This design comes from an exercise in tuning for small area and a short achievable clock period on the open sky130 flow, not from production work.
At most, simulation tests tie the RTL to the original design; equivalence was not proved.
Some runs may be left out. An edit can pass the tests and still lose a function that they never use.
No functional check of the RTL was part of run 9.
Power is estimated from default activity; no workload was simulated.

File: flow/design.v
module mips_core(
	input clk,
	input rst,
	input fwd_en,
	output [31:0] imem_addr,
	input  [31:0] imem_rdata,
	output [31:0] dmem_addr,
	output [31:0] dmem_wdata,
	output dmem_we,
	output dmem_re,
	input  [31:0] dmem_rdata,
	output wb_en,
	output [4:0] wb_dst,
	output [31:0] wb_data
);
	reg  [31:2] pc;
	reg  [31:16] ir_hi;           
	reg  [15:0]  ir_lo;           
	reg         ex_wb, ex_mr, ex_mw, ex_bez, ex_bne, ex_jmp;
	reg         ex_sub;
	reg  [3:0]  ex_cmd;
	reg  [16:0] ex_imm;               
	reg  [4:0]  ex_dst;
	reg  [31:0] ex_a, ex_b;
	reg         ex_f1e, ex_f1m, ex_f1r;    
	reg         ex_f2e, ex_f2m, ex_f2r;    
	reg         ex_ye, ex_ym, ex_yr, ex_yi;  
	reg         m_wb, m_mr, m_mw;
	reg  [31:0] m_res, m_st;
	reg  [4:0]  m_dst;
	reg         w_en;
	reg  [4:0]  w_dst;
	reg  [31:0] w_val;
	reg  [31:1] rf_vld;
	wire [31:0] rf_q [1:31];
	wire [5:0] op = ir_hi[31:26];
	wire [4:0] rs = ir_hi[25:21];
	wire [4:0] rt = ir_hi[20:16];
	wire [4:0] rd = ir_lo[15:11];
	wire [15:0] imm = ir_lo;
	wire d_bez   = (op == 6'd40);
	wire d_bne   = (op == 6'd41);
	wire d_jmp   = (op == 6'd42);
	wire d_br    = d_bez | d_bne | d_jmp;
	wire d_ld    = (op == 6'd36);
	wire d_st    = (op == 6'd37);
	wire d_itype = (op == 6'd32) | (op == 6'd33) | d_ld | d_st | d_br;
	wire d_wb    = (op == 6'd32) | (op == 6'd33) | d_ld | (!d_itype && op != 6'd0);
	wire d_rwi   = d_itype & !d_st & !d_bne;    
	wire [4:0] d_dst = d_itype ? rt : rd;
	reg [3:0] d_cmd;
	always @(*) begin
		case (op)
			6'd3, 6'd33: d_cmd = 4'd2;    
			6'd5:        d_cmd = 4'd4;    
			6'd6:        d_cmd = 4'd5;    
			6'd7:        d_cmd = 4'd6;    
			6'd8:        d_cmd = 4'd7;    
			6'd9, 6'd10: d_cmd = 4'd8;    
			6'd11:       d_cmd = 4'd9;    
			6'd12:       d_cmd = 4'd10;   
			default:     d_cmd = 4'd0;    
		endcase
	end
	wire [16:0] imm_sx  = {imm[15], imm};
	wire [16:0] d_imm   = d_br ? imm_sx - 17'd1 : imm_sx;
	wire rs_e = (rs == ex_dst), rt_e = (rt == ex_dst);
	wire rs_m = (rs == m_dst),  rt_m = (rt == m_dst);
	wire hz_fwd = ex_mr & (rs_e | (rt_e & !d_rwi));
	wire hz_nofwd = d_rwi ? ((m_wb & rs_m) | (ex_wb & rs_e))
	                      : ((m_wb & (rs_m | rt_m)) | (ex_wb & (rs_e | rt_e)));
	wire freeze = fwd_en ? hz_fwd : hz_nofwd;
	wire exd_nz = |ex_dst, md_nz = |m_dst;
	wire f1e = fwd_en & ex_wb & exd_nz & rs_e;
	wire f1m = fwd_en & m_wb & md_nz & rs_m;
	wire f2e = fwd_en & ex_wb & exd_nz & rt_e;
	wire f2m = fwd_en & m_wb & md_nz & rt_m;
	reg  [31:0] ra, rb;
	reg         ha, hb;
	integer k;
	always @(*) begin
		ra = 32'd0; rb = 32'd0; ha = 1'b0; hb = 1'b0;
		for (k = 1; k < 32; k = k + 1) begin
			ra = ra | ({32{rs == k && rf_vld[k]}} & rf_q[k]);
			rb = rb | ({32{rt == k && rf_vld[k]}} & rf_q[k]);
			ha = ha | (rs == k && rf_vld[k]);
			hb = hb | (rt == k && rf_vld[k]);
		end
		ra[4:0] = ra[4:0] | (rs & {5{!ha}});
		rb[4:0] = rb[4:0] | (rt & {5{!hb}});
	end
	wire [31:0] fa = ({32{ex_f1e}} & m_res) | ({32{ex_f1m}} & w_val) | ({32{ex_f1r}} & ex_a);
	wire [31:0] fb = ({32{ex_f2e}} & m_res) | ({32{ex_f2m}} & w_val) | ({32{ex_f2r}} & ex_b);
	wire [31:0] x  = fa;
	wire [31:0] y  = ({32{ex_ye}} & m_res) | ({32{ex_ym}} & w_val) | ({32{ex_yr}} & ex_b)
	               | ({32{ex_yi}} & {{15{ex_imm[16]}}, ex_imm});
	wire        sub = ex_sub;
	wire [31:0] sum = x + (y ^ {32{sub}}) + {31'd0, sub};
	wire [31:2] br_addr = pc + {{13{ex_imm[16]}}, ex_imm};
	wire [31:2] pc_inc;
	genvar gk;
	generate
		for (gk = 2; gk < 32; gk = gk + 1) begin : g_inc
			if (gk == 2) begin : g0
				assign pc_inc[gk] = !pc[gk];
			end else begin : gn
				assign pc_inc[gk] = pc[gk] ^ (&pc[gk-1:2]);
			end
		end
	endgenerate
	wire        sh_left  = (ex_cmd == 4'd8);
	wire        sh_fill  = (ex_cmd == 4'd9) & x[31];
	wire        sh_big   = |y[31:5];
	reg  [31:0] x_rev, r_rev;
	wire [31:0] sh_in = sh_left ? x_rev : x;
	wire signed [32:0] sh_sin = {sh_fill, sh_in};
	wire signed [32:0] sh_ext = sh_sin >>> y[4:0];
	wire [31:0] sh_r = sh_ext[31:0];
	always @(*) begin
		for (k = 0; k < 32; k = k + 1) begin
			x_rev[k] = x[31-k];
			r_rev[k] = sh_r[31-k];
		end
	end
	wire [31:0] sh_out = sh_big ? {32{sh_fill}} : (sh_left ? r_rev : sh_r);
	reg [31:0] res;
	always @(*) begin
		case (ex_cmd)
			4'd4:    res = x & y;
			4'd5:    res = x | y;
			4'd6:    res = ~(x | y);
			4'd7:    res = x ^ y;
			4'd8, 4'd9, 4'd10: res = sh_out;
			default: res = sum;
		endcase
	end
	wire br_taken = (ex_bez & (fa == 32'd0)) | (ex_bne & (fa != fb)) | ex_jmp;
	wire [31:0] m_val = m_mr ? dmem_rdata : m_res;
	wire        rf_we = m_wb & (|m_dst);
	always @(posedge clk or posedge rst) begin
		if (rst) pc <= 30'd0;
		else if (br_taken) pc <= br_addr;
		else if (!freeze) pc <= pc_inc;
	end
	always @(posedge clk or posedge rst) begin
		if (rst) ir_hi <= 16'd0;
		else if (br_taken) ir_hi <= 16'd0;
		else if (!freeze) ir_hi <= imem_rdata[31:16];
	end
	always @(posedge clk) begin
		if (!freeze) ir_lo <= imem_rdata[15:0];
	end
	always @(posedge clk or posedge rst) begin
		if (rst) {ex_wb, ex_mr, ex_mw, ex_bez, ex_bne, ex_jmp} <= 6'd0;
		else if (br_taken | freeze) {ex_wb, ex_mr, ex_mw, ex_bez, ex_bne, ex_jmp} <= 6'd0;
		else {ex_wb, ex_mr, ex_mw, ex_bez, ex_bne, ex_jmp} <= {d_wb, d_ld, d_st, d_bez, d_bne, d_jmp};
	end
	always @(posedge clk) begin
		ex_sub   <= (d_cmd == 4'd2);
		ex_cmd   <= d_cmd;
		ex_imm   <= d_imm;
		ex_dst   <= d_dst;
		ex_a     <= ra;
		ex_b     <= rb;
		ex_f1e   <= f1e;
		ex_f1m   <= f1m & !f1e;
		ex_f1r   <= !f1m & !f1e;
		ex_f2e   <= f2e;
		ex_f2m   <= f2m & !f2e;
		ex_f2r   <= !f2m & !f2e;
		ex_ye    <= !d_itype & f2e;
		ex_ym    <= !d_itype & f2m & !f2e;
		ex_yr    <= !d_itype & !f2m & !f2e;
		ex_yi    <= d_itype;
	end
	always @(posedge clk or posedge rst) begin
		if (rst) {m_wb, m_mr, m_mw} <= 3'd0;
		else {m_wb, m_mr, m_mw} <= {ex_wb, ex_mr, ex_mw};
	end
	always @(posedge clk) begin
		m_res <= res;
		m_st  <= fb;
		m_dst <= ex_dst;
	end
	always @(posedge clk or posedge rst) begin
		if (rst) w_en <= 1'b0;
		else w_en <= m_wb;
	end
	always @(posedge clk) begin
		w_dst <= m_dst;
		w_val <= m_val;
	end
	genvar gi;
	generate
		for (gi = 1; gi < 32; gi = gi + 1) begin : g_rf
			reg [31:0] r;
			always @(posedge clk) begin
				if (rf_we && m_dst == gi) r <= m_val;
			end
			assign rf_q[gi] = r;
			always @(posedge clk or posedge rst) begin
				if (rst) rf_vld[gi] <= 1'b0;
				else if (rf_we && m_dst == gi) rf_vld[gi] <= 1'b1;
			end
		end
	endgenerate
	assign imem_addr  = {pc, 2'b00};
	assign dmem_addr  = m_res;
	assign dmem_wdata = m_st;
	assign dmem_we    = m_mw;
	assign dmem_re    = m_mr;
	assign wb_en      = w_en;
	assign wb_dst     = w_dst;
	assign wb_data    = w_val;
endmodule
File: flow/run.sh
#!/bin/bash
# synth_recipe.tcl (not shown) runs the flow's synth.tcl, then flattens the netlist and writes it again
# the make line also repeats each setting of config.mk as NAME=value (left out here)
make -C /OpenROAD-flow-scripts/flow DESIGN_CONFIG=/design/flow/config.mk WORK_HOME=/design/flow/orfs CLKGATE_MAP_FILE= SYNTH_SCRIPT=/design/flow/synth_recipe.tcl finish
File: flow/config.mk
export PLATFORM = sky130hd
export DESIGN_NAME = mips_core
export DESIGN_NICKNAME = mips_core
export VERILOG_FILES = /design/flow/design.v
export SDC_FILE = /design/flow/constraint.sdc
export NUM_CORES = 4
export LEC_CHECK = 0
export CAP_MARGIN = 20
export CORE_MARGIN = 2
export CORE_UTILIZATION = 30
export PLACE_DENSITY = 0.45
export SETUP_SLACK_MARGIN = 4.5
export SLEW_MARGIN = 20
File: flow/constraint.sdc
create_clock -name core_clock -period 8.0 [get_ports {clk}]
set_input_delay 1.6000 -clock core_clock [delete_from_list [all_inputs] [get_ports {clk}]]
set_output_delay 1.6000 -clock core_clock [all_outputs]
set_load 0.01 [all_outputs]
Run 1, sequential cells grouped by signal name:
(1 px per um) Other sequential cells in the stronger grey, the rest of the logic in the fainter grey.
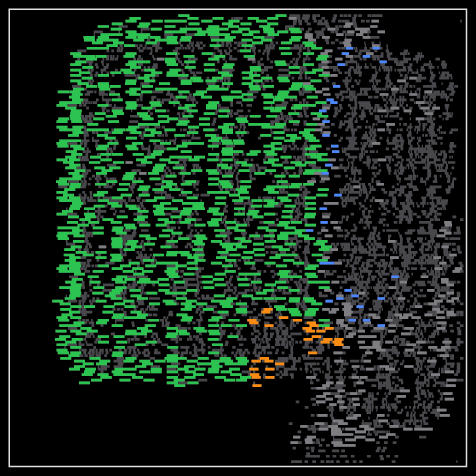
legend:
  ex_b:
    colour: blue
    sequential_cells: 32
  rf_vld:
    colour: orange
    sequential_cells: 31
    where: bottom centre
  g_rf.r:
    colour: green
    sequential_cells: 992
not coloured: 247
share of the core filled with cells in the final layout: 0.368
share of cell area taken by flip-flops and latches: 0.493
power in sequential cells: 10.5 mW

Run 1, routing congestion map:
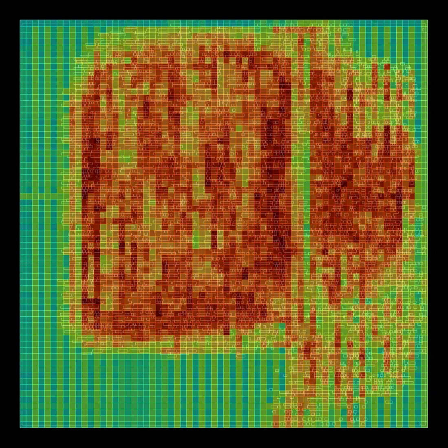
Overall Global Routing Usage: 0.314
most crowded layer after global routing: met2
met1 routing resource usage after global routing: 0.388

Run 1, cell density map:
The die is cut into 23 by 23 equal tiles; black is low, pale yellow is high, 0 to 100% covered.
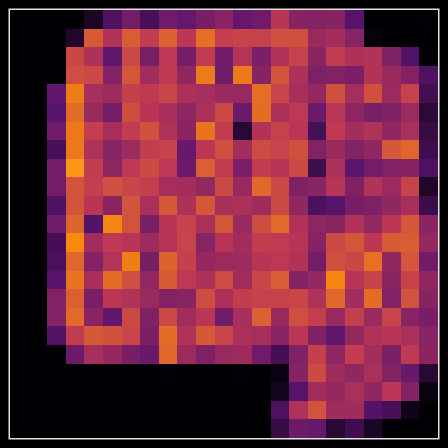
emptiest ninth of the die: lower left
tiles over 75% full: 0.20%
mean over tiles: 34%
nearly empty tiles: 21%
fullest tile: 77%
initial cell density of the core: 0.302
core area: 0.203 sq mm

[run 1: Yosys cell counts, types with 109 or more instances]
library cell | instances | area, sq um
sky130_fd_sc_hd__a21oi_1 | 109 | 546
sky130_fd_sc_hd__a221oi_1 | 177 | 1550
sky130_fd_sc_hd__a22o_1 | 163 | 1430
sky130_fd_sc_hd__a22oi_1 | 665 | 4990
sky130_fd_sc_hd__clkbuf_1 | 325 | 1220
sky130_fd_sc_hd__dfxtp_1 | 207 | 4140
sky130_fd_sc_hd__edfxtp_1 | 1008 | 30300
sky130_fd_sc_hd__ha_1 | 129 | 1610
sky130_fd_sc_hd__mux2i_1 | 146 | 1460
sky130_fd_sc_hd__nand2_1 | 231 | 867
sky130_fd_sc_hd__nand3_1 | 243 | 1220
sky130_fd_sc_hd__nor2_1 | 167 | 627
sky130_fd_sc_hd__o21ai_0 | 111 | 556
[run 1: registers in the layout, summed over array words and instances, names as in the netlist, 4 cells and up]
register / cells
g_rf.r: 992
ex_a: 32
ex_b: 32
m_res: 32
m_st: 32
w_val: 32
rf_vld: 31
pc: 30
ex_imm: 17
ir_hi: 16
ir_lo: 16
ex_dst: 5
m_dst: 5
w_dst: 5
ex_cmd: 4
[run 1: power by group]
part / switching [mW] / internal, mW
clock network: 3.01 / 3.91
logic: 8.62 / 4.71
registers: 1.20 / 9.28
total: 12.8 / 17.9
[run 1: metrics by stage]
step / power [mW] / utilization / instance area, sq um
final: 30.7 / 0.368 / 74500
after floorplan: 16.3 / - / 61400
after global placement: 21.9 / 0.330 / 66800
after CTS: 29.7 / 0.362 / 73300
after detailed placement: 21.9 / 0.330 / 66800
after global routing: 31.6 / 0.368 / 74400
[run 1: logic make-up after synthesis]
kind of cell / Yosys count / synth area share
flip-flops: 1302 / 0.598
buffers and inverters: 497 / 0.0314
multiplexers: 215 / 0.0367
XOR/XNOR: 168 / 0.0240
adder cells (fa/ha/maj): 131 / 0.0270
other: 1 / 0.0000612
AO/OA/AOI/OAI: 1528 / 0.191
AND/OR/NAND/NOR: 1092 / 0.0918
[run 1: layer usage]
| layer | wire (um) | vias to the layer above |
|---|---|---|
| met3 | 44000 | 1238 |
| met5 | 289 | - |
| met1 | 124000 | 27100 |
| met2 | 147000 | 4722 |
| met4 | 24800 | 26 |
| li1 | - | 20500 |
==> flow_summary.json, run 1 <==
{
  "r2r_start": "ir_hi[22]",
  "timing.fmax_mhz": 273,
  "max_cap_violations": 0,
  "multi_input_area_share": 0.322,
  "crit_path_cell_trace": "nor2b_1 -> nor2b_1 -> and3_2 -> buf_4 -> buf_4 -> a22o_1 -> a221oi_1 -> nand3_1 -> or4_1",
  "via_count": 53600,
  "worst-path-stages": 9,
  "synth_seq_cells": 1302,
  "critPathTopFamily": "simple AND/OR/NAND/NOR gates",
  "cts_resized": 293,
  "port_buffers": 200,
  "drive_gt1_frac": 0.183,
  "core.rowCount": 165,
  "tritoncts_clock_tree": "built",
  "synth_cells": 4934,
  "well_tap_count": 2672,
  "clock_tree.htree_level_count": 4,
  "crit_slowest_cell": "sky130_fd_sc_hd__dfrtp_2",
  "synthArstFlopShare": 0.0668,
  "dominant-cell-class": "registers",
  "place_ws_ps": 2930,
  "ant_nets": 0,
  "final_hold_viol_count": 0,
  "slowest_delay_ps": 590,
  "timing.hold.worst.class": "reg -> reg",
  "final.signal_inverter_count": 100,
  "grt_max_degree": 73,
  "status": "no timing/DRC/antenna violations",
  "worstSetupStartpoint": "ir_hi[22]",
  "path_max_fanout": 17,
  "num_antenna_cells": 12,
  "fin_skew_ps": 37.4,
  "grt_pass1_wl_mm": 449,
  "worst_hold_path_depth": 0,
  "synth-seq-area-share": 0.598,
  "hold_slack_ps": 353,
  "drc": 0,
  "met3_usage": 0.106,
  "synth.cell_area_sq_mm": 0.0612,
  "hold_path.startpoint": "ex_mw",
  "buffers_excl_clock": 511
}
Run 1, M2 wires:
(1 px per um)
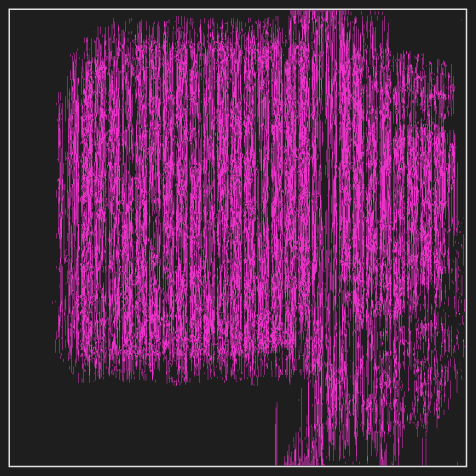

==> inputs of run 2 (changes only) <==
--- a/flow/design.v
+++ b/flow/design.v
@@ -18,7 +18,8 @@
 	reg  [15:0]  ir_lo;           
 	reg         ex_wb, ex_mr, ex_mw, ex_bez, ex_bne, ex_jmp;
 	reg         ex_sub;
-	reg  [3:0]  ex_cmd;
+	reg         ex_r_add, ex_r_and, ex_r_or, ex_r_nor, ex_r_xor, ex_r_sh;   
+	reg         ex_sh_left, ex_sh_arith;
 	reg  [16:0] ex_imm;               
 	reg  [4:0]  ex_dst;
 	reg  [31:0] ex_a, ex_b;
@@ -31,6 +32,7 @@
 	reg         w_en;
 	reg  [4:0]  w_dst;
 	reg  [31:0] w_val;
+	reg         fwd_q;
 	reg  [31:1] rf_vld;
 	wire [31:0] rf_q [1:31];
 	wire [5:0] op = ir_hi[31:26];
@@ -69,12 +71,12 @@
 	wire hz_fwd = ex_mr & (rs_e | (rt_e & !d_rwi));
 	wire hz_nofwd = d_rwi ? ((m_wb & rs_m) | (ex_wb & rs_e))
 	                      : ((m_wb & (rs_m | rt_m)) | (ex_wb & (rs_e | rt_e)));
-	wire freeze = fwd_en ? hz_fwd : hz_nofwd;
+	wire freeze = fwd_q ? hz_fwd : hz_nofwd;
 	wire exd_nz = |ex_dst, md_nz = |m_dst;
-	wire f1e = fwd_en & ex_wb & exd_nz & rs_e;
-	wire f1m = fwd_en & m_wb & md_nz & rs_m;
-	wire f2e = fwd_en & ex_wb & exd_nz & rt_e;
-	wire f2m = fwd_en & m_wb & md_nz & rt_m;
+	wire f1e = fwd_q & ex_wb & exd_nz & rs_e;
+	wire f1m = fwd_q & m_wb & md_nz & rs_m;
+	wire f2e = fwd_q & ex_wb & exd_nz & rt_e;
+	wire f2m = fwd_q & m_wb & md_nz & rt_m;
 	reg  [31:0] ra, rb;
 	reg         ha, hb;
 	integer k;
@@ -108,8 +110,8 @@
 			end
 		end
 	endgenerate
-	wire        sh_left  = (ex_cmd == 4'd8);
-	wire        sh_fill  = (ex_cmd == 4'd9) & x[31];
+	wire        sh_left  = ex_sh_left;
+	wire        sh_fill  = ex_sh_arith & x[31];
 	wire        sh_big   = |y[31:5];
 	reg  [31:0] x_rev, r_rev;
 	wire [31:0] sh_in = sh_left ? x_rev : x;
@@ -123,17 +125,12 @@
 		end
 	end
 	wire [31:0] sh_out = sh_big ? {32{sh_fill}} : (sh_left ? r_rev : sh_r);
-	reg [31:0] res;
-	always @(*) begin
-		case (ex_cmd)
-			4'd4:    res = x & y;
-			4'd5:    res = x | y;
-			4'd6:    res = ~(x | y);
-			4'd7:    res = x ^ y;
-			4'd8, 4'd9, 4'd10: res = sh_out;
-			default: res = sum;
-		endcase
-	end
+	wire [31:0] res = ({32{ex_r_add}} & sum)
+	                | ({32{ex_r_and}} & (x & y))
+	                | ({32{ex_r_or}}  & (x | y))
+	                | ({32{ex_r_nor}} & ~(x | y))
+	                | ({32{ex_r_xor}} & (x ^ y))
+	                | ({32{ex_r_sh}}  & sh_out);
 	wire br_taken = (ex_bez & (fa == 32'd0)) | (ex_bne & (fa != fb)) | ex_jmp;
 	wire [31:0] m_val = m_mr ? dmem_rdata : m_res;
 	wire        rf_we = m_wb & (|m_dst);
@@ -157,7 +154,15 @@
 	end
 	always @(posedge clk) begin
 		ex_sub   <= (d_cmd == 4'd2);
-		ex_cmd   <= d_cmd;
+		ex_r_add <= (d_cmd == 4'd0) | (d_cmd == 4'd2);
+		ex_r_and <= (d_cmd == 4'd4);
+		ex_r_or  <= (d_cmd == 4'd5);
+		ex_r_nor <= (d_cmd == 4'd6);
+		ex_r_xor <= (d_cmd == 4'd7);
+		ex_r_sh  <= (d_cmd == 4'd8) | (d_cmd == 4'd9) | (d_cmd == 4'd10);
+		ex_sh_left  <= (d_cmd == 4'd8);
+		ex_sh_arith <= (d_cmd == 4'd9);
+		fwd_q    <= fwd_en;
 		ex_imm   <= d_imm;
 		ex_dst   <= d_dst;
 		ex_a     <= ra;
--- a/flow/config.mk
+++ b/flow/config.mk
@@ -7,7 +7,9 @@
 export LEC_CHECK = 0
 export CAP_MARGIN = 20
 export CORE_MARGIN = 2
-export CORE_UTILIZATION = 30
-export PLACE_DENSITY = 0.45
+export CORE_UTILIZATION = 40
+export CTS_CLUSTER_DIAMETER = 80
+export CTS_CLUSTER_SIZE = 30
+export PLACE_DENSITY = 0.55
 export SETUP_SLACK_MARGIN = 4.5
 export SLEW_MARGIN = 20
Run 2, M2 wires:
(1 px per um)
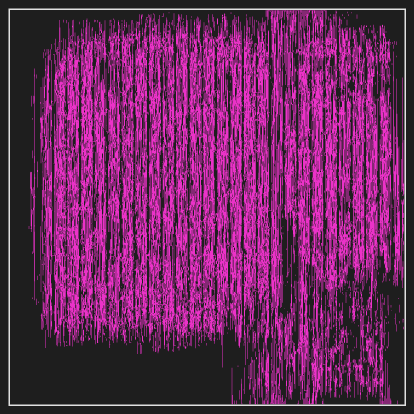
wire length on this layer: 130 mm
longest straight run: 148 um
share of all routed wire: 42%
nets with wire on the layer: 4448
met2 Usage GRT: 0.568
via count: 52.2k
Detailed Route WL: 308 mm

Run 2, sequential cells grouped by signal name:
(1.5 px per um) Other sequential cells in the stronger grey, the rest of the logic in the fainter grey.
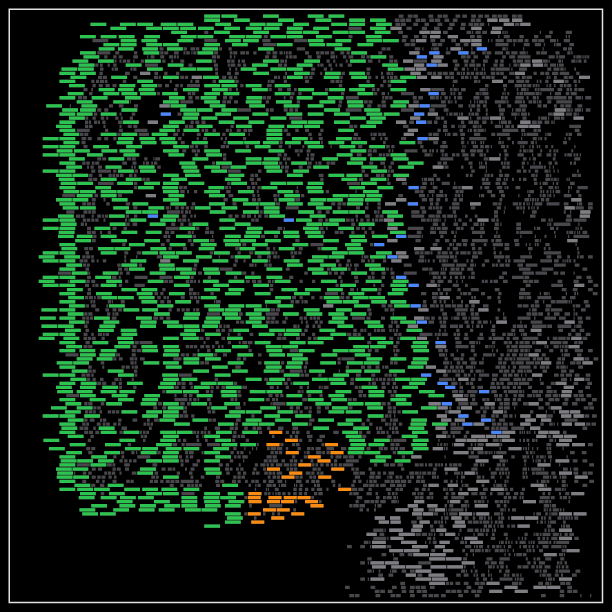
legend:
  g_rf.r:
    colour: green
    sequential_cells: 992
  rf_vld:
    colour: orange
    sequential_cells: 31
    where: bottom centre
  ex_b:
    colour: blue
    sequential_cells: 32
not coloured: 252
share of cell area taken by flip-flops and latches: 0.522
share of the core filled with cells in the final layout: 0.464
area taken by flip-flops and latches: 0.0368 sq mm

==> run 2 against run 1 <==
Sequential cell count grew 5. Synthesized area shrank 0.42%. Wire length shrank 9.5%. Worst setup slack gained 6.2 ps. Register-to-register slack is essentially flat. Combinational power is essentially flat. Clock power shrank 34%. Synthesized cell count shrank 1.9%. Die area shrank 25%. Cell area shrank 5.4%.
==> flow_summary.json, run 2 <==
{
  "mostFrequentLayoutCells": "sky130_fd_sc_hd__edfxtp_1 (1008), sky130_fd_sc_hd__a22oi_1 (563), sky130_fd_sc_hd__buf_4 (234)",
  "path_max_fanout": 19,
  "synth.cell_area_sq_mm": 0.0610,
  "final_period_minus_worst_setup_slack_ps": 3660,
  "globalRouteOverflowTotal": 0,
  "port_buffers": 200,
  "fin_skew_ps": 60.2,
  "cts_max_path_buffers": 3,
  "timing_worst_slew_pin_value_ps": 1210,
  "post_synth_most_frequent_cells": "sky130_fd_sc_hd__edfxtp_1 (1008), sky130_fd_sc_hd__a22oi_1 (578), sky130_fd_sc_hd__clkbuf_1 (342)",
  "netlist_top_cells_area": "sky130_fd_sc_hd__edfxtp_1 (50%), sky130_fd_sc_hd__a22oi_1 (7.1%), sky130_fd_sc_hd__dfxtp_1 (7.0%)",
  "clock_tree.htree_level_count": 3,
  "power-per-cell-area_mw_per_mm2": 399,
  "clkSlewWorstSetupHoldPaths_ps": 110,
  "critPathTopFamily": "simple AND/OR/NAND/NOR gates",
  "synth_seq_cells": 1307,
  "clock-root-buffer": "sky130_fd_sc_hd__clkbuf_16",
  "ant_nets": 0,
  "gp_congestion": 0.947,
  "setup_violations_final": 0,
  "timing.fmax_mhz": 273,
  "design.portCount": 203,
  "final_min_period_over_clock_period": 0.457,
  "power_leakage_nw": 24.8,
  "drive_gt1_frac": 0.158,
  "synth.most_common_cell": "sky130_fd_sc_hd__edfxtp_1",
  "largest_register_ff_count": 992,
  "crit_slowest_cell": "sky130_fd_sc_hd__dfrtp_2",
  "placed_cells_incl_taps": 6823,
  "commonest_non_fill_non_tap_cell_in_the_layout": "sky130_fd_sc_hd__edfxtp_1",
  "core.rowCount": 143,
  "cp-end-kind": "flip-flop",
  "vias_per_cell": 7.35,
  "clock_sinks": 1307,
  "max_cap_violations": 0,
  "tritoncts_clock_tree": "built",
  "yosys.area.top_type_share": 0.496,
  "drtIter0Drc": 9392,
  "arrival_time_at_the_worst_endpoint_ps": 4080,
  "synth-seq-area-share": 0.602,
  "finalMaxSlewViolations": 0,
  "floorplan.die.height_um": 394,
  "clk-insertion-delay-late_ps": 760,
  "slowest_delay_ps": 650,
  "crit_path_cell_trace": "nor3b_1 -> and3_4 -> buf_4 -> nor4_1 -> nand4_1 -> nor2_1 -> nand2_1 -> nand3_1",
  "dieArea_sq_mm": 0.156,
  "crit_required_ps": 8420,
  "grt_pass1_wl_mm": 412,
  "floorplan.die.width_um": 394,
  "synth_cells": 4841,
  "synth_flop_cell": "sky130_fd_sc_hd__edfxtp_1",
  "setup.worst_path.start_class": "flip-flop",
  "post-synth-top-area-cell": "sky130_fd_sc_hd__edfxtp_1",
  "timing.hold.worst.class": "reg -> reg",
  "floorplan.initialDensity": 0.402,
  "synthArstFlopShare": 0.0666,
  "tritoncts.num_buffers": 70,
  "fp.coreArea_sq_mm": 0.152,
  "status": "no timing/DRC/antenna violations",
  "dp.final_hpwl_mm": 176,
  "reg_with_most_ffs": "g_rf.r",
  "drt_pass1_iterations": 13,
  "grt_pass1_vias": 48900,
  "final_hold_viol_count": 0,
  "drc": 0,
  "setup_repair_after_global_routing_missed_its_margin": "yes",
  "grt_max_degree": 69
}
Run 2, cell density map:
(1 px per um) The die is cut into 39 by 39 equal tiles; black is low, pale yellow is high, 0 to 100% covered.
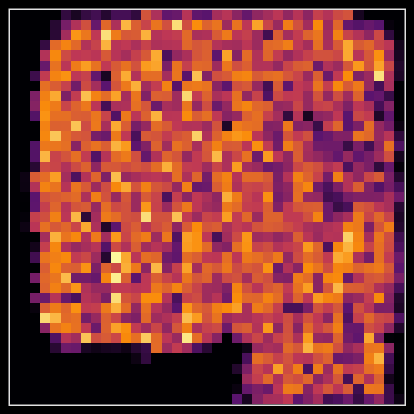
emptiest ninth of the die: lower left
tiles over 75% full: 6.8%
mean over tiles: 44%
fullest tile: 99%
nearly empty tiles: 14%

Run 2, wiring by layer:
(1 px per um) Two of the layers only.
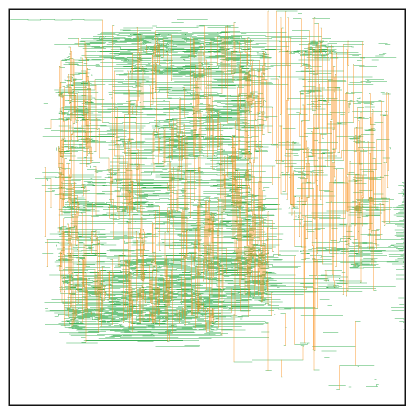
legend:
  M4:
    colour: orange
    wire_length: 27.8 mm
  M3:
    colour: green
    wire_length: 46.1 mm
wire length per cell: 43.3 um
Overall Global Routing Usage: 0.380

run 2: cells by family after synthesis:
logic type	share of synthesized area
fa+ha+maj	0.0271
compound gates	0.191
xor+xnor	0.0246
flops	0.602
simple gates	0.0855
buf+inv	0.0333
other cells	0.0000615
mux	0.0370
run 2: per-layer routing:
| layer | routed length, um | vias up | GRT usage |
|---|---|---|---|
| met4 | 27800 | 16 | 0.260 |
| met5 | 304 | - | 0.00277 |
| met1 | 104000 | 25700 | 0.460 |
| li1 | - | 19900 | - |
| met3 | 46100 | 1506 | 0.134 |
| met2 | 130000 | 5126 | 0.568 |
run 2: what timing repair did:
item,4_1_cts,5_1_grt
pin swaps,57,68
setup buffers,81,41
gates cloned,7,4
endpoints found under the setup margin,91,66
hold endpoints to repair,0,0
gates resized for setup,185,113
run 2: report_power, final:
| part | total (mW) | internal [mW] | switching [mW] | leakage [nW] |
|---|---|---|---|---|
| logic | 13.0 | 4.72 | 8.32 | 11.6 |
| clock network | 4.56 | 1.92 | 2.65 | 1.23 |
| registers | 10.5 | 9.25 | 1.24 | 11.9 |
run 2: worst paths after layout:
check / to / cells past startpoint / slack, ps / startpoint
setup / recovery: ex_b[2] / 8 / 4340 / ir_hi[20]
hold / removal: m_mw / 0 / 360 / ex_mw
setup reg to reg: ex_b[2] / 8 / 4340 / ir_hi[20]
hold reg to reg: m_mw / 0 / 360 / ex_mw
max in group asynchronous: ir_hi[29] / 3 / 5360 / rst
min in group asynchronous: ir_hi[25] / 2 / 1430 / rst
run 2: cell type report:
type / count / area [sq um]
clock buffer: 81 / 1810
multi-input combinational: 3009 / 23500
tap: 2030 / 2540
fill: 13700 / 81300
clock inverter: 46 / 777
inverter: 129 / 541
antenna: 13 / 32.5
timing repair inverter: 2 / 17.5
sequential: 1307 / 36800
timing repair buffer: 479 / 4500
run 2: per-stage QoR:
stage | worst slack (ps) | area, sq um | hold WS [ps] | utilization | power [mW]
2_1_floorplan | 4340 | 61100 | 329 | - | 16.3
3_3_place_gp | 2890 | 65400 | 339 | 0.431 | 21.5
3_5_place_dp | 2810 | 65500 | 337 | 0.431 | 21.5
4_1_cts | 4290 | 69500 | 362 | 0.458 | 26.8
5_1_grt | 4310 | 70400 | 371 | 0.464 | 28.9
6_report | 4340 | 70400 | 361 | 0.464 | 28.1
Run 2, routing congestion map:
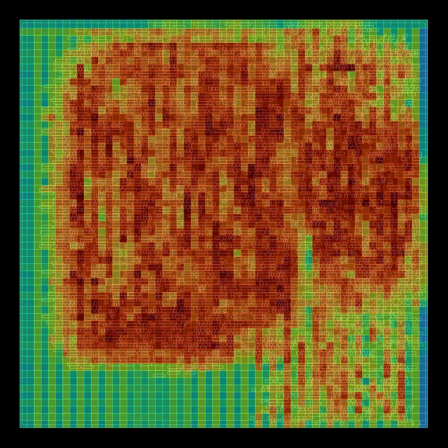

==> inputs of run 3 (changes only) <==
--- a/flow/config.mk
+++ b/flow/config.mk
@@ -8,7 +8,7 @@
 export CAP_MARGIN = 20
 export CORE_MARGIN = 2
 export CORE_UTILIZATION = 40
-export CTS_CLUSTER_DIAMETER = 80
+export CTS_CLUSTER_DIAMETER = 70
 export CTS_CLUSTER_SIZE = 30
 export PLACE_DENSITY = 0.55
 export SETUP_SLACK_MARGIN = 4.5
Run 3, routing congestion map:
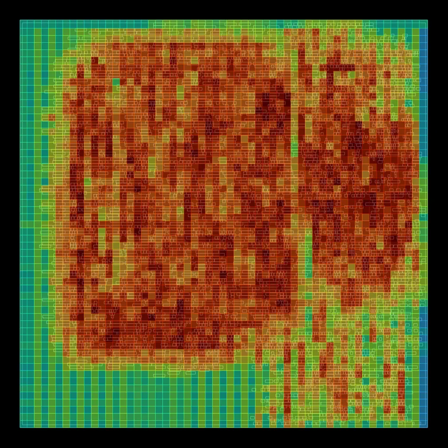
met1 routing resource usage after global routing: 0.459
met3 usage in global routing: 0.137
wire length per cell: 43.1 um
met2 Usage GRT: 0.567

Run 3, cell density map:
(1 px per um) The die is cut into 39 by 39 equal tiles; black is low, pale yellow is high, 0 to 100% covered.
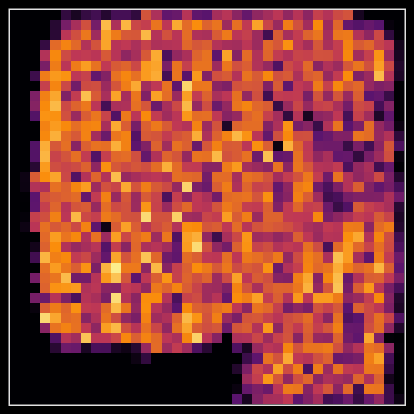
core area: 0.152 sq mm
initial cell density of the core: 0.402

Run 3, wiring by layer:
(1 px per um) Two of the layers only.
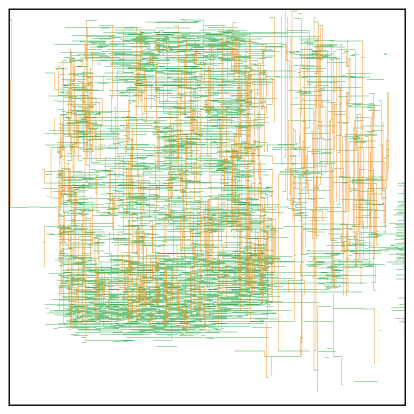
legend:
  M3:
    colour: green
    wire_length: 45.1 mm
  M4:
    colour: orange
    wire_length: 28.3 mm

Run 3, sequential cells grouped by signal name:
(1.5 px per um) Other sequential cells in the stronger grey, the rest of the logic in the fainter grey.
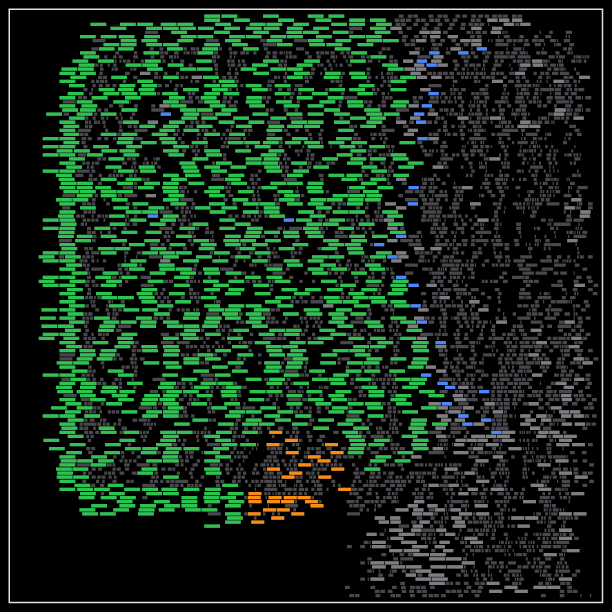
legend:
  ex_b:
    colour: blue
    sequential_cells: 32
  g_rf.r:
    colour: green
    sequential_cells: 992
  rf_vld:
    colour: orange
    sequential_cells: 31
    where: bottom centre
not coloured: 252

==> run 3 against run 2 <==
Worst setup slack got worse by 71 ps. Via count rose by 0.88%. Total power rose by 3.1%. Combinational power barely moved. Critical path depth rose by 1. Global-route usage barely moved. Sequential power barely moved. Critical endpoint is now ex_b[4].
==> flow_summary.json, run 3 <==
{
  "detail_route.wirelength_mm": 308,
  "arrival_time_at_the_worst_endpoint_ps": 4160,
  "reg_with_most_ffs": "g_rf.r",
  "worstReg2RegEnd": "ex_b[4]",
  "r2r_start": "ir_hi[16]",
  "final_hold_viol_count": 0,
  "cts_resized": 196,
  "clkSlewWorstSetupHoldPaths_ps": 110,
  "clock_sinks": 1307,
  "synthArstFlopShare": 0.0666,
  "drc": 0,
  "synth.most_common_cell": "sky130_fd_sc_hd__edfxtp_1",
  "grt_pass1_vias": 49200,
  "design.portCount": 203,
  "max_cap_violations": 0,
  "cts_post_setup_buffers_inserted": 78,
  "largest_register_ff_count": 992,
  "cp-end-kind": "flip-flop",
  "tritoncts.num_buffers": 90,
  "finished_layout_cell_area_sq_mm": 0.0713,
  "path_max_fanout": 16,
  "synth_seq_cells": 1307,
  "power-per-cell-area_mw_per_mm2": 406,
  "reg2reg_slack_ps": 4270,
  "via_count": 52700,
  "floorplan.die.width_um": 394,
  "mostFrequentLayoutCells": "sky130_fd_sc_hd__edfxtp_1 (1008), sky130_fd_sc_hd__a22oi_1 (563), sky130_fd_sc_hd__buf_4 (232)",
  "vias_per_cell": 7.38,
  "synthXorXnorAreaFrac": 0.0246,
  "largest_family_of_logic_cells_by_synthesized_area": "compound AO/OA/AOI/OAI gates",
  "clock_tree.htree_level_count": 3,
  "slowest_delay_ps": 630,
  "final_period_minus_worst_setup_slack_ps": 3730,
  "timing_worst_slew_pin_value_ps": 1230,
  "num-fill-cells": 13700,
  "timing.hold.worst.class": "reg -> reg",
  "commonest_non_fill_non_tap_cell_in_the_layout": "sky130_fd_sc_hd__edfxtp_1",
  "timing.fmax_mhz": 268,
  "detailed_place.area_sq_mm": 0.0655,
  "power_leakage_nw": 25.3,
  "cts_max_path_buffers": 3,
  "r2r_cells": 9,
  "globalRouteOverflowTotal": 0,
  "dieArea_sq_mm": 0.156,
  "critPathTopFamily": "simple AND/OR/NAND/NOR gates",
  "dp.final_hpwl_mm": 176,
  "yosys.area.top_type_share": 0.496,
  "setup.worst_path.start_class": "flip-flop",
  "worst_setup_path_endpoint": "ex_b[4]",
  "synth.cell_area_sq_mm": 0.0610,
  "grt_pass1_wl_mm": 413,
  "final_min_period_over_clock_period": 0.466,
  "crit_path_cell_trace": "nor3b_2 -> and4b_2 -> buf_4 -> buf_4 -> nor4_1 -> nand4_1 -> nor2_1 -> nand2_1 -> nand3_1",
  "timing.critical_path.buf_inv": 2,
  "yosys.area_share.adder": 0.0271,
  "post_synth_most_frequent_cells": "sky130_fd_sc_hd__edfxtp_1 (1008), sky130_fd_sc_hd__a22oi_1 (578), sky130_fd_sc_hd__clkbuf_1 (342)",
  "worstSetupStartpoint": "ir_hi[16]",
  "gp_congestion": 0.947,
  "status": "no timing/DRC/antenna violations",
  "crit_required_ps": 8440,
  "clk-insertion-delay-late_ps": 770,
  "drive_gt1_frac": 0.167,
  "fin_skew_ps": 57.2,
  "synth-seq-area-share": 0.602,
  "tritoncts_clock_tree": "built",
  "core.rowCount": 143,
  "finalMaxSlewViolations": 0,
  "synth_cells": 4841,
  "compound_cell_area_share_of_the_yosys_netlist": 0.191,
  "drtIter0Drc": 9395,
  "clock-root-buffer": "sky130_fd_sc_hd__clkbuf_16",
  "port_buffers": 200,
  "portion_of_netlist_area_occupied_by_mux_cells": 0.0370
}
## run 3: cell count changes in the layout (fill, tap and decap cells not counted), moves of 3 or more
cell and delta:
sky130_fd_sc_hd__clkbuf_16 +19, sky130_fd_sc_hd__inv_12 +17, sky130_fd_sc_hd__clkinv_8 +8, sky130_fd_sc_hd__clkbuf_1 -6
sky130_fd_sc_hd__inv_8 +5, sky130_fd_sc_hd__inv_6 +4, sky130_fd_sc_hd__clkinv_16 -3, sky130_fd_sc_hd__dfrtp_1 +3
sky130_fd_sc_hd__dfrtp_2 -3, sky130_fd_sc_hd__dfxtp_1 -3, sky130_fd_sc_hd__dfxtp_2 +3, sky130_fd_sc_hd__o21ai_0 -3
sky130_fd_sc_hd__o21ai_1 +3
## run 3: how the worst min path moves through the flow
stage | startpoint | to | slack [ps] | depth (start not counted)
final | ex_mw | m_mw | 360 | 0
after global placement | ex_mw | m_mw | 340 | 0
after CTS | ex_mw | m_mw | 360 | 0
after floorplan | m_dst[0] | w_dst[0] | 330 | 0
after global routing | ex_mw | m_mw | 370 | 0
after detailed placement | ex_mw | m_mw | 340 | 0
## run 3: area by class of cell
| type | count | area, sq um | share of cell area |
|---|---|---|---|
| sequential | 1307 | 36800 | 0.515 |
| multi-input combinational | 3009 | 23500 | 0.329 |
| timing repair buffer | 477 | 4480 | 0.0628 |
| tap | 2030 | 2540 | 0.0356 |
| clock buffer | 96 | 2310 | 0.0323 |
| clock inverter | 74 | 1170 | 0.0164 |
| inverter | 129 | 538 | 0.00754 |
| antenna | 13 | 32.5 | 0.000456 |
| timing repair inverter | 2 | 17.5 | 0.000246 |
## run 3: metal layers
metal | up-vias | GRT usage | wire [um]
met5 | - | 0.00277 | 188
met2 | 5184 | 0.567 | 130000
li1 | 19900 | - | -
met3 | 1631 | 0.137 | 45100
met4 | 16 | 0.263 | 28300
met1 | 25900 | 0.459 | 105000
## run 3: metrics by stage
stage	hold slack, ps	std cells	util	setup slack [ps]	total power [mW]
finish	360	7137	0.470	4270	29.0
global route	368	7124	0.470	4320	29.7
CTS	358	7078	0.464	4270	27.7
detailed placement	337	6823	0.431	2810	21.5
global placement	339	6821	0.431	2890	21.5
floorplan	329	4842	-	4340	16.3
## run 3: report_power, final
part	switching [mW]	internal (mW)
Clock	3.03	2.45
Sequential	1.23	9.25
Combinational	8.30	4.70
Run 3, M2 wires:
(1 px per um)
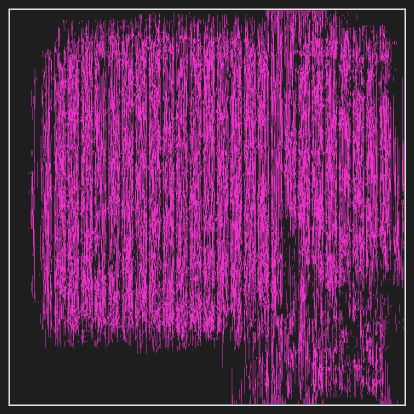

==> inputs of run 4 (changes only) <==
--- a/flow/design.v
+++ b/flow/design.v
@@ -16,7 +16,14 @@
 	reg  [31:2] pc;
 	reg  [31:16] ir_hi;           
 	reg  [15:0]  ir_lo;           
-	reg         ex_wb, ex_mr, ex_mw, ex_bez, ex_bne, ex_jmp;
+	reg         ex_wb_r, ex_mr_r, ex_mw_r, ex_bez_r, ex_bne_r, ex_jmp_r;
+	reg         ex_kill;
+	wire        ex_wb  = ex_wb_r  & !ex_kill;
+	wire        ex_mr  = ex_mr_r  & !ex_kill;
+	wire        ex_mw  = ex_mw_r  & !ex_kill;
+	wire        ex_bez = ex_bez_r & !ex_kill;
+	wire        ex_bne = ex_bne_r & !ex_kill;
+	wire        ex_jmp = ex_jmp_r & !ex_kill;
 	reg         ex_sub;
 	reg         ex_r_add, ex_r_and, ex_r_or, ex_r_nor, ex_r_xor, ex_r_sh;   
 	reg         ex_sh_left, ex_sh_arith;
@@ -112,11 +119,11 @@
 	endgenerate
 	wire        sh_left  = ex_sh_left;
 	wire        sh_fill  = ex_sh_arith & x[31];
-	wire        sh_big   = |y[31:5];
+	wire        sh_big   = |fb[31:5];
 	reg  [31:0] x_rev, r_rev;
 	wire [31:0] sh_in = sh_left ? x_rev : x;
 	wire signed [32:0] sh_sin = {sh_fill, sh_in};
-	wire signed [32:0] sh_ext = sh_sin >>> y[4:0];
+	wire signed [32:0] sh_ext = sh_sin >>> fb[4:0];
 	wire [31:0] sh_r = sh_ext[31:0];
 	always @(*) begin
 		for (k = 0; k < 32; k = k + 1) begin
@@ -148,9 +155,12 @@
 		if (!freeze) ir_lo <= imem_rdata[15:0];
 	end
 	always @(posedge clk or posedge rst) begin
-		if (rst) {ex_wb, ex_mr, ex_mw, ex_bez, ex_bne, ex_jmp} <= 6'd0;
-		else if (br_taken | freeze) {ex_wb, ex_mr, ex_mw, ex_bez, ex_bne, ex_jmp} <= 6'd0;
-		else {ex_wb, ex_mr, ex_mw, ex_bez, ex_bne, ex_jmp} <= {d_wb, d_ld, d_st, d_bez, d_bne, d_jmp};
+		if (rst) {ex_wb_r, ex_mr_r, ex_mw_r, ex_bez_r, ex_bne_r, ex_jmp_r, ex_kill} <= 7'd0;
+		else begin
+			if (freeze) {ex_wb_r, ex_mr_r, ex_mw_r, ex_bez_r, ex_bne_r, ex_jmp_r} <= 6'd0;
+			else {ex_wb_r, ex_mr_r, ex_mw_r, ex_bez_r, ex_bne_r, ex_jmp_r} <= {d_wb, d_ld, d_st, d_bez, d_bne, d_jmp};
+			ex_kill <= br_taken;
+		end
 	end
 	always @(posedge clk) begin
 		ex_sub   <= (d_cmd == 4'd2);
--- a/flow/config.mk
+++ b/flow/config.mk
@@ -7,9 +7,9 @@
 export LEC_CHECK = 0
 export CAP_MARGIN = 20
 export CORE_MARGIN = 2
-export CORE_UTILIZATION = 40
-export CTS_CLUSTER_DIAMETER = 70
-export CTS_CLUSTER_SIZE = 30
+export CORE_UTILIZATION = 38
+export CTS_CLUSTER_DIAMETER = 50
+export CTS_CLUSTER_SIZE = 25
 export PLACE_DENSITY = 0.55
 export SETUP_SLACK_MARGIN = 4.5
 export SLEW_MARGIN = 20
Run 4, M2 wires:
(1 px per um)
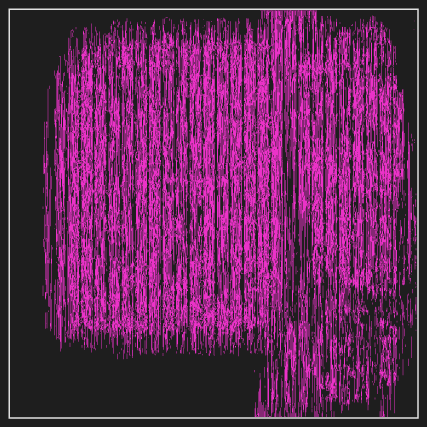
nets with wire on the layer: 4520
longest straight run: 138 um
share of all routed wire: 42%
main direction: vertical
via count: 53.5k
met2 Usage GRT: 0.522
Detailed Route WL: 307 mm

Run 4, cell density map:
(1 px per um) The die is cut into 20 by 20 equal tiles; black is low, pale yellow is high, 0 to 100% covered.
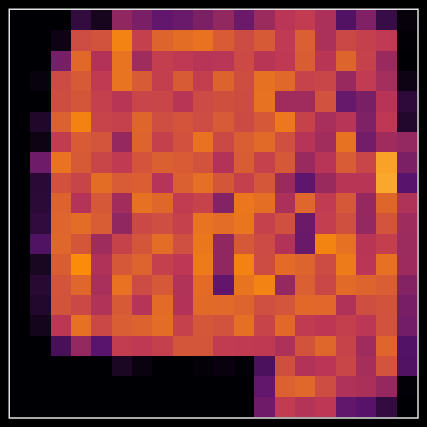
initial cell density of the core: 0.384
share of the core filled with cells in the final layout: 0.456
core area: 0.161 sq mm

Run 4, wiring by layer:
(1 px per um) Two of the layers only.
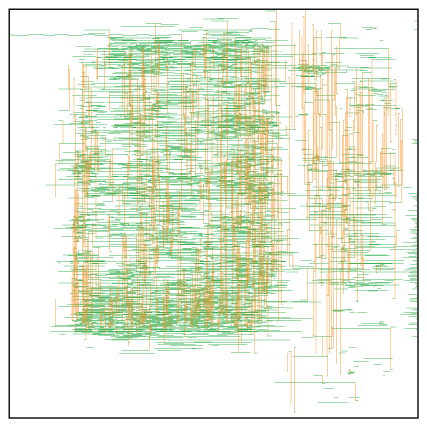
legend:
  M3:
    colour: green
    wire_length: 47.4 mm
  M4:
    colour: orange
    wire_length: 26.9 mm

Run 4, sequential cells grouped by signal name:
(1.5 px per um) Other sequential cells in the stronger grey, the rest of the logic in the fainter grey.
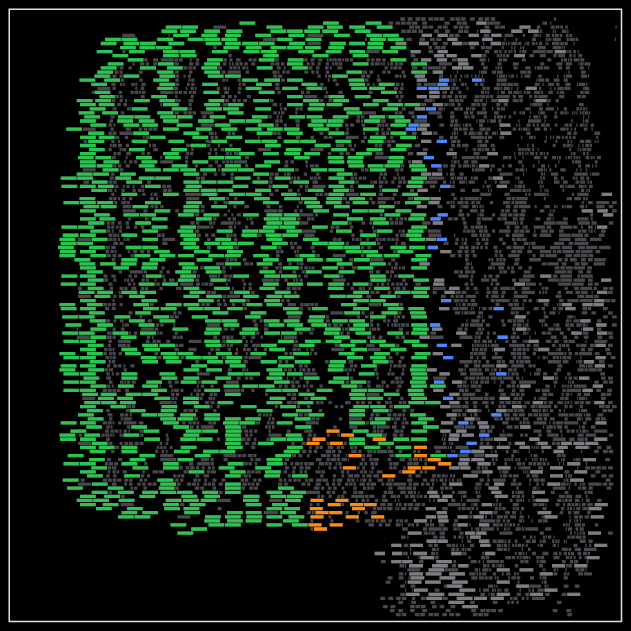
legend:
  rf_vld:
    colour: orange
    sequential_cells: 31
    where: bottom centre
  ex_b:
    colour: blue
    sequential_cells: 32
  g_rf.r:
    colour: green
    sequential_cells: 992
not coloured: 253
area taken by flip-flops and latches: 0.0368 sq mm
power in sequential cells: 9.87 mW
share of cell area taken by flip-flops and latches: 0.501

==> run 4 against run 3 <==
Still clean. Total power down 7.2%. Wire length down 0.18%. Clock power up 15%. Clock skew up 1.6 ps. First-iteration DRC count up 25%. Cell area up 2.9%. Via count up 1.6%. Critical path type unchanged. Largest cell class unchanged.
==> flow_summary.json, run 4 <==
{
  "status": "no timing/DRC/antenna violations",
  "dp.final_hpwl_mm": 175,
  "tritoncts.num_buffers": 118,
  "drc": 0,
  "globalRouteOverflowTotal": 0,
  "final_min_period_over_clock_period": 0.455,
  "routedWlPerCell_um": 41.5,
  "dieArea_sq_mm": 0.166,
  "crit_required_ps": 8630,
  "slowest_delay_ps": 840,
  "vias_per_cell": 7.23,
  "yosys.area.top_type_share": 0.490,
  "design.portCount": 203,
  "fin_skew_ps": 58.9,
  "timing.fmax_mhz": 275,
  "finalMaxSlewViolations": 0,
  "largest_register_ff_count": 992,
  "clock-root-buffer": "sky130_fd_sc_hd__clkbuf_16",
  "clock_sinks": 1308,
  "endpoint_of_the_worst_hold_path": "m_dst[4]",
  "arrival_time_at_the_worst_endpoint_ps": 4260,
  "cts_max_path_buffers": 3,
  "synthArstFlopShare": 0.0673,
  "synth_seq_cells": 1308,
  "timing.hold.worst.class": "reg -> reg",
  "core.rowCount": 147,
  "drtIter0Drc": 11700,
  "final_hold_viol_count": 0,
  "timing.critical_path.buf_inv": 1,
  "clk-insertion-delay-late_ps": 780,
  "worst_hold_path_depth": 0,
  "max_cap_violations": 0,
  "clock_tree.htree_level_count": 3,
  "port_buffers": 200,
  "reg2reg_slack_ps": 4360,
  "floorplan.die.width_um": 407,
  "r2r_cells": 7,
  "grt_pass1_vias": 49800,
  "timing_worst_slew_pin_value_ps": 1150,
  "worstReg2RegEnd": "ex_a[21]",
  "synth.most_common_cell": "sky130_fd_sc_hd__edfxtp_1",
  "tritoncts_clock_tree": "built",
  "r2r_start": "ir_hi[21]"
}
run 4: changes by cell type after synthesis, moves of 16 or more:
| cell | delta |
|---|---|
| sky130_fd_sc_hd__mux4_2 | +16 |
| sky130_fd_sc_hd__a221oi_1 | -32 |
| sky130_fd_sc_hd__nor3_1 | -30 |
| sky130_fd_sc_hd__mux2i_1 | +30 |
| sky130_fd_sc_hd__clkbuf_1 | -36 |
| sky130_fd_sc_hd__a22o_1 | -38 |
| sky130_fd_sc_hd__or4_1 | +30 |
| sky130_fd_sc_hd__a22oi_1 | +71 |
| sky130_fd_sc_hd__nand2_1 | -38 |
| sky130_fd_sc_hd__buf_2 | +46 |
| sky130_fd_sc_hd__nand4_1 | -20 |
| sky130_fd_sc_hd__nand3_1 | +40 |
run 4: power breakdown:
group / switching [mW] / internal (mW) / leakage, nW
sequential: 0.946 / 8.93 / 12.0
combinational: 6.64 / 4.06 / 12.1
clock: 3.15 / 3.17 / 2.08
run 4: metrics by stage:
| step | instances | setup slack [ps] | hold slack (ps) | util | total power [mW] |
|---|---|---|---|---|---|
| floorplan | 4901 | 4510 | 329 | - | 14.8 |
| detailed placement | 7011 | 3390 | 405 | 0.413 | 18.9 |
| CTS | 7329 | 4450 | 415 | 0.449 | 25.9 |
| finish | 7399 | 4360 | 415 | 0.456 | 26.9 |
| global route | 7380 | 4340 | 428 | 0.456 | 27.6 |
| global placement | 7010 | 3270 | 411 | 0.412 | 18.9 |
run 4: cell families after synthesis:
| group | share of synthesized area |
|---|---|
| mux | 0.0453 |
| other cells | 0.0000607 |
| compound gates | 0.190 |
| fa+ha+maj | 0.0268 |
| simple gates | 0.0846 |
| buf+inv | 0.0353 |
| xor+xnor | 0.0234 |
| flops | 0.594 |
run 4: cell type report:
type,instances,area [sq um]
fill,14300,87600
timing repair buffer,510,4820
clock buffer,125,3020
antenna,20,50.0
multi-input combinational,3048,24200
tap,2160,2700
clock inverter,99,1300
inverter,129,499
sequential,1308,36800
run 4: layer usage:
layer / global-route usage / up-vias / routed length, um
met5: 0.0115 / - / 322
li1: - / 20300 / -
met4: 0.229 / 18 / 26900
met1: 0.432 / 26000 / 105000
met2: 0.522 / 5457 / 128000
met3: 0.135 / 1624 / 47400
run 4: repair_timing:
action | in CTS | in global routing
gates resized for setup | 185 | 140
gates cloned | 4 | 6
setup buffers | 90 | 44
pin swaps | 52 | 45
endpoints found under the setup margin | 130 | 75
Run 4, routing congestion map:
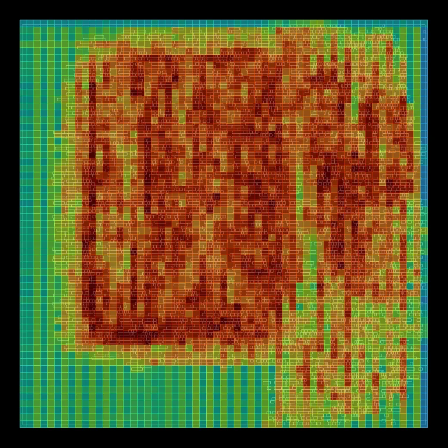

==> inputs of run 5 (changes only) <==
--- a/flow/config.mk
+++ b/flow/config.mk
@@ -7,9 +7,9 @@
 export LEC_CHECK = 0
 export CAP_MARGIN = 20
 export CORE_MARGIN = 2
-export CORE_UTILIZATION = 38
-export CTS_CLUSTER_DIAMETER = 50
-export CTS_CLUSTER_SIZE = 25
+export CORE_UTILIZATION = 40
+export CTS_CLUSTER_DIAMETER = 65
+export CTS_CLUSTER_SIZE = 30
 export PLACE_DENSITY = 0.55
-export SETUP_SLACK_MARGIN = 4.5
+export SETUP_SLACK_MARGIN = 4.8
 export SLEW_MARGIN = 20
Run 5, routing congestion map:
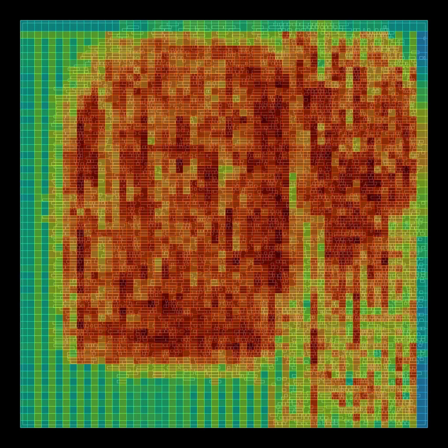
met2 Usage GRT: 0.558
met1 routing resource usage after global routing: 0.471
met3 usage in global routing: 0.158
wire length per cell: 42.7 um

Run 5, cell density map:
(1 px per um) The die is cut into 40 by 40 equal tiles; black is low, pale yellow is high, 0 to 100% covered.
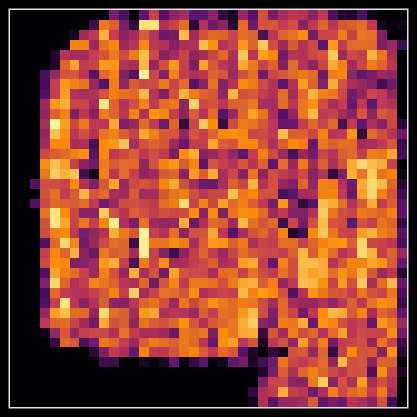
tiles over 75% full: 12%
emptiest ninth of the die: lower left
fullest tile: 98%
nearly empty tiles: 16%
mean over tiles: 46%
share of the core filled with cells in the final layout: 0.487
initial cell density of the core: 0.402
core area: 0.154 sq mm

Run 5, M2 wires:
(1 px per um)
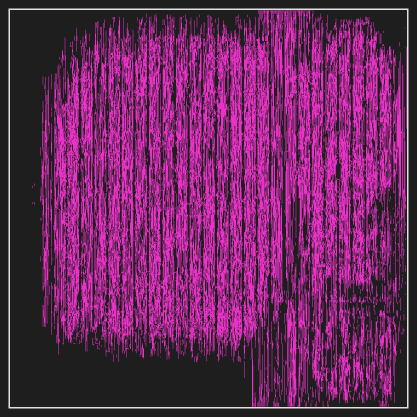
Detailed Route WL: 314 mm
via count: 54.1k

Run 5, sequential cells grouped by signal name:
(1.5 px per um) Other sequential cells in the stronger grey, the rest of the logic in the fainter grey.
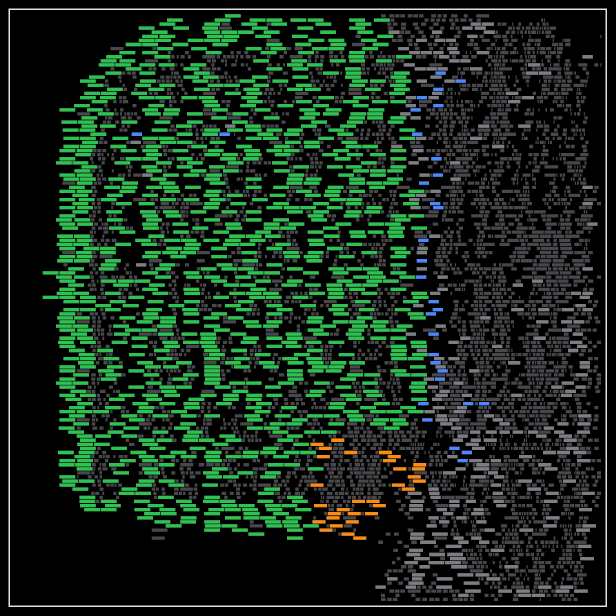
legend:
  ex_b:
    colour: blue
    sequential_cells: 32
  g_rf.r:
    colour: green
    sequential_cells: 992
  rf_vld:
    colour: orange
    sequential_cells: 31
    where: bottom centre
not coloured: 253

==> run 5 against run 4 <==
Via count increased by 1.2%. Non-clock buffer count increased by 102. Hold slack improved by 2.8 ps. Total power increased by 1.2%. Cell area increased by 2.1%. Sequential power about the same. Global-route usage increased by 3.0 points. Final cell count decreased by 0.80%. First-iteration DRC count decreased by 9.7%. Maximum frequency decreased by 1.7%. Critical path depth increased by 8. Clock skew decreased by 12 ps. Largest power group unchanged. Highest routed layer unchanged.
==> flow_summary.json, run 5 <==
{
  "status": "no timing/DRC/antenna violations",
  "mostFrequentLayoutCells": "sky130_fd_sc_hd__edfxtp_1 (1008), sky130_fd_sc_hd__a22oi_1 (642), sky130_fd_sc_hd__buf_4 (288)",
  "hold_slack_ps": 418,
  "dp.final_hpwl_mm": 177,
  "synth.most_common_cell": "sky130_fd_sc_hd__edfxtp_1",
  "tritoncts_clock_tree": "built",
  "core.rowCount": 144,
  "globalRouteOverflowTotal": 0,
  "fin_skew_ps": 47.0,
  "slowest_delay_ps": 520,
  "drc": 0,
  "clock_sinks": 1308,
  "design.portCount": 203,
  "finalMaxSlewViolations": 0,
  "clock_tree.htree_level_count": 3,
  "max_cap_violations": 0,
  "placed_cells_incl_taps": 6891,
  "final_critical_path_setup_slack_ps": 4300,
  "finished_layout_cell_area_sq_mm": 0.0749,
  "timing.hold.worst.class": "reg -> reg",
  "final_hold_viol_count": 0,
  "grt_pass1_vias": 50300,
  "vias_per_cell": 7.37,
  "largest_register_ff_count": 992,
  "ff_latch_area_sq_mm": 0.0369,
  "clock-root-buffer": "sky130_fd_sc_hd__clkbuf_16",
  "port_buffers": 200,
  "crit_required_ps": 8570,
  "yosys.area.top_type_share": 0.490,
  "num-fill-cells": 13400,
  "timing.fmax_mhz": 270,
  "synthArstFlopShare": 0.0673,
  "timing_worst_slew_pin_value_ps": 1160,
  "instances_no_fill": 7340,
  "tritoncts.num_buffers": 99,
  "floorplan.die.width_um": 397,
  "design.final.nets": 5396,
  "cts_max_path_buffers": 3,
  "path_max_fanout": 4,
  "multiInputGateArea_sq_mm": 0.0252,
  "final_min_period_over_clock_period": 0.463,
  "synth_seq_cells": 1308,
  "cp-end-kind": "flip-flop",
  "drtIter0Drc": 10600,
  "setup.worst_path.start_class": "flip-flop",
  "dieArea_sq_mm": 0.158
}
run 5: cell counts after synthesis:
Identical to the previous run, type by type.
run 5: what timing repair did:
item / 4_1_cts / 5_1_grt
endpoints found under the setup margin: 276 / 170
gates resized for setup: 627 / 229
cloned: 15 / 4
hold endpoints to repair: 0 / 0
buffers inserted: 177 / 54
pin swaps: 129 / 119
run 5: metrics by stage:
stage / utilization / total power, mW
floorplan: - / 14.9
global placement: 0.431 / 18.9
detailed placement: 0.431 / 18.9
CTS: 0.478 / 26.0
global route: 0.487 / 27.9
finish: 0.487 / 27.2
run 5: final timing paths:
check                               start    endpoint  slack [ps]  cells after the start
worst max-delay path               ex_f1m   m_res[12]        4300                     15
worst min-delay path            ex_dst[4]    m_dst[4]         420                      0
worst max register to register     ex_f1m   m_res[12]        4300                     15
worst min register to register  ex_dst[4]    m_dst[4]         420                      0
max in group asynchronous             rst   ir_hi[16]        5400                      3
min in group asynchronous             rst  rf_vld[31]        1270                      2
run 5: critical path, delay by kind of cell (launching register included):
| family | cells | cell delay, ps |
|---|---|---|
| mux | 3 | 890 |
| buf+inv | 6 | 880 |
| simple gates | 1 | 80 |
| compound gates | 5 | 1270 |
| flops | 1 | 390 |
run 5: layout make-up:
| class | instances | area share |
|---|---|---|
| Antenna cell | 12 | 0.000401 |
| Clock buffer | 102 | 0.0338 |
| Clock inverter | 85 | 0.0161 |
| Inverter | 129 | 0.00697 |
| Multi-Input combinational cell | 3047 | 0.337 |
| Sequential cell | 1308 | 0.493 |
| Tap cell | 2044 | 0.0342 |
| Timing Repair Buffer | 612 | 0.0791 |
| Timing Repair inverter | 1 | 0.0000668 |
run 5: cell families after synthesis:
kind of cell,after synthesis,synth area share
compound gates,1513,0.190
flops,1308,0.594
simple gates,1005,0.0846
buf+inv,546,0.0353
mux,231,0.0453
xor+xnor,165,0.0234
fa+ha+maj,131,0.0268
other cells,1,0.0000607
run 5: metal layers:
metal | vias to the layer above | share of wire | GRT usage
li1 | 20500 | - | -
met1 | 26400 | 0.34 | 0.471
met3 | 1562 | 0.16 | 0.158
met4 | 20 | 0.086 | 0.245
met5 | - | 0.00077 | 0.00212
met2 | 5652 | 0.41 | 0.558
run 5: report_power, final:
part / internal (mW) / switching [mW]
registers: 8.96 / 0.916
logic: 4.46 / 7.17
clock network: 2.60 / 3.10
Run 5, wiring by layer:
(1 px per um) Two of the layers only.
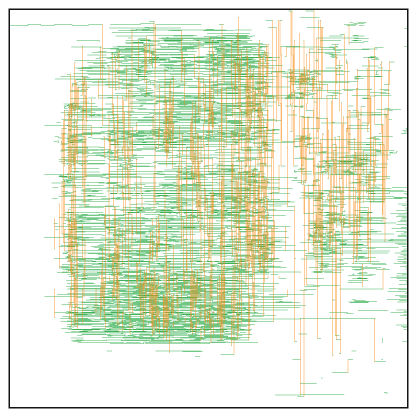

==> inputs of run 6 (changes only) <==
--- a/flow/config.mk
+++ b/flow/config.mk
@@ -11,5 +11,5 @@
 export CTS_CLUSTER_DIAMETER = 65
 export CTS_CLUSTER_SIZE = 30
 export PLACE_DENSITY = 0.55
-export SETUP_SLACK_MARGIN = 4.8
+export SETUP_SLACK_MARGIN = 5.0
 export SLEW_MARGIN = 20
Run 6, wiring by layer:
(1 px per um) Two of the layers only.
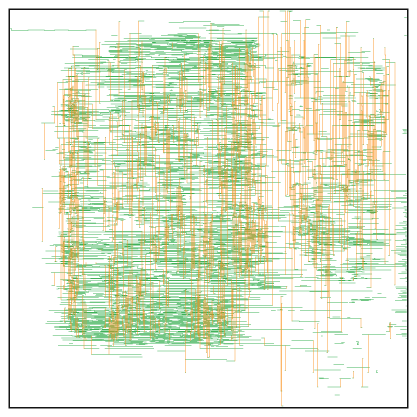
Detailed Route WL: 321 mm
via count: 55.3k
wire length per cell: 42.6 um
Overall Global Routing Usage: 0.394

Run 6, cell density map:
(1 px per um) The die is cut into 40 by 40 equal tiles; black is low, pale yellow is high, 0 to 100% covered.
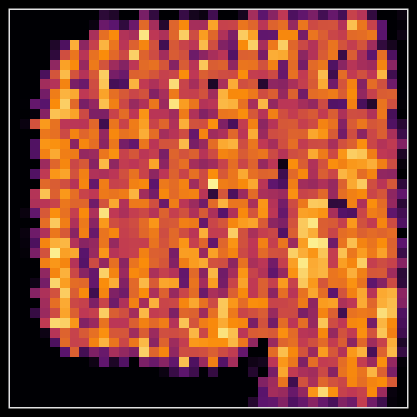
fullest tile: 98%
nearly empty tiles: 15%
tiles over 75% full: 14%
mean over tiles: 47%
emptiest ninth of the die: lower left

Run 6, M2 wires:
(1 px per um)
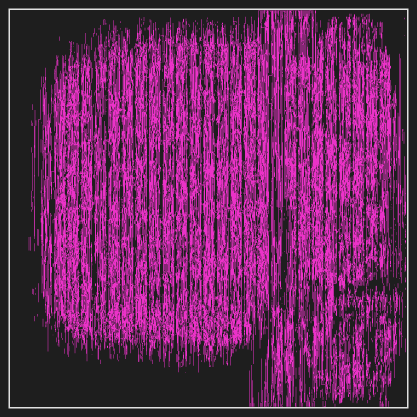
met2 Usage GRT: 0.570

Run 6, sequential cells grouped by signal name:
(1.5 px per um) Other sequential cells in the stronger grey, the rest of the logic in the fainter grey.
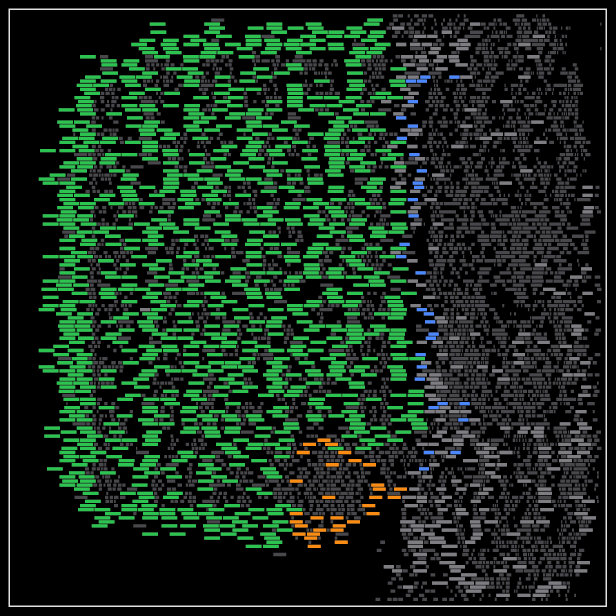
legend:
  g_rf.r:
    colour: green
    sequential_cells: 992
  rf_vld:
    colour: orange
    sequential_cells: 31
    where: bottom centre
  ex_b:
    colour: blue
    sequential_cells: 32

==> run 6 against run 5 <==
Still clean. Final cell count up 2.5%. Worst setup slack better by 91 ps. Sequential power down 0.4%. Wire length up 2.2%. Largest power group unchanged.
==> flow_summary.json, run 6 <==
{
  "status": "no timing/DRC/antenna violations",
  "r2r_start": "ex_f1m",
  "drtIter0Drc": 10400,
  "reg2reg_slack_ps": 4390,
  "num_antenna_cells": 26,
  "final_critical_path_setup_slack_ps": 4390,
  "well_tap_count": 2044,
  "synth.most_common_cell": "sky130_fd_sc_hd__edfxtp_1",
  "finalMaxSlewViolations": 0,
  "worstSetupStartpoint": "ex_f1m",
  "instances_no_fill": 7527,
  "setup.worst_path.start_class": "flip-flop",
  "yosys.area.top_type_share": 0.490,
  "multi_input_area_share": 0.331,
  "critPathTopFamily": "compound AO/OA/AOI/OAI gates",
  "num-fill-cells": 13200,
  "multi_input_gates": 3054,
  "power.switching_mw": 11.7,
  "crit_required_ps": 8620,
  "clock-root-buffer": "sky130_fd_sc_hd__clkbuf_16",
  "layout.clock.cell_area_share": 0.0510,
  "clock_sinks": 1308,
  "r2r_cells": 14,
  "dieArea_sq_mm": 0.158,
  "worst_setup_path_endpoint": "m_res[12]",
  "fin_skew_ps": 66.6,
  "timing.fmax_mhz": 277,
  "finished_layout_cell_area_sq_mm": 0.0769,
  "nonClkBufAreaFrac": 0.0969,
  "floorplan.die.width_um": 397,
  "clock_power_share": 0.207,
  "placed_cells_incl_taps": 6894,
  "seq_share": 0.481,
  "power.share.switching": 0.412,
  "final.signal_inverter_count": 130,
  "fp.coreArea_sq_mm": 0.154,
  "design.portCount": 203,
  "floorplan.initialDensity": 0.402,
  "timing.critical_path.buf_inv": 5,
  "clock_tree.htree_level_count": 3,
  "internal-power_mw": 16.7,
  "largest_register_ff_count": 992,
  "ff_latch_area_sq_mm": 0.0370,
  "final_hold_viol_count": 0,
  "cp-end-kind": "flip-flop",
  "worstReg2RegEnd": "m_res[12]",
  "synthArstFlopShare": 0.0673,
  "worst-path-stages": 14,
  "n_clock_buffer": 103,
  "dp.final_hpwl_mm": 180,
  "drc": 0,
  "tritoncts_clock_tree": "built",
  "path_max_fanout": 8,
  "max_cap_violations": 0,
  "timing_worst_slew_pin_value_ps": 1170,
  "grt_pass1_vias": 51800,
  "core.rowCount": 144,
  "final_min_period_over_clock_period": 0.451,
  "report.power.total_mw": 28.4,
  "power_frac_comb": 0.447,
  "multiInputGateArea_sq_mm": 0.0254,
  "port_buffers": 200,
  "design.final.nets": 5568
}
[run 6: cell types whose count changed in the layout (fill, tap and decap cells not counted), sizes merged]
cell / before / now
buf: 404 / 661
bufbuf: 3 / 4
bufinv: 0 / 1
clkbuf: 108 / 114
clkdlybuf4s15: 6 / 21
clkdlybuf4s50: 67 / 66
clkinv: 35 / 41
clkinvlp: 6 / 5
diode: 12 / 26
dlygate4sd2: 123 / 14
dlymetal6s2s: 3 / 0
inv: 174 / 168
nand3: 253 / 259
o21ai: 82 / 83
[run 6: cell families (layout without fill, tap and decap cells)]
kind of cell    count (synthesis)  after routing  share of synthesized area
xor+xnor                      165            165                     0.0234
fa+ha+maj                     131            131                     0.0268
other cells                     1             28                  0.0000607
flops                        1308           1308                      0.594
simple gates                 1005           1011                     0.0846
mux                           231            231                     0.0453
buf+inv                       546           1095                     0.0353
compound gates               1513           1514                      0.190
[run 6: timing repair]
action | 4_1_cts | 5_1_grt
buffers inserted | 285 | 107
pin swaps | 131 | 113
gates cloned | 26 | 1
gates resized for setup | 1090 | 273
endpoints found under the setup margin | 310 | 198
[run 6: power groups by stage]
stage | clock network [mW] | logic (mW) | registers, mW
after floorplan | 0 | 5.33 | 9.61
after global placement | 0 | 9.25 | 9.95
after detailed placement | 0 | 9.22 | 9.94
after CTS | 5.86 | 11.3 | 9.77
after global routing | 6.13 | 13.1 | 9.87
final | 5.86 | 12.7 | 9.84
[run 6: layer usage]
| layer | vias up | wire (um) | GRT usage |
|---|---|---|---|
| met5 | - | 305 | 0.0169 |
| met4 | 18 | 29800 | 0.273 |
| met3 | 1687 | 50800 | 0.155 |
| met2 | 5801 | 132000 | 0.570 |
| met1 | 26900 | 107000 | 0.479 |
| li1 | 20900 | - | - |
[run 6: worst min-delay path by stage]
stage | startpoint | slack (ps) | cells after the start | to
final | ex_dst[1] | 420 | 0 | m_dst[1]
after global routing | ex_dst[1] | 440 | 0 | m_dst[1]
after CTS | ex_dst[1] | 420 | 0 | m_dst[1]
after detailed placement | ex_dst[1] | 410 | 0 | m_dst[1]
after global placement | ex_dst[1] | 410 | 0 | m_dst[1]
after floorplan | m_dst[2] | 330 | 0 | w_dst[2]
Run 6, routing congestion map:
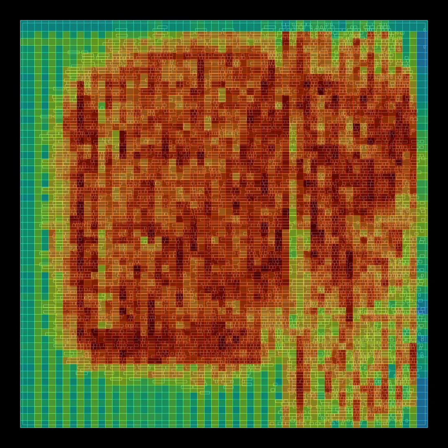

==> inputs of run 7 (changes only) <==
--- a/flow/config.mk
+++ b/flow/config.mk
@@ -8,8 +8,8 @@
 export CAP_MARGIN = 20
 export CORE_MARGIN = 2
 export CORE_UTILIZATION = 40
-export CTS_CLUSTER_DIAMETER = 65
+export CTS_CLUSTER_DIAMETER = 70
 export CTS_CLUSTER_SIZE = 30
 export PLACE_DENSITY = 0.55
-export SETUP_SLACK_MARGIN = 5.0
+export SETUP_SLACK_MARGIN = 4.5
 export SLEW_MARGIN = 20
Run 7, routing congestion map:
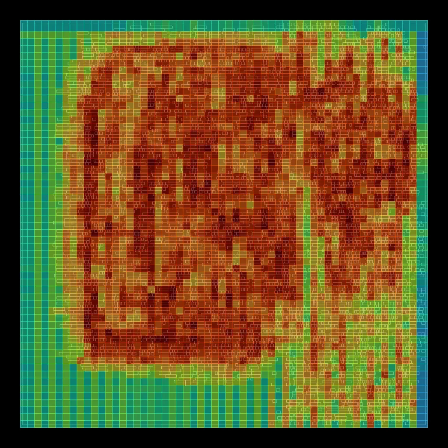
share of the core filled with cells in the final layout: 0.467
met3 usage in global routing: 0.154
Overall Global Routing Usage: 0.376
wire length per cell: 42.9 um

Run 7, cell density map:
(1 px per um) The die is cut into 40 by 40 equal tiles; black is low, pale yellow is high, 0 to 100% covered.
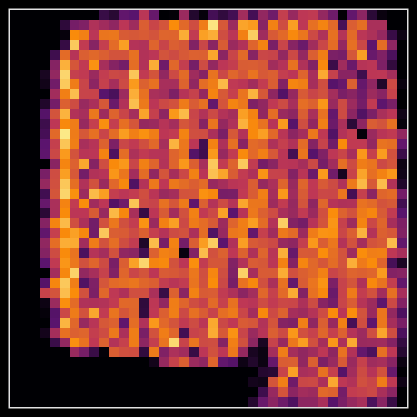
mean over tiles: 44%
fullest tile: 95%
tiles over 75% full: 7.9%
emptiest ninth of the die: lower left
nearly empty tiles: 16%

Run 7, wiring by layer:
(1 px per um) Two of the layers only.
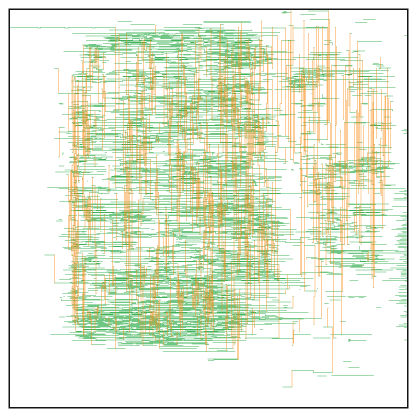
legend:
  M3:
    colour: green
    wire_length: 48.0 mm
  M4:
    colour: orange
    wire_length: 26.7 mm

Run 7, M2 wires:
(1 px per um)
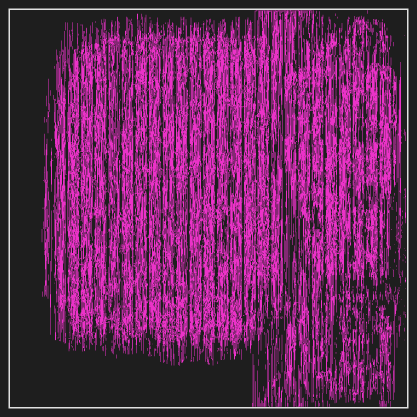
wire length on this layer: 129 mm
main direction: vertical
longest straight run: 176 um

==> run 7 against run 6 <==
Still clean. Sequential power up 0.4%. Register-to-register slack lost 100 ps. Synthesized cell count stayed put. Cell area shrank 6.7%. Critical endpoint is now m_res[27]. Largest cell class unchanged. Largest power group unchanged.
==> flow_summary.json, run 7 <==
{
  "synth.most_common_cell": "sky130_fd_sc_hd__edfxtp_1",
  "worst_setup_path_endpoint": "m_res[27]",
  "crit_path_cell_trace": "buf_12 -> a222oi_1 -> buf_4 -> inv_2 -> ha_4 -> and3_4 -> a32o_2 -> a311oi_4 -> a21oi_4 -> a21oi_4 -> o31ai_2 -> buf_4 -> a211o_1 -> mux2_4 -> nand3_2",
  "commonest_non_fill_non_tap_cell_in_the_layout": "sky130_fd_sc_hd__edfxtp_1",
  "drc": 0,
  "clock-root-buffer": "sky130_fd_sc_hd__clkbuf_16",
  "num-fill-cells": 13700,
  "synth_cells": 4900,
  "seq_power_share": 0.383,
  "grt_pass1_vias": 49400,
  "via_count": 53500,
  "post_synth_most_frequent_cells": "sky130_fd_sc_hd__edfxtp_1 (1008), sky130_fd_sc_hd__a22oi_1 (649), sky130_fd_sc_hd__clkbuf_1 (306)",
  "gp_congestion": 0.978,
  "netlist_top_cells_area": "sky130_fd_sc_hd__edfxtp_1 (49%), sky130_fd_sc_hd__a22oi_1 (7.9%), sky130_fd_sc_hd__dfxtp_1 (6.9%)",
  "mostFrequentLayoutCells": "sky130_fd_sc_hd__edfxtp_1 (1008), sky130_fd_sc_hd__a22oi_1 (643), sky130_fd_sc_hd__nand3_1 (251)",
  "max_cap_violations": 0,
  "grt_max_degree": 67,
  "r2r_start": "ex_f1m",
  "finalMaxSlewViolations": 0,
  "cp-end-kind": "flip-flop",
  "r2r_cells": 15,
  "setup_repair_after_global_routing_missed_its_margin": "yes",
  "clock_power_share": 0.204,
  "drtIter0Drc": 10500,
  "design.portCount": 203,
  "setup_tns_ps": 0,
  "worstSetupStartpoint": "ex_f1m",
  "post_synth_num_cell_types": 85,
  "slowest_delay_ps": 420,
  "vias_per_cell": 7.44,
  "power_frac_comb": 0.413,
  "multiInputGateArea_sq_mm": 0.0241,
  "antenna_found_initial": 22,
  "power_leakage_nw": 25.5,
  "portion_of_netlist_area_occupied_by_mux_cells": 0.0453,
  "clock_sinks": 1308,
  "timing.hold.worst.class": "reg -> reg",
  "reg2reg_slack_ps": 4290,
  "clk-insertion-delay-late_ps": 780,
  "synthSimpleGateAreaFrac": 0.0846,
  "final_critical_path_setup_slack_ps": 4290,
  "final_min_period_over_clock_period": 0.464,
  "tritoncts_clock_tree": "built",
  "ant_nets": 0,
  "clkSlewWorstSetupHoldPaths_ps": 110,
  "yosys.area_share.adder": 0.0268,
  "internal-power_mw": 15.2,
  "post-synth-top-area-cell": "sky130_fd_sc_hd__edfxtp_1",
  "ff_latch_area_sq_mm": 0.0368,
  "ir_worst_vdd_uv": 216,
  "dp.final_hpwl_mm": 174,
  "place_ws_ps": 3360,
  "status": "no timing/DRC/antenna violations",
  "setup.worst_path.start_class": "flip-flop",
  "layout-area-overhead-vs-synth_pct": 16.1,
  "synth_flop_cell": "sky130_fd_sc_hd__edfxtp_1",
  "floorplan.die.height_um": 397,
  "critPathTopFamily": "compound AO/OA/AOI/OAI gates",
  "synthXorXnorAreaFrac": 0.0234,
  "tritoncts.num_buffers": 84,
  "drive_gt1_frac": 0.161,
  "power.share.switching": 0.410,
  "worstReg2RegEnd": "m_res[27]",
  "yosysWarningCount": 1,
  "finished_layout_cell_area_sq_mm": 0.0717,
  "core.rowCount": 144,
  "timing.fmax_mhz": 269,
  "arrival_time_at_the_worst_endpoint_ps": 4410,
  "floorplan.die.width_um": 397,
  "grt_pass1_wl_mm": 412,
  "dieArea_sq_mm": 0.158,
  "setup_violations_final": 0,
  "synth-seq-area-share": 0.594,
  "maxSlewHeadroom": 0.168,
  "path_max_fanout": 8,
  "reg_with_most_ffs": "g_rf.r",
  "largest_family_of_logic_cells_by_synthesized_area": "compound AO/OA/AOI/OAI gates",
  "design.final.nets": 5250,
  "cts_hold_buf": 0,
  "final_hold_viol_count": 0,
  "yosys.area.top_type_share": 0.490,
  "synth.cell_area_sq_mm": 0.0618,
  "worst-path-stages": 15,
  "crit_type": "reg -> reg",
  "detail_route.wirelength_mm": 308,
  "synth_seq_cells": 1308,
  "average_cell_area_after_synthesis_sq_um": 12.6,
  "synth_enable_flop_cells": 1008,
  "crit_required_ps": 8690,
  "detailed_place.area_sq_mm": 0.0662,
  "port_buffers": 200,
  "fp.coreArea_sq_mm": 0.154,
  "floorplan.initialDensity": 0.402,
  "drt_pass1_iterations": 14,
  "power.switching_mw": 10.6,
  "synthArstFlopShare": 0.0673,
  "timing_worst_slew_pin_value_ps": 1250,
  "power-per-cell-area_mw_per_mm2": 359,
  "largest_register_ff_count": 992,
  "report.power.total_mw": 25.8,
  "crit_slowest_cell": "sky130_fd_sc_hd__dfxtp_4",
  "timing.critical_path.buf_inv": 4,
  "compound_cell_area_share_of_the_yosys_netlist": 0.190,
  "fin_skew_ps": 76.2,
  "final_period_minus_worst_setup_slack_ps": 3710,
  "cts_max_path_buffers": 3,
  "globalRouteOverflowTotal": 0,
  "clock_tree.htree_level_count": 3
}
## run 7: cell counts after synthesis
No cell type changed its count.
## run 7: cell families (layout without fill, tap and decap cells)
logic type | count (synthesis) | after routing
AOI/OAI and AO/OA | 1513 | 1514
xor gates and xnor gates | 165 | 165
muxes | 231 | 231
DFF | 1308 | 1308
buffers and inverters | 546 | 768
adders and majority gates | 131 | 131
and+or+nand+nor | 1005 | 1005
other | 1 | 23
## run 7: area by class of cell
cell class                      count  area share
Timing Repair Buffer              480      0.0623
Antenna cell                       21    0.000732
Clock inverter                     70      0.0156
Multi-Input combinational cell   3048       0.336
Inverter                          129     0.00720
Timing Repair inverter              1   0.0000698
Sequential cell                  1308       0.512
Tap cell                         2044      0.0356
Clock buffer                       88      0.0299
## run 7: metal layers
metal | up-vias | share of wire | track usage
li1 | 20200 | - | -
met1 | 26200 | 0.34 | 0.456
met2 | 5473 | 0.42 | 0.552
met3 | 1566 | 0.16 | 0.154
met4 | 25 | 0.087 | 0.244
met5 | - | 0.0012 | 0.00151
## run 7: how the worst min path moves through the flow
stage / start / endpoint / cells past startpoint
after global placement: ex_dst[3] / m_dst[3] / 0
after global routing: ex_dst[3] / m_dst[3] / 0
final: ex_dst[3] / m_dst[3] / 0
after floorplan: m_dst[2] / w_dst[2] / 0
after detailed placement: ex_dst[3] / m_dst[3] / 0
after CTS: ex_dst[3] / m_dst[3] / 0
## run 7: what timing repair did
| action | in CTS | in global routing |
|---|---|---|
| buffers inserted | 63 | 42 |
| endpoints found under the setup margin | 130 | 82 |
| gates resized for setup | 143 | 149 |
| pin swaps | 39 | 56 |
| cloned | 3 | 8 |
## run 7: metrics by stage
stage | std cells | hold slack [ps]
after floorplan | 4901 | 329
after global placement | 6893 | 405
after detailed placement | 6894 | 404
after CTS | 7118 | 414
after global routing | 7169 | 425
final | 7189 | 414
## run 7: power groups by stage
stage                     Sequential (mW)  Clock [mW]  Combinational [mW]
final                                9.88        5.25                10.6
after CTS                            9.82        5.25                9.52
after floorplan                      9.60           0                5.23
after global placement               9.94           0                8.97
after detailed placement             9.94           0                8.98
after global routing                 9.92        5.50                11.0
Run 7, sequential cells grouped by signal name:
(1.5 px per um) Other sequential cells in the stronger grey, the rest of the logic in the fainter grey.
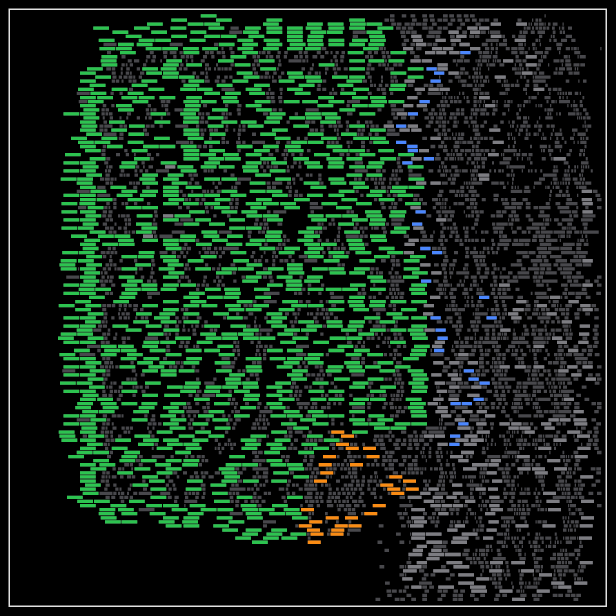

==> inputs of run 8 (changes only) <==
==> flow/flow/run.sh (new file) <==
#!/bin/bash
# The standard layout (standard.sh, standard synthesis included), with
# one change: the buffers that buffer_ports puts on every input and output
# port are sky130_fd_sc_hd__buf_1 cells instead of the default delay-buffer
# cell; repair_design/repair_timing still resize them as timing needs.
# make's full output goes to standard.log; each ORFS step keeps its own log
# under orfs/logs/.
set -euo pipefail
export BUFFER_PORTS_ARGS="-buffer_cell sky130_fd_sc_hd__buf_1"
bash standard.sh > standard.log 2>&1
==> flow/standard.sh (new file) <==
#!/bin/bash
# synth_recipe.tcl (not shown) runs the flow's synth.tcl, then flattens the netlist and writes it again
# the make line also repeats each setting of config.mk as NAME=value (left out here)
make -C /OpenROAD-flow-scripts/flow DESIGN_CONFIG=/design/flow/config.mk WORK_HOME=/design/flow/orfs CLKGATE_MAP_FILE= SYNTH_SCRIPT=/design/flow/synth_recipe.tcl "${@:-finish}"
--- a/flow/config.mk
+++ b/flow/config.mk
@@ -7,9 +7,9 @@
 export LEC_CHECK = 0
 export CAP_MARGIN = 20
 export CORE_MARGIN = 2
-export CORE_UTILIZATION = 40
-export CTS_CLUSTER_DIAMETER = 70
-export CTS_CLUSTER_SIZE = 30
+export CORE_UTILIZATION = 38
+export CTS_CLUSTER_DIAMETER = 50
+export CTS_CLUSTER_SIZE = 25
 export PLACE_DENSITY = 0.55
 export SETUP_SLACK_MARGIN = 4.5
 export SLEW_MARGIN = 20
removed: flow/run.sh
Run 8, sequential cells grouped by signal name:
(1.5 px per um) Other sequential cells in the stronger grey, the rest of the logic in the fainter grey.
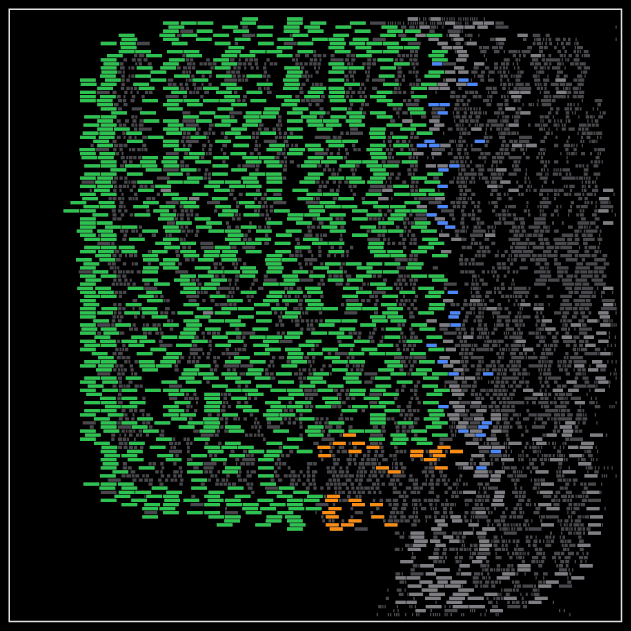
share of the core filled with cells in the final layout: 0.448
share of cell area taken by flip-flops and latches: 0.509
area taken by flip-flops and latches: 0.0368 sq mm

Run 8, routing congestion map:
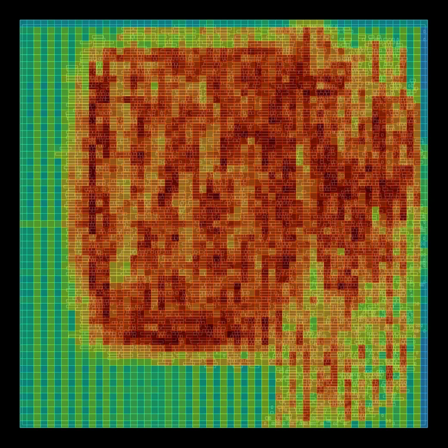
wire length per cell: 42.0 um
Overall Global Routing Usage: 0.356
met2 Usage GRT: 0.522
met3 usage in global routing: 0.140

Run 8, cell density map:
(1 px per um) The die is cut into 20 by 20 equal tiles; black is low, pale yellow is high, 0 to 100% covered.
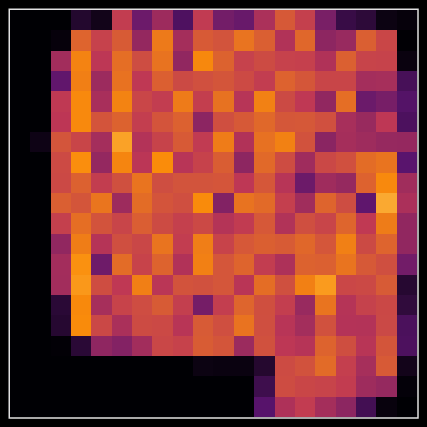
nearly empty tiles: 18%
emptiest ninth of the die: lower left
mean over tiles: 42%
fullest tile: 81%
tiles over 75% full: 1.5%

Run 8, wiring by layer:
(1 px per um) Two of the layers only.
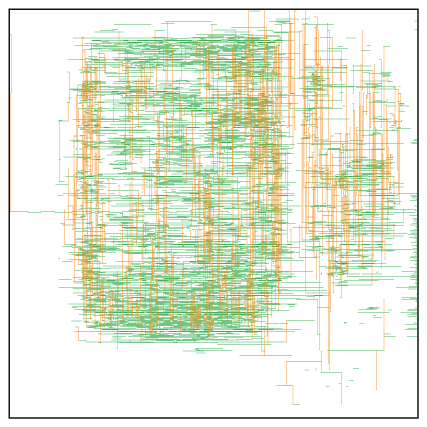
legend:
  M3:
    colour: green
    wire_length: 48.8 mm
  M4:
    colour: orange
    wire_length: 28.0 mm
via count: 54.1k
Detailed Route WL: 311 mm

==> run 8 against run 7 <==
Global-route usage down 2.0 points. Critical path type unchanged. Total power increased by 3.0%. Via count is 1.2% higher. Clock power up about 20%. First-iteration DRC count grew 5.1%. Maximum frequency decreased by 0.40%. Combinational power hardly changed.
==> flow_summary.json, run 8 <==
{
  "gp_congestion": 1.00,
  "detailed_place.area_sq_mm": 0.0651,
  "drc": 0,
  "arrival_time_at_the_worst_endpoint_ps": 4410,
  "grt_pass1_vias": 49400,
  "clkSlewWorstSetupHoldPaths_ps": 90,
  "tritoncts.num_buffers": 116,
  "synth.cell_area_sq_mm": 0.0618,
  "final_period_minus_worst_setup_slack_ps": 3730,
  "fin_skew_ps": 55.9,
  "grt_pass1_wl_mm": 414,
  "core.rowCount": 147,
  "setup_violations_final": 0,
  "crit_type": "reg -> reg",
  "commonest_non_fill_non_tap_cell_in_the_layout": "sky130_fd_sc_hd__edfxtp_1",
  "max_cap_violations": 0,
  "finished_layout_cell_area_sq_mm": 0.0722,
  "power-per-cell-area_mw_per_mm2": 368,
  "reg_with_most_ffs": "g_rf.r",
  "path_max_fanout": 7,
  "num-fill-cells": 14500,
  "synth_cells": 4900,
  "final_min_period_over_clock_period": 0.466,
  "synth_seq_cells": 1308,
  "clock-root-buffer": "sky130_fd_sc_hd__clkbuf_16",
  "timing.hold.worst.class": "reg -> reg",
  "cp-end-kind": "flip-flop",
  "drive_gt1_frac": 0.178,
  "ir_worst_vdd_uv": 241,
  "synth.most_common_cell": "sky130_fd_sc_hd__edfxtp_1",
  "post_synth_num_cell_types": 85,
  "timing.fmax_mhz": 268,
  "design.final.nets": 5312,
  "dieArea_sq_mm": 0.166,
  "average_cell_area_after_synthesis_sq_um": 12.6,
  "cts_max_path_buffers": 3,
  "clock_tree.htree_level_count": 3,
  "synth_enable_flop_cells": 1008,
  "post-synth-top-area-cell": "sky130_fd_sc_hd__edfxtp_1",
  "setup_tns_ps": 0,
  "place_ws_ps": 3430,
  "timing_worst_slew_pin_value_ps": 1190,
  "final_critical_path_setup_slack_ps": 4270,
  "final_hold_viol_count": 0,
  "design.portCount": 203,
  "yosys.area.top_type_share": 0.490,
  "tritoncts_clock_tree": "built",
  "grt_max_degree": 68,
  "globalRouteOverflowTotal": 0,
  "netlist_top_cells_area": "sky130_fd_sc_hd__edfxtp_1 (49%), sky130_fd_sc_hd__a22oi_1 (7.9%), sky130_fd_sc_hd__dfxtp_1 (6.9%)",
  "port_buffers": 200,
  "clock_sinks": 1308,
  "ant_nets": 0,
  "largest_register_ff_count": 992,
  "setup_repair_after_global_routing_missed_its_margin": "yes",
  "floorplan.die.height_um": 407,
  "finalMaxSlewViolations": 0,
  "synthArstFlopShare": 0.0673,
  "post_synth_most_frequent_cells": "sky130_fd_sc_hd__edfxtp_1 (1008), sky130_fd_sc_hd__a22oi_1 (649), sky130_fd_sc_hd__clkbuf_1 (306)",
  "antenna_found_initial": 22,
  "report.power.total_mw": 26.5,
  "maxSlewHeadroom": 0.207,
  "floorplan.initialDensity": 0.384,
  "crit_path_cell_trace": "buf_12 -> a222oi_1 -> buf_4 -> buf_12 -> buf_4 -> mux2i_1 -> mux4_2 -> mux2i_4 -> a21oi_1 -> nor2_2 -> a21oi_1 -> a221o_1",
  "status": "no timing/DRC/antenna violations",
  "fp.coreArea_sq_mm": 0.161,
  "synth-seq-area-share": 0.594,
  "drtIter0Drc": 11100,
  "mostFrequentLayoutCells": "sky130_fd_sc_hd__edfxtp_1 (1008), sky130_fd_sc_hd__a22oi_1 (638), sky130_fd_sc_hd__buf_4 (261)",
  "layout-area-overhead-vs-synth_pct": 16.8,
  "multiInputGateArea_sq_mm": 0.0243,
  "synth_flop_cell": "sky130_fd_sc_hd__edfxtp_1",
  "crit_required_ps": 8680,
  "clk-insertion-delay-late_ps": 800,
  "timing.critical_path.buf_inv": 4,
  "vias_per_cell": 7.32,
  "dp.final_hpwl_mm": 173,
  "floorplan.die.width_um": 407,
  "yosysWarningCount": 1,
  "setup.worst_path.start_class": "flip-flop",
  "crit_slowest_cell": "sky130_fd_sc_hd__a222oi_1",
  "slowest_delay_ps": 610,
  "power_leakage_nw": 25.6,
  "critPathTopFamily": "compound AO/OA/AOI/OAI gates",
  "drt_pass1_iterations": 12
}
run 8: cell counts after synthesis:
Identical to the previous run, type by type.
run 8: path summary, 6_finish.rpt:
path	from	cells past startpoint	slack [ps]	endpoint
max	ex_f2m	12	4270	m_res[22]
min	ex_dst[4]	0	430	m_dst[4]
max reg2reg	ex_f2m	12	4270	m_res[22]
min reg2reg	ex_dst[4]	0	430	m_dst[4]
max in group asynchronous	rst	3	5740	m_mr
min in group asynchronous	rst	2	840	rf_vld[19]
run 8: cells by family after synthesis:
group	synth area share
multiplexers	0.0453
adder cells (fa/ha/maj)	0.0268
buffers and inverters	0.0353
AO/OA/AOI/OAI	0.190
flip-flops	0.594
XOR/XNOR	0.0234
other	0.0000607
AND/OR/NAND/NOR	0.0846
run 8: final cells by class:
cell class,count,area share
diodes,18,0.000624
clock buffers,122,0.0411
clock inverters,99,0.0188
inverters,129,0.00714
multi-input cells,3048,0.336
flip-flops and latches,1308,0.509
well taps,2160,0.0375
repair buffers,510,0.0492
repair inverters,1,0.0000694
run 8: timing repair:
item / CTS / global route
endpoints found under the setup margin: 106 / 87
hold buffers: 0 / 0
gates resized for setup: 112 / 204
pin swaps: 27 / 63
gates cloned: 4 / 10
hold endpoints to repair: 0 / 0
setup buffers: 64 / 69
run 8: through the flow:
stage,instances,util,hold slack (ps)
6_report,7395,0.448,426
5_1_grt,7379,0.448,437
4_1_cts,7298,0.438,427
3_5_place_dp,7009,0.405,417
3_3_place_gp,7008,0.405,414
2_1_floorplan,4901,-,329
run 8: routing by layer:
| metal | part of all wire | global-route usage | vias to the layer above |
|---|---|---|---|
| li1 | - | - | 20300 |
| met1 | 0.34 | 0.433 | 26500 |
| met2 | 0.41 | 0.522 | 5594 |
| met3 | 0.16 | 0.140 | 1705 |
| met4 | 0.090 | 0.232 | 15 |
| met5 | 0.00073 | 0.00489 | - |
run 8: report_power, final:
part           internal (mW)  switching [mW]
clock network           3.13            3.15
logic                   3.64            6.75
registers               8.91           0.960
Run 8, M2 wires:
(1 px per um)
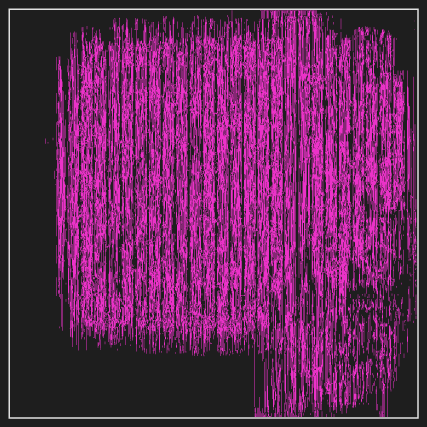

## Run 9: files that changed since run 8, shown whole
removed: flow/flow/run.sh
removed: flow/standard.sh
==> flow/design.v <==
module mips_core(
	input clk,
	input rst,
	input fwd_en,
	output [31:0] imem_addr,
	input  [31:0] imem_rdata,
	output [31:0] dmem_addr,
	output [31:0] dmem_wdata,
	output dmem_we,
	output dmem_re,
	input  [31:0] dmem_rdata,
	output wb_en,
	output [4:0] wb_dst,
	output [31:0] wb_data
);
	reg  [31:2] pc;
	reg  [31:16] ir_hi;           
	reg  [15:0]  ir_lo;           
	reg         ex_wb, ex_mr, ex_mw, ex_bez, ex_bne, ex_jmp;
	reg         ex_usepc, ex_itype;
	reg  [3:0]  ex_cmd;
	reg  [18:0] ex_imm;
	reg  [4:0]  ex_dst;
	reg  [31:0] ex_a, ex_b;
	reg         ex_f1e, ex_f1m, ex_f2e, ex_f2m;
	reg         m_wb, m_mr, m_mw;
	reg  [31:0] m_res, m_st;
	reg  [4:0]  m_dst;
	reg         w_en;
	reg  [4:0]  w_dst;
	reg  [31:0] w_val;
	reg  [31:1] rf_vld;
	wire [31:0] rf_q [1:31];
	wire [5:0] op = ir_hi[31:26];
	wire [4:0] rs = ir_hi[25:21];
	wire [4:0] rt = ir_hi[20:16];
	wire [4:0] rd = ir_lo[15:11];
	wire [15:0] imm = ir_lo;
	wire d_bez   = (op == 6'd40);
	wire d_bne   = (op == 6'd41);
	wire d_jmp   = (op == 6'd42);
	wire d_br    = d_bez | d_bne | d_jmp;
	wire d_ld    = (op == 6'd36);
	wire d_st    = (op == 6'd37);
	wire d_itype = (op == 6'd32) | (op == 6'd33) | d_ld | d_st | d_br;
	wire d_wb    = (op == 6'd32) | (op == 6'd33) | d_ld | (!d_itype && op != 6'd0);
	wire d_rwi   = d_itype & !d_st & !d_bne;    
	wire [4:0] d_dst = d_itype ? rt : rd;
	reg [3:0] d_cmd;
	always @(*) begin
		case (op)
			6'd3, 6'd33: d_cmd = 4'd2;    
			6'd5:        d_cmd = 4'd4;    
			6'd6:        d_cmd = 4'd5;    
			6'd7:        d_cmd = 4'd6;    
			6'd8:        d_cmd = 4'd7;    
			6'd9, 6'd10: d_cmd = 4'd8;    
			6'd11:       d_cmd = 4'd9;    
			6'd12:       d_cmd = 4'd10;   
			default:     d_cmd = 4'd0;    
		endcase
	end
	wire [16:0] imm_sx  = {imm[15], imm};
	wire [16:0] imm_m1  = imm_sx - 17'd1;
	wire [18:0] d_imm   = d_br ? {imm_m1, 2'b00} : {{3{imm[15]}}, imm};
	wire rs_e = (rs == ex_dst), rt_e = (rt == ex_dst);
	wire rs_m = (rs == m_dst),  rt_m = (rt == m_dst);
	wire hz_fwd = ex_mr & (rs_e | (rt_e & !d_rwi));
	wire hz_nofwd = d_rwi ? ((m_wb & rs_m) | (ex_wb & rs_e))
	                      : ((m_wb & (rs_m | rt_m)) | (ex_wb & (rs_e | rt_e)));
	wire freeze = fwd_en ? hz_fwd : hz_nofwd;
	wire exd_nz = |ex_dst, md_nz = |m_dst;
	wire f1e = fwd_en & ex_wb & exd_nz & rs_e;
	wire f1m = fwd_en & m_wb & md_nz & rs_m;
	wire f2e = fwd_en & ex_wb & exd_nz & rt_e;
	wire f2m = fwd_en & m_wb & md_nz & rt_m;
	reg  [31:0] ra, rb;
	reg         ha, hb;
	integer k;
	always @(*) begin
		ra = 32'd0; rb = 32'd0; ha = 1'b0; hb = 1'b0;
		for (k = 1; k < 32; k = k + 1) begin
			ra = ra | ({32{rs == k && rf_vld[k]}} & rf_q[k]);
			rb = rb | ({32{rt == k && rf_vld[k]}} & rf_q[k]);
			ha = ha | (rs == k && rf_vld[k]);
			hb = hb | (rt == k && rf_vld[k]);
		end
		ra[4:0] = ra[4:0] | (rs & {5{!ha}});
		rb[4:0] = rb[4:0] | (rt & {5{!hb}});
	end
	wire [31:0] fa = ex_f1e ? m_res : ex_f1m ? w_val : ex_a;
	wire [31:0] fb = ex_f2e ? m_res : ex_f2m ? w_val : ex_b;
	wire [31:0] x  = ex_usepc ? {pc, 2'b00} : fa;
	wire [31:0] y  = ex_itype ? {{13{ex_imm[18]}}, ex_imm} : fb;
	wire        sub = (ex_cmd == 4'd2);
	wire [31:0] sum = x + (y ^ {32{sub}}) + {31'd0, sub};
	wire        sh_left  = (ex_cmd == 4'd8);
	wire        sh_fill  = (ex_cmd == 4'd9) & x[31];
	wire        sh_big   = |y[31:5];
	reg  [31:0] x_rev, r_rev;
	wire [31:0] sh_in = sh_left ? x_rev : x;
	wire [32:0] sh_ext = $signed({sh_fill, sh_in}) >>> y[4:0];
	wire [31:0] sh_r = sh_ext[31:0];
	always @(*) begin
		for (k = 0; k < 32; k = k + 1) begin
			x_rev[k] = x[31-k];
			r_rev[k] = sh_r[31-k];
		end
	end
	wire [31:0] sh_out = sh_big ? {32{sh_fill}} : (sh_left ? r_rev : sh_r);
	reg [31:0] res;
	always @(*) begin
		case (ex_cmd)
			4'd4:    res = x & y;
			4'd5:    res = x | y;
			4'd6:    res = ~(x | y);
			4'd7:    res = x ^ y;
			4'd8, 4'd9, 4'd10: res = sh_out;
			default: res = sum;
		endcase
	end
	wire br_taken = (ex_bez & (fa == 32'd0)) | (ex_bne & (fa != fb)) | ex_jmp;
	wire [31:0] m_val = m_mr ? dmem_rdata : m_res;
	wire        rf_we = m_wb & (|m_dst);
	always @(posedge clk or posedge rst) begin
		if (rst) pc <= 30'd0;
		else if (br_taken) pc <= sum[31:2];
		else if (!freeze) pc <= pc + 30'd1;
	end
	always @(posedge clk or posedge rst) begin
		if (rst) ir_hi <= 16'd0;
		else if (br_taken) ir_hi <= 16'd0;
		else if (!freeze) ir_hi <= imem_rdata[31:16];
	end
	always @(posedge clk) begin
		if (!freeze) ir_lo <= imem_rdata[15:0];
	end
	always @(posedge clk or posedge rst) begin
		if (rst) {ex_wb, ex_mr, ex_mw, ex_bez, ex_bne, ex_jmp} <= 6'd0;
		else if (br_taken | freeze) {ex_wb, ex_mr, ex_mw, ex_bez, ex_bne, ex_jmp} <= 6'd0;
		else {ex_wb, ex_mr, ex_mw, ex_bez, ex_bne, ex_jmp} <= {d_wb, d_ld, d_st, d_bez, d_bne, d_jmp};
	end
	always @(posedge clk) begin
		ex_usepc <= d_br;
		ex_itype <= d_itype;
		ex_cmd   <= d_cmd;
		ex_imm   <= d_imm;
		ex_dst   <= d_dst;
		ex_a     <= ra;
		ex_b     <= rb;
		ex_f1e   <= f1e;
		ex_f1m   <= f1m;
		ex_f2e   <= f2e;
		ex_f2m   <= f2m;
	end
	always @(posedge clk or posedge rst) begin
		if (rst) {m_wb, m_mr, m_mw} <= 3'd0;
		else {m_wb, m_mr, m_mw} <= {ex_wb, ex_mr, ex_mw};
	end
	always @(posedge clk) begin
		m_res <= res;
		m_st  <= fb;
		m_dst <= ex_dst;
	end
	always @(posedge clk or posedge rst) begin
		if (rst) w_en <= 1'b0;
		else w_en <= m_wb;
	end
	always @(posedge clk) begin
		w_dst <= m_dst;
		w_val <= m_val;
	end
	genvar gi;
	generate
		for (gi = 1; gi < 32; gi = gi + 1) begin : g_rf
			reg [31:0] r;
			always @(posedge clk) begin
				if (rf_we && m_dst == gi) r <= m_val;
			end
			assign rf_q[gi] = r;
			always @(posedge clk or posedge rst) begin
				if (rst) rf_vld[gi] <= 1'b0;
				else if (rf_we && m_dst == gi) rf_vld[gi] <= 1'b1;
			end
		end
	endgenerate
	assign imem_addr  = {pc, 2'b00};
	assign dmem_addr  = m_res;
	assign dmem_wdata = m_st;
	assign dmem_we    = m_mw;
	assign dmem_re    = m_mr;
	assign wb_en      = w_en;
	assign wb_dst     = w_dst;
	assign wb_data    = w_val;
endmodule
==> flow/run.sh <==
#!/bin/bash
# synth_recipe.tcl (not shown) runs the flow's synth.tcl, then flattens the netlist and writes it again
# the make line also repeats each setting of config.mk as NAME=value (left out here)
make -C /OpenROAD-flow-scripts/flow DESIGN_CONFIG=/design/flow/config.mk WORK_HOME=/design/flow/orfs CLKGATE_MAP_FILE= SYNTH_SCRIPT=/design/flow/synth_recipe.tcl finish
==> flow/config.mk <==
export PLATFORM = sky130hd
export DESIGN_NAME = mips_core
export DESIGN_NICKNAME = mips_core
export VERILOG_FILES = /design/flow/design.v
export SDC_FILE = /design/flow/constraint.sdc
export NUM_CORES = 4
export LEC_CHECK = 0
export CAP_MARGIN = 20
export CORE_MARGIN = 2
export CORE_UTILIZATION = 30
export PLACE_DENSITY = 0.45
export SLEW_MARGIN = 20
Run 9, M2 wires:
(1 px per um)
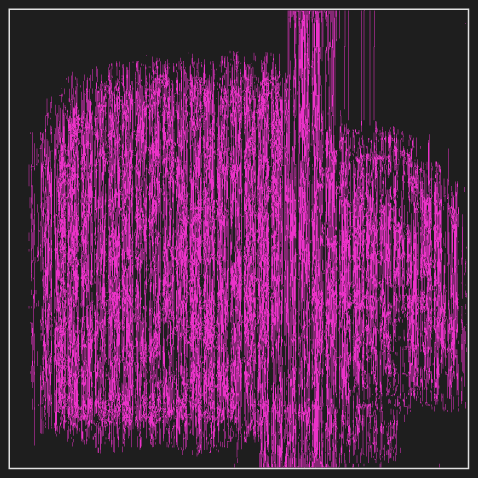
longest straight run: 216 um
share of all routed wire: 44%
wire length on this layer: 156 mm

Run 9, sequential cells grouped by signal name:
(1 px per um) Other sequential cells in the stronger grey, the rest of the logic in the fainter grey.
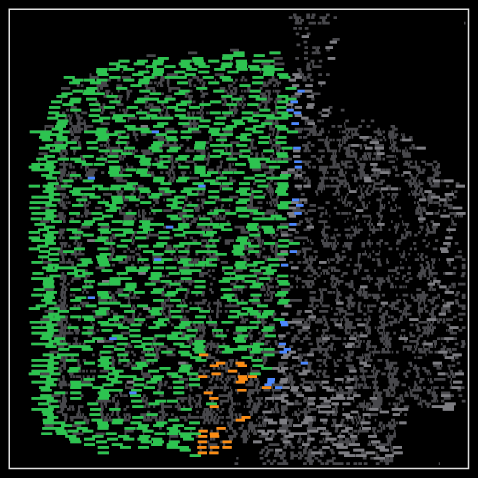
share of the core filled with cells in the final layout: 0.354
share of cell area taken by flip-flops and latches: 0.505
area taken by flip-flops and latches: 0.0365 sq mm
power in sequential cells: 11.0 mW

==> run 9 against run 8 <==
Clock skew fell by 2.8 ps. Synthesized cell count rose by 1.7%. Synthesized area barely moved. Critical path type unchanged. Largest power group unchanged. Largest cell class unchanged. Combinational power rose by 42%.
==> flow_summary.json, run 9 <==
{
  "status": "no timing/DRC/antenna violations",
  "clk-insertion-delay-late_ps": 830,
  "reg2reg_slack_ps": 2850,
  "design.portCount": 203,
  "tritoncts_clock_tree": "built",
  "antenna_found_initial": 30,
  "num-fill-cells": 19900,
  "grt_pass1_vias": 50400,
  "yosysWarningCount": 1,
  "clkSlewWorstSetupHoldPaths_ps": 60,
  "slowest_delay_ps": 690,
  "floorplan.die.width_um": 458,
  "report.power.total_mw": 33.1,
  "final_period_minus_worst_setup_slack_ps": 5150,
  "mostFrequentLayoutCells": "sky130_fd_sc_hd__edfxtp_1 (1008), sky130_fd_sc_hd__a22oi_1 (611), sky130_fd_sc_hd__nand3_1 (238)",
  "yosys.area_share.adder": 0.0198,
  "fin_skew_ps": 53.1,
  "dp.final_hpwl_mm": 216,
  "final_hold_viol_count": 0,
  "synth-seq-area-share": 0.591,
  "maxSlewHeadroom": 0.173,
  "setup_violations_final": 0,
  "design.final.nets": 5283,
  "setup.worst_path.start_class": "flip-flop",
  "critPathTopFamily": "compound AO/OA/AOI/OAI gates",
  "drt_pass1_iterations": 8,
  "largest_register_ff_count": 992,
  "synthXorXnorAreaFrac": 0.0217,
  "synthSimpleGateAreaFrac": 0.0889,
  "gp_congestion": 0.977,
  "ant_nets": 0,
  "power-per-cell-area_mw_per_mm2": 457,
  "average_cell_area_after_synthesis_sq_um": 12.4,
  "ir_worst_vdd_uv": 216,
  "cts_max_path_buffers": 3,
  "synth.cell_area_sq_mm": 0.0618,
  "synth_cells": 4984,
  "largest_family_of_logic_cells_by_synthesized_area": "compound AO/OA/AOI/OAI gates",
  "vias_per_cell": 6.69,
  "layout-area-overhead-vs-synth_pct": 17.2,
  "commonest_non_fill_non_tap_cell_in_the_layout": "sky130_fd_sc_hd__edfxtp_1",
  "placed_cells_incl_taps": 7654,
  "compound_cell_area_share_of_the_yosys_netlist": 0.195,
  "setup_repair_after_global_routing_missed_its_margin": "no",
  "floorplan.die.height_um": 458,
  "crit_required_ps": 8640,
  "crit_path_cell_trace": "buf_4 -> nor2b_1 -> a211o_1 -> a21boi_1 -> mux2i_1 -> xnor2_1 -> ha_1 -> nand2_1 -> or2_2 -> o211ai_1 -> a21oi_1 -> a41oi_1 -> xor2_1 -> a221oi_1 -> o21ai_1",
  "timing.critical_path.buf_inv": 1,
  "cp-end-kind": "flip-flop",
  "reg_with_most_ffs": "g_rf.r",
  "cts_post_setup_buffers_inserted": 0,
  "grt_pass1_wl_mm": 465,
  "post_synth_num_cell_types": 111,
  "tritoncts.num_buffers": 150,
  "core.rowCount": 166,
  "timing.hold.worst.class": "reg -> reg",
  "synth_enable_flop_cells": 1008,
  "arrival_time_at_the_worst_endpoint_ps": 5790,
  "finalMaxSlewViolations": 0,
  "port_buffers": 200,
  "drive_gt1_frac": 0.140,
  "post_synth_most_frequent_cells": "sky130_fd_sc_hd__edfxtp_1 (1008), sky130_fd_sc_hd__a22oi_1 (611), sky130_fd_sc_hd__clkbuf_1 (297)",
  "drtIter0Drc": 9544,
  "synth_flop_cell": "sky130_fd_sc_hd__edfxtp_1",
  "post-synth-top-area-cell": "sky130_fd_sc_hd__edfxtp_1",
  "clock_sinks": 1299,
  "timing.fmax_mhz": 194,
  "cts_resized": 0,
  "detail_route.wirelength_mm": 353,
  "grt_max_degree": 62,
  "final_min_period_over_clock_period": 0.643,
  "max_cap_violations": 0,
  "synthArstFlopShare": 0.0670,
  "path_max_fanout": 18,
  "instances_no_fill": 7939,
  "timing_worst_slew_pin_value_ps": 1240,
  "drc": 0,
  "netlist_top_cells_area": "sky130_fd_sc_hd__edfxtp_1 (49%), sky130_fd_sc_hd__a22oi_1 (7.4%), sky130_fd_sc_hd__dfxtp_1 (6.6%)",
  "synth_seq_cells": 1299,
  "cts_hold_buf": 0,
  "globalRouteOverflowTotal": 0,
  "yosys.area.top_type_share": 0.490,
  "crit_type": "reg -> reg",
  "synth.most_common_cell": "sky130_fd_sc_hd__edfxtp_1",
  "via_count": 53100,
  "crit_slowest_cell": "sky130_fd_sc_hd__dfxtp_2",
  "portion_of_netlist_area_occupied_by_mux_cells": 0.0485,
  "clock-root-buffer": "sky130_fd_sc_hd__clkbuf_16",
  "dieArea_sq_mm": 0.210,
  "power_leakage_nw": 25.1,
  "clock_tree.htree_level_count": 4,
  "setup_tns_ps": 0
}
Run 9, routing congestion map:
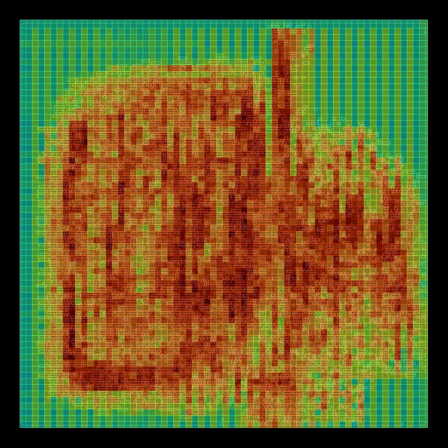
wire length per cell: 44.5 um
Overall Global Routing Usage: 0.326
met3 usage in global routing: 0.0968
met1 routing resource usage after global routing: 0.398
met2 Usage GRT: 0.504

Run 9, cell density map:
The die is cut into 23 by 23 equal tiles; black is low, pale yellow is high, 0 to 100% covered.
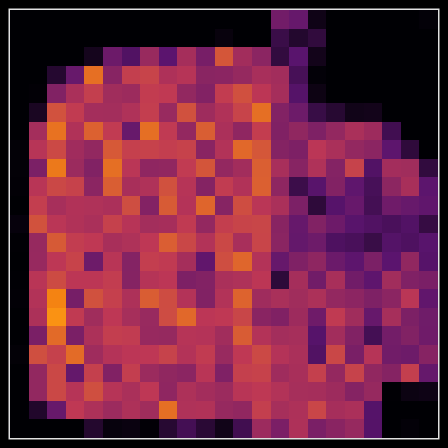
emptiest ninth of the die: upper right
tiles over 75% full: 0.20%
nearly empty tiles: 19%
fullest tile: 76%
core area: 0.205 sq mm
initial cell density of the core: 0.302

==> run 9: worst paths after layout <==
| path | start | to | depth (start not counted) |
|---|---|---|---|
| max | ex_f2m | m_res[30] | 15 |
| min | ex_mw | m_mw | 0 |
| max reg2reg | ex_f2m | m_res[30] | 15 |
| min reg2reg | ex_mw | m_mw | 0 |
| max in group asynchronous | rst | pc[25] | 3 |
| min in group asynchronous | rst | rf_vld[9] | 2 |
==> run 9: report_power, final <==
part	switching [mW]	total (mW)	internal [mW]
Sequential	1.61	11.0	9.34
Clock	3.07	7.27	4.20
Combinational	10.3	14.8	4.57
Total	15.0	33.1	18.1
==> run 9: worst register-to-register path, stage by stage, from the launching register on <==
cell and delay, ps:
sky130_fd_sc_hd__dfxtp_2 690, sky130_fd_sc_hd__buf_4 380, sky130_fd_sc_hd__nor2b_1 90, sky130_fd_sc_hd__a211o_1 310, sky130_fd_sc_hd__a21boi_1 260, sky130_fd_sc_hd__mux2i_1 490, sky130_fd_sc_hd__xnor2_1 120, sky130_fd_sc_hd__ha_1 440
sky130_fd_sc_hd__nand2_1 170, sky130_fd_sc_hd__or2_2 350, sky130_fd_sc_hd__o211ai_1 650, sky130_fd_sc_hd__a21oi_1 270, sky130_fd_sc_hd__a41oi_1 290, sky130_fd_sc_hd__xor2_1 130, sky130_fd_sc_hd__a221oi_1 260, sky130_fd_sc_hd__o21ai_1 120
==> run 9: routing by layer <==
| layer | part of all wire | wire length (um) | vias to the layer above | GRT usage |
|---|---|---|---|---|
| li1 | - | - | 20300 | - |
| met2 | 0.44 | 156000 | 4718 | 0.504 |
| met1 | 0.36 | 127000 | 26800 | 0.398 |
| met5 | 0.00029 | 104 | - | 0 |
| met3 | 0.12 | 42900 | 1265 | 0.0968 |
| met4 | 0.079 | 27800 | 14 | 0.206 |
==> run 9: cell type report <==
class                      count  area [sq um]  area share
sequential                  1299         36500       0.505
multi-input combinational   3165         23500       0.324
clock buffer                 192          4130      0.0570
timing repair buffer         387          3450      0.0477
tap                         2688          3360      0.0464
clock inverter                83           988      0.0137
inverter                     116           438     0.00605
antenna                        9          22.5    0.000311
==> run 9: through the flow <==
stage	util	cell area (sq um)	setup slack, ps	hold WS, ps
floorplan	-	61800	3600	329
global placement	0.328	67200	2850	343
detailed placement	0.329	67200	2880	347
CTS	0.354	72300	2880	359
global route	0.354	72400	2450	363
finish	0.354	72400	2850	354

==> afterwards: timing with drivers on the ports <==
Ports are ideal in the flow. The routed layouts listed here were re-timed in OpenROAD.
Step 1 sets driving cells, clkbuf_16 on the clock port and buf_2 on the other inputs (assumed; they add their load-dependent delay and slew).
Step 2 also shifts input and output timing later by t, the mid clock arrival at the registers, as if the neighbouring blocks saw the same clock.
a / b / c = no drivers / after step 1 / after step 2; a / b = the first two.
| run | t (ns) | setup slack, ns | worst setup path at the end | slew at the worst register clock pin (ns) | worst data-port slew with drivers (ns) |
|---|---|---|---|---|---|
| run 1 | 0.908 | 4.335 / 4.335 / 3.787 | input to register | 0.07 / 0.07 | 0.14 |
| run 2 | 0.822 | 4.341 / 4.341 / 4.341 | register to register | 0.12 / 0.12 | 0.06 |
| run 3 | 0.823 | 4.270 / 4.270 / 4.270 | register to register | 0.12 / 0.12 | 0.07 |
| run 4 | 0.841 | 4.363 / 4.363 / 4.363 | register to register | 0.09 / 0.09 | 0.05 |
| run 5 | 0.837 | 4.299 / 4.299 / 4.299 | register to register | 0.11 / 0.11 | 0.07 |
| run 6 | 0.867 | 4.390 / 4.390 / 4.390 | register to register | 0.11 / 0.11 | 0.05 |
| run 7 | 0.835 | 4.286 / 4.286 / 4.286 | register to register | 0.12 / 0.12 | 0.05 |
| run 8 | 0.854 | 4.271 / 4.271 / 4.271 | register to register | 0.09 / 0.09 | 0.05 |
| run 9 | 0.897 | 2.852 / 2.852 / 2.852 | register to register | 0.07 / 0.07 | 0.10 |
After both steps every run listed still meets setup and hold. The setup slack of run 1, which loses most, moves by 0.000 ns with the drivers and by -0.548 ns with both steps.
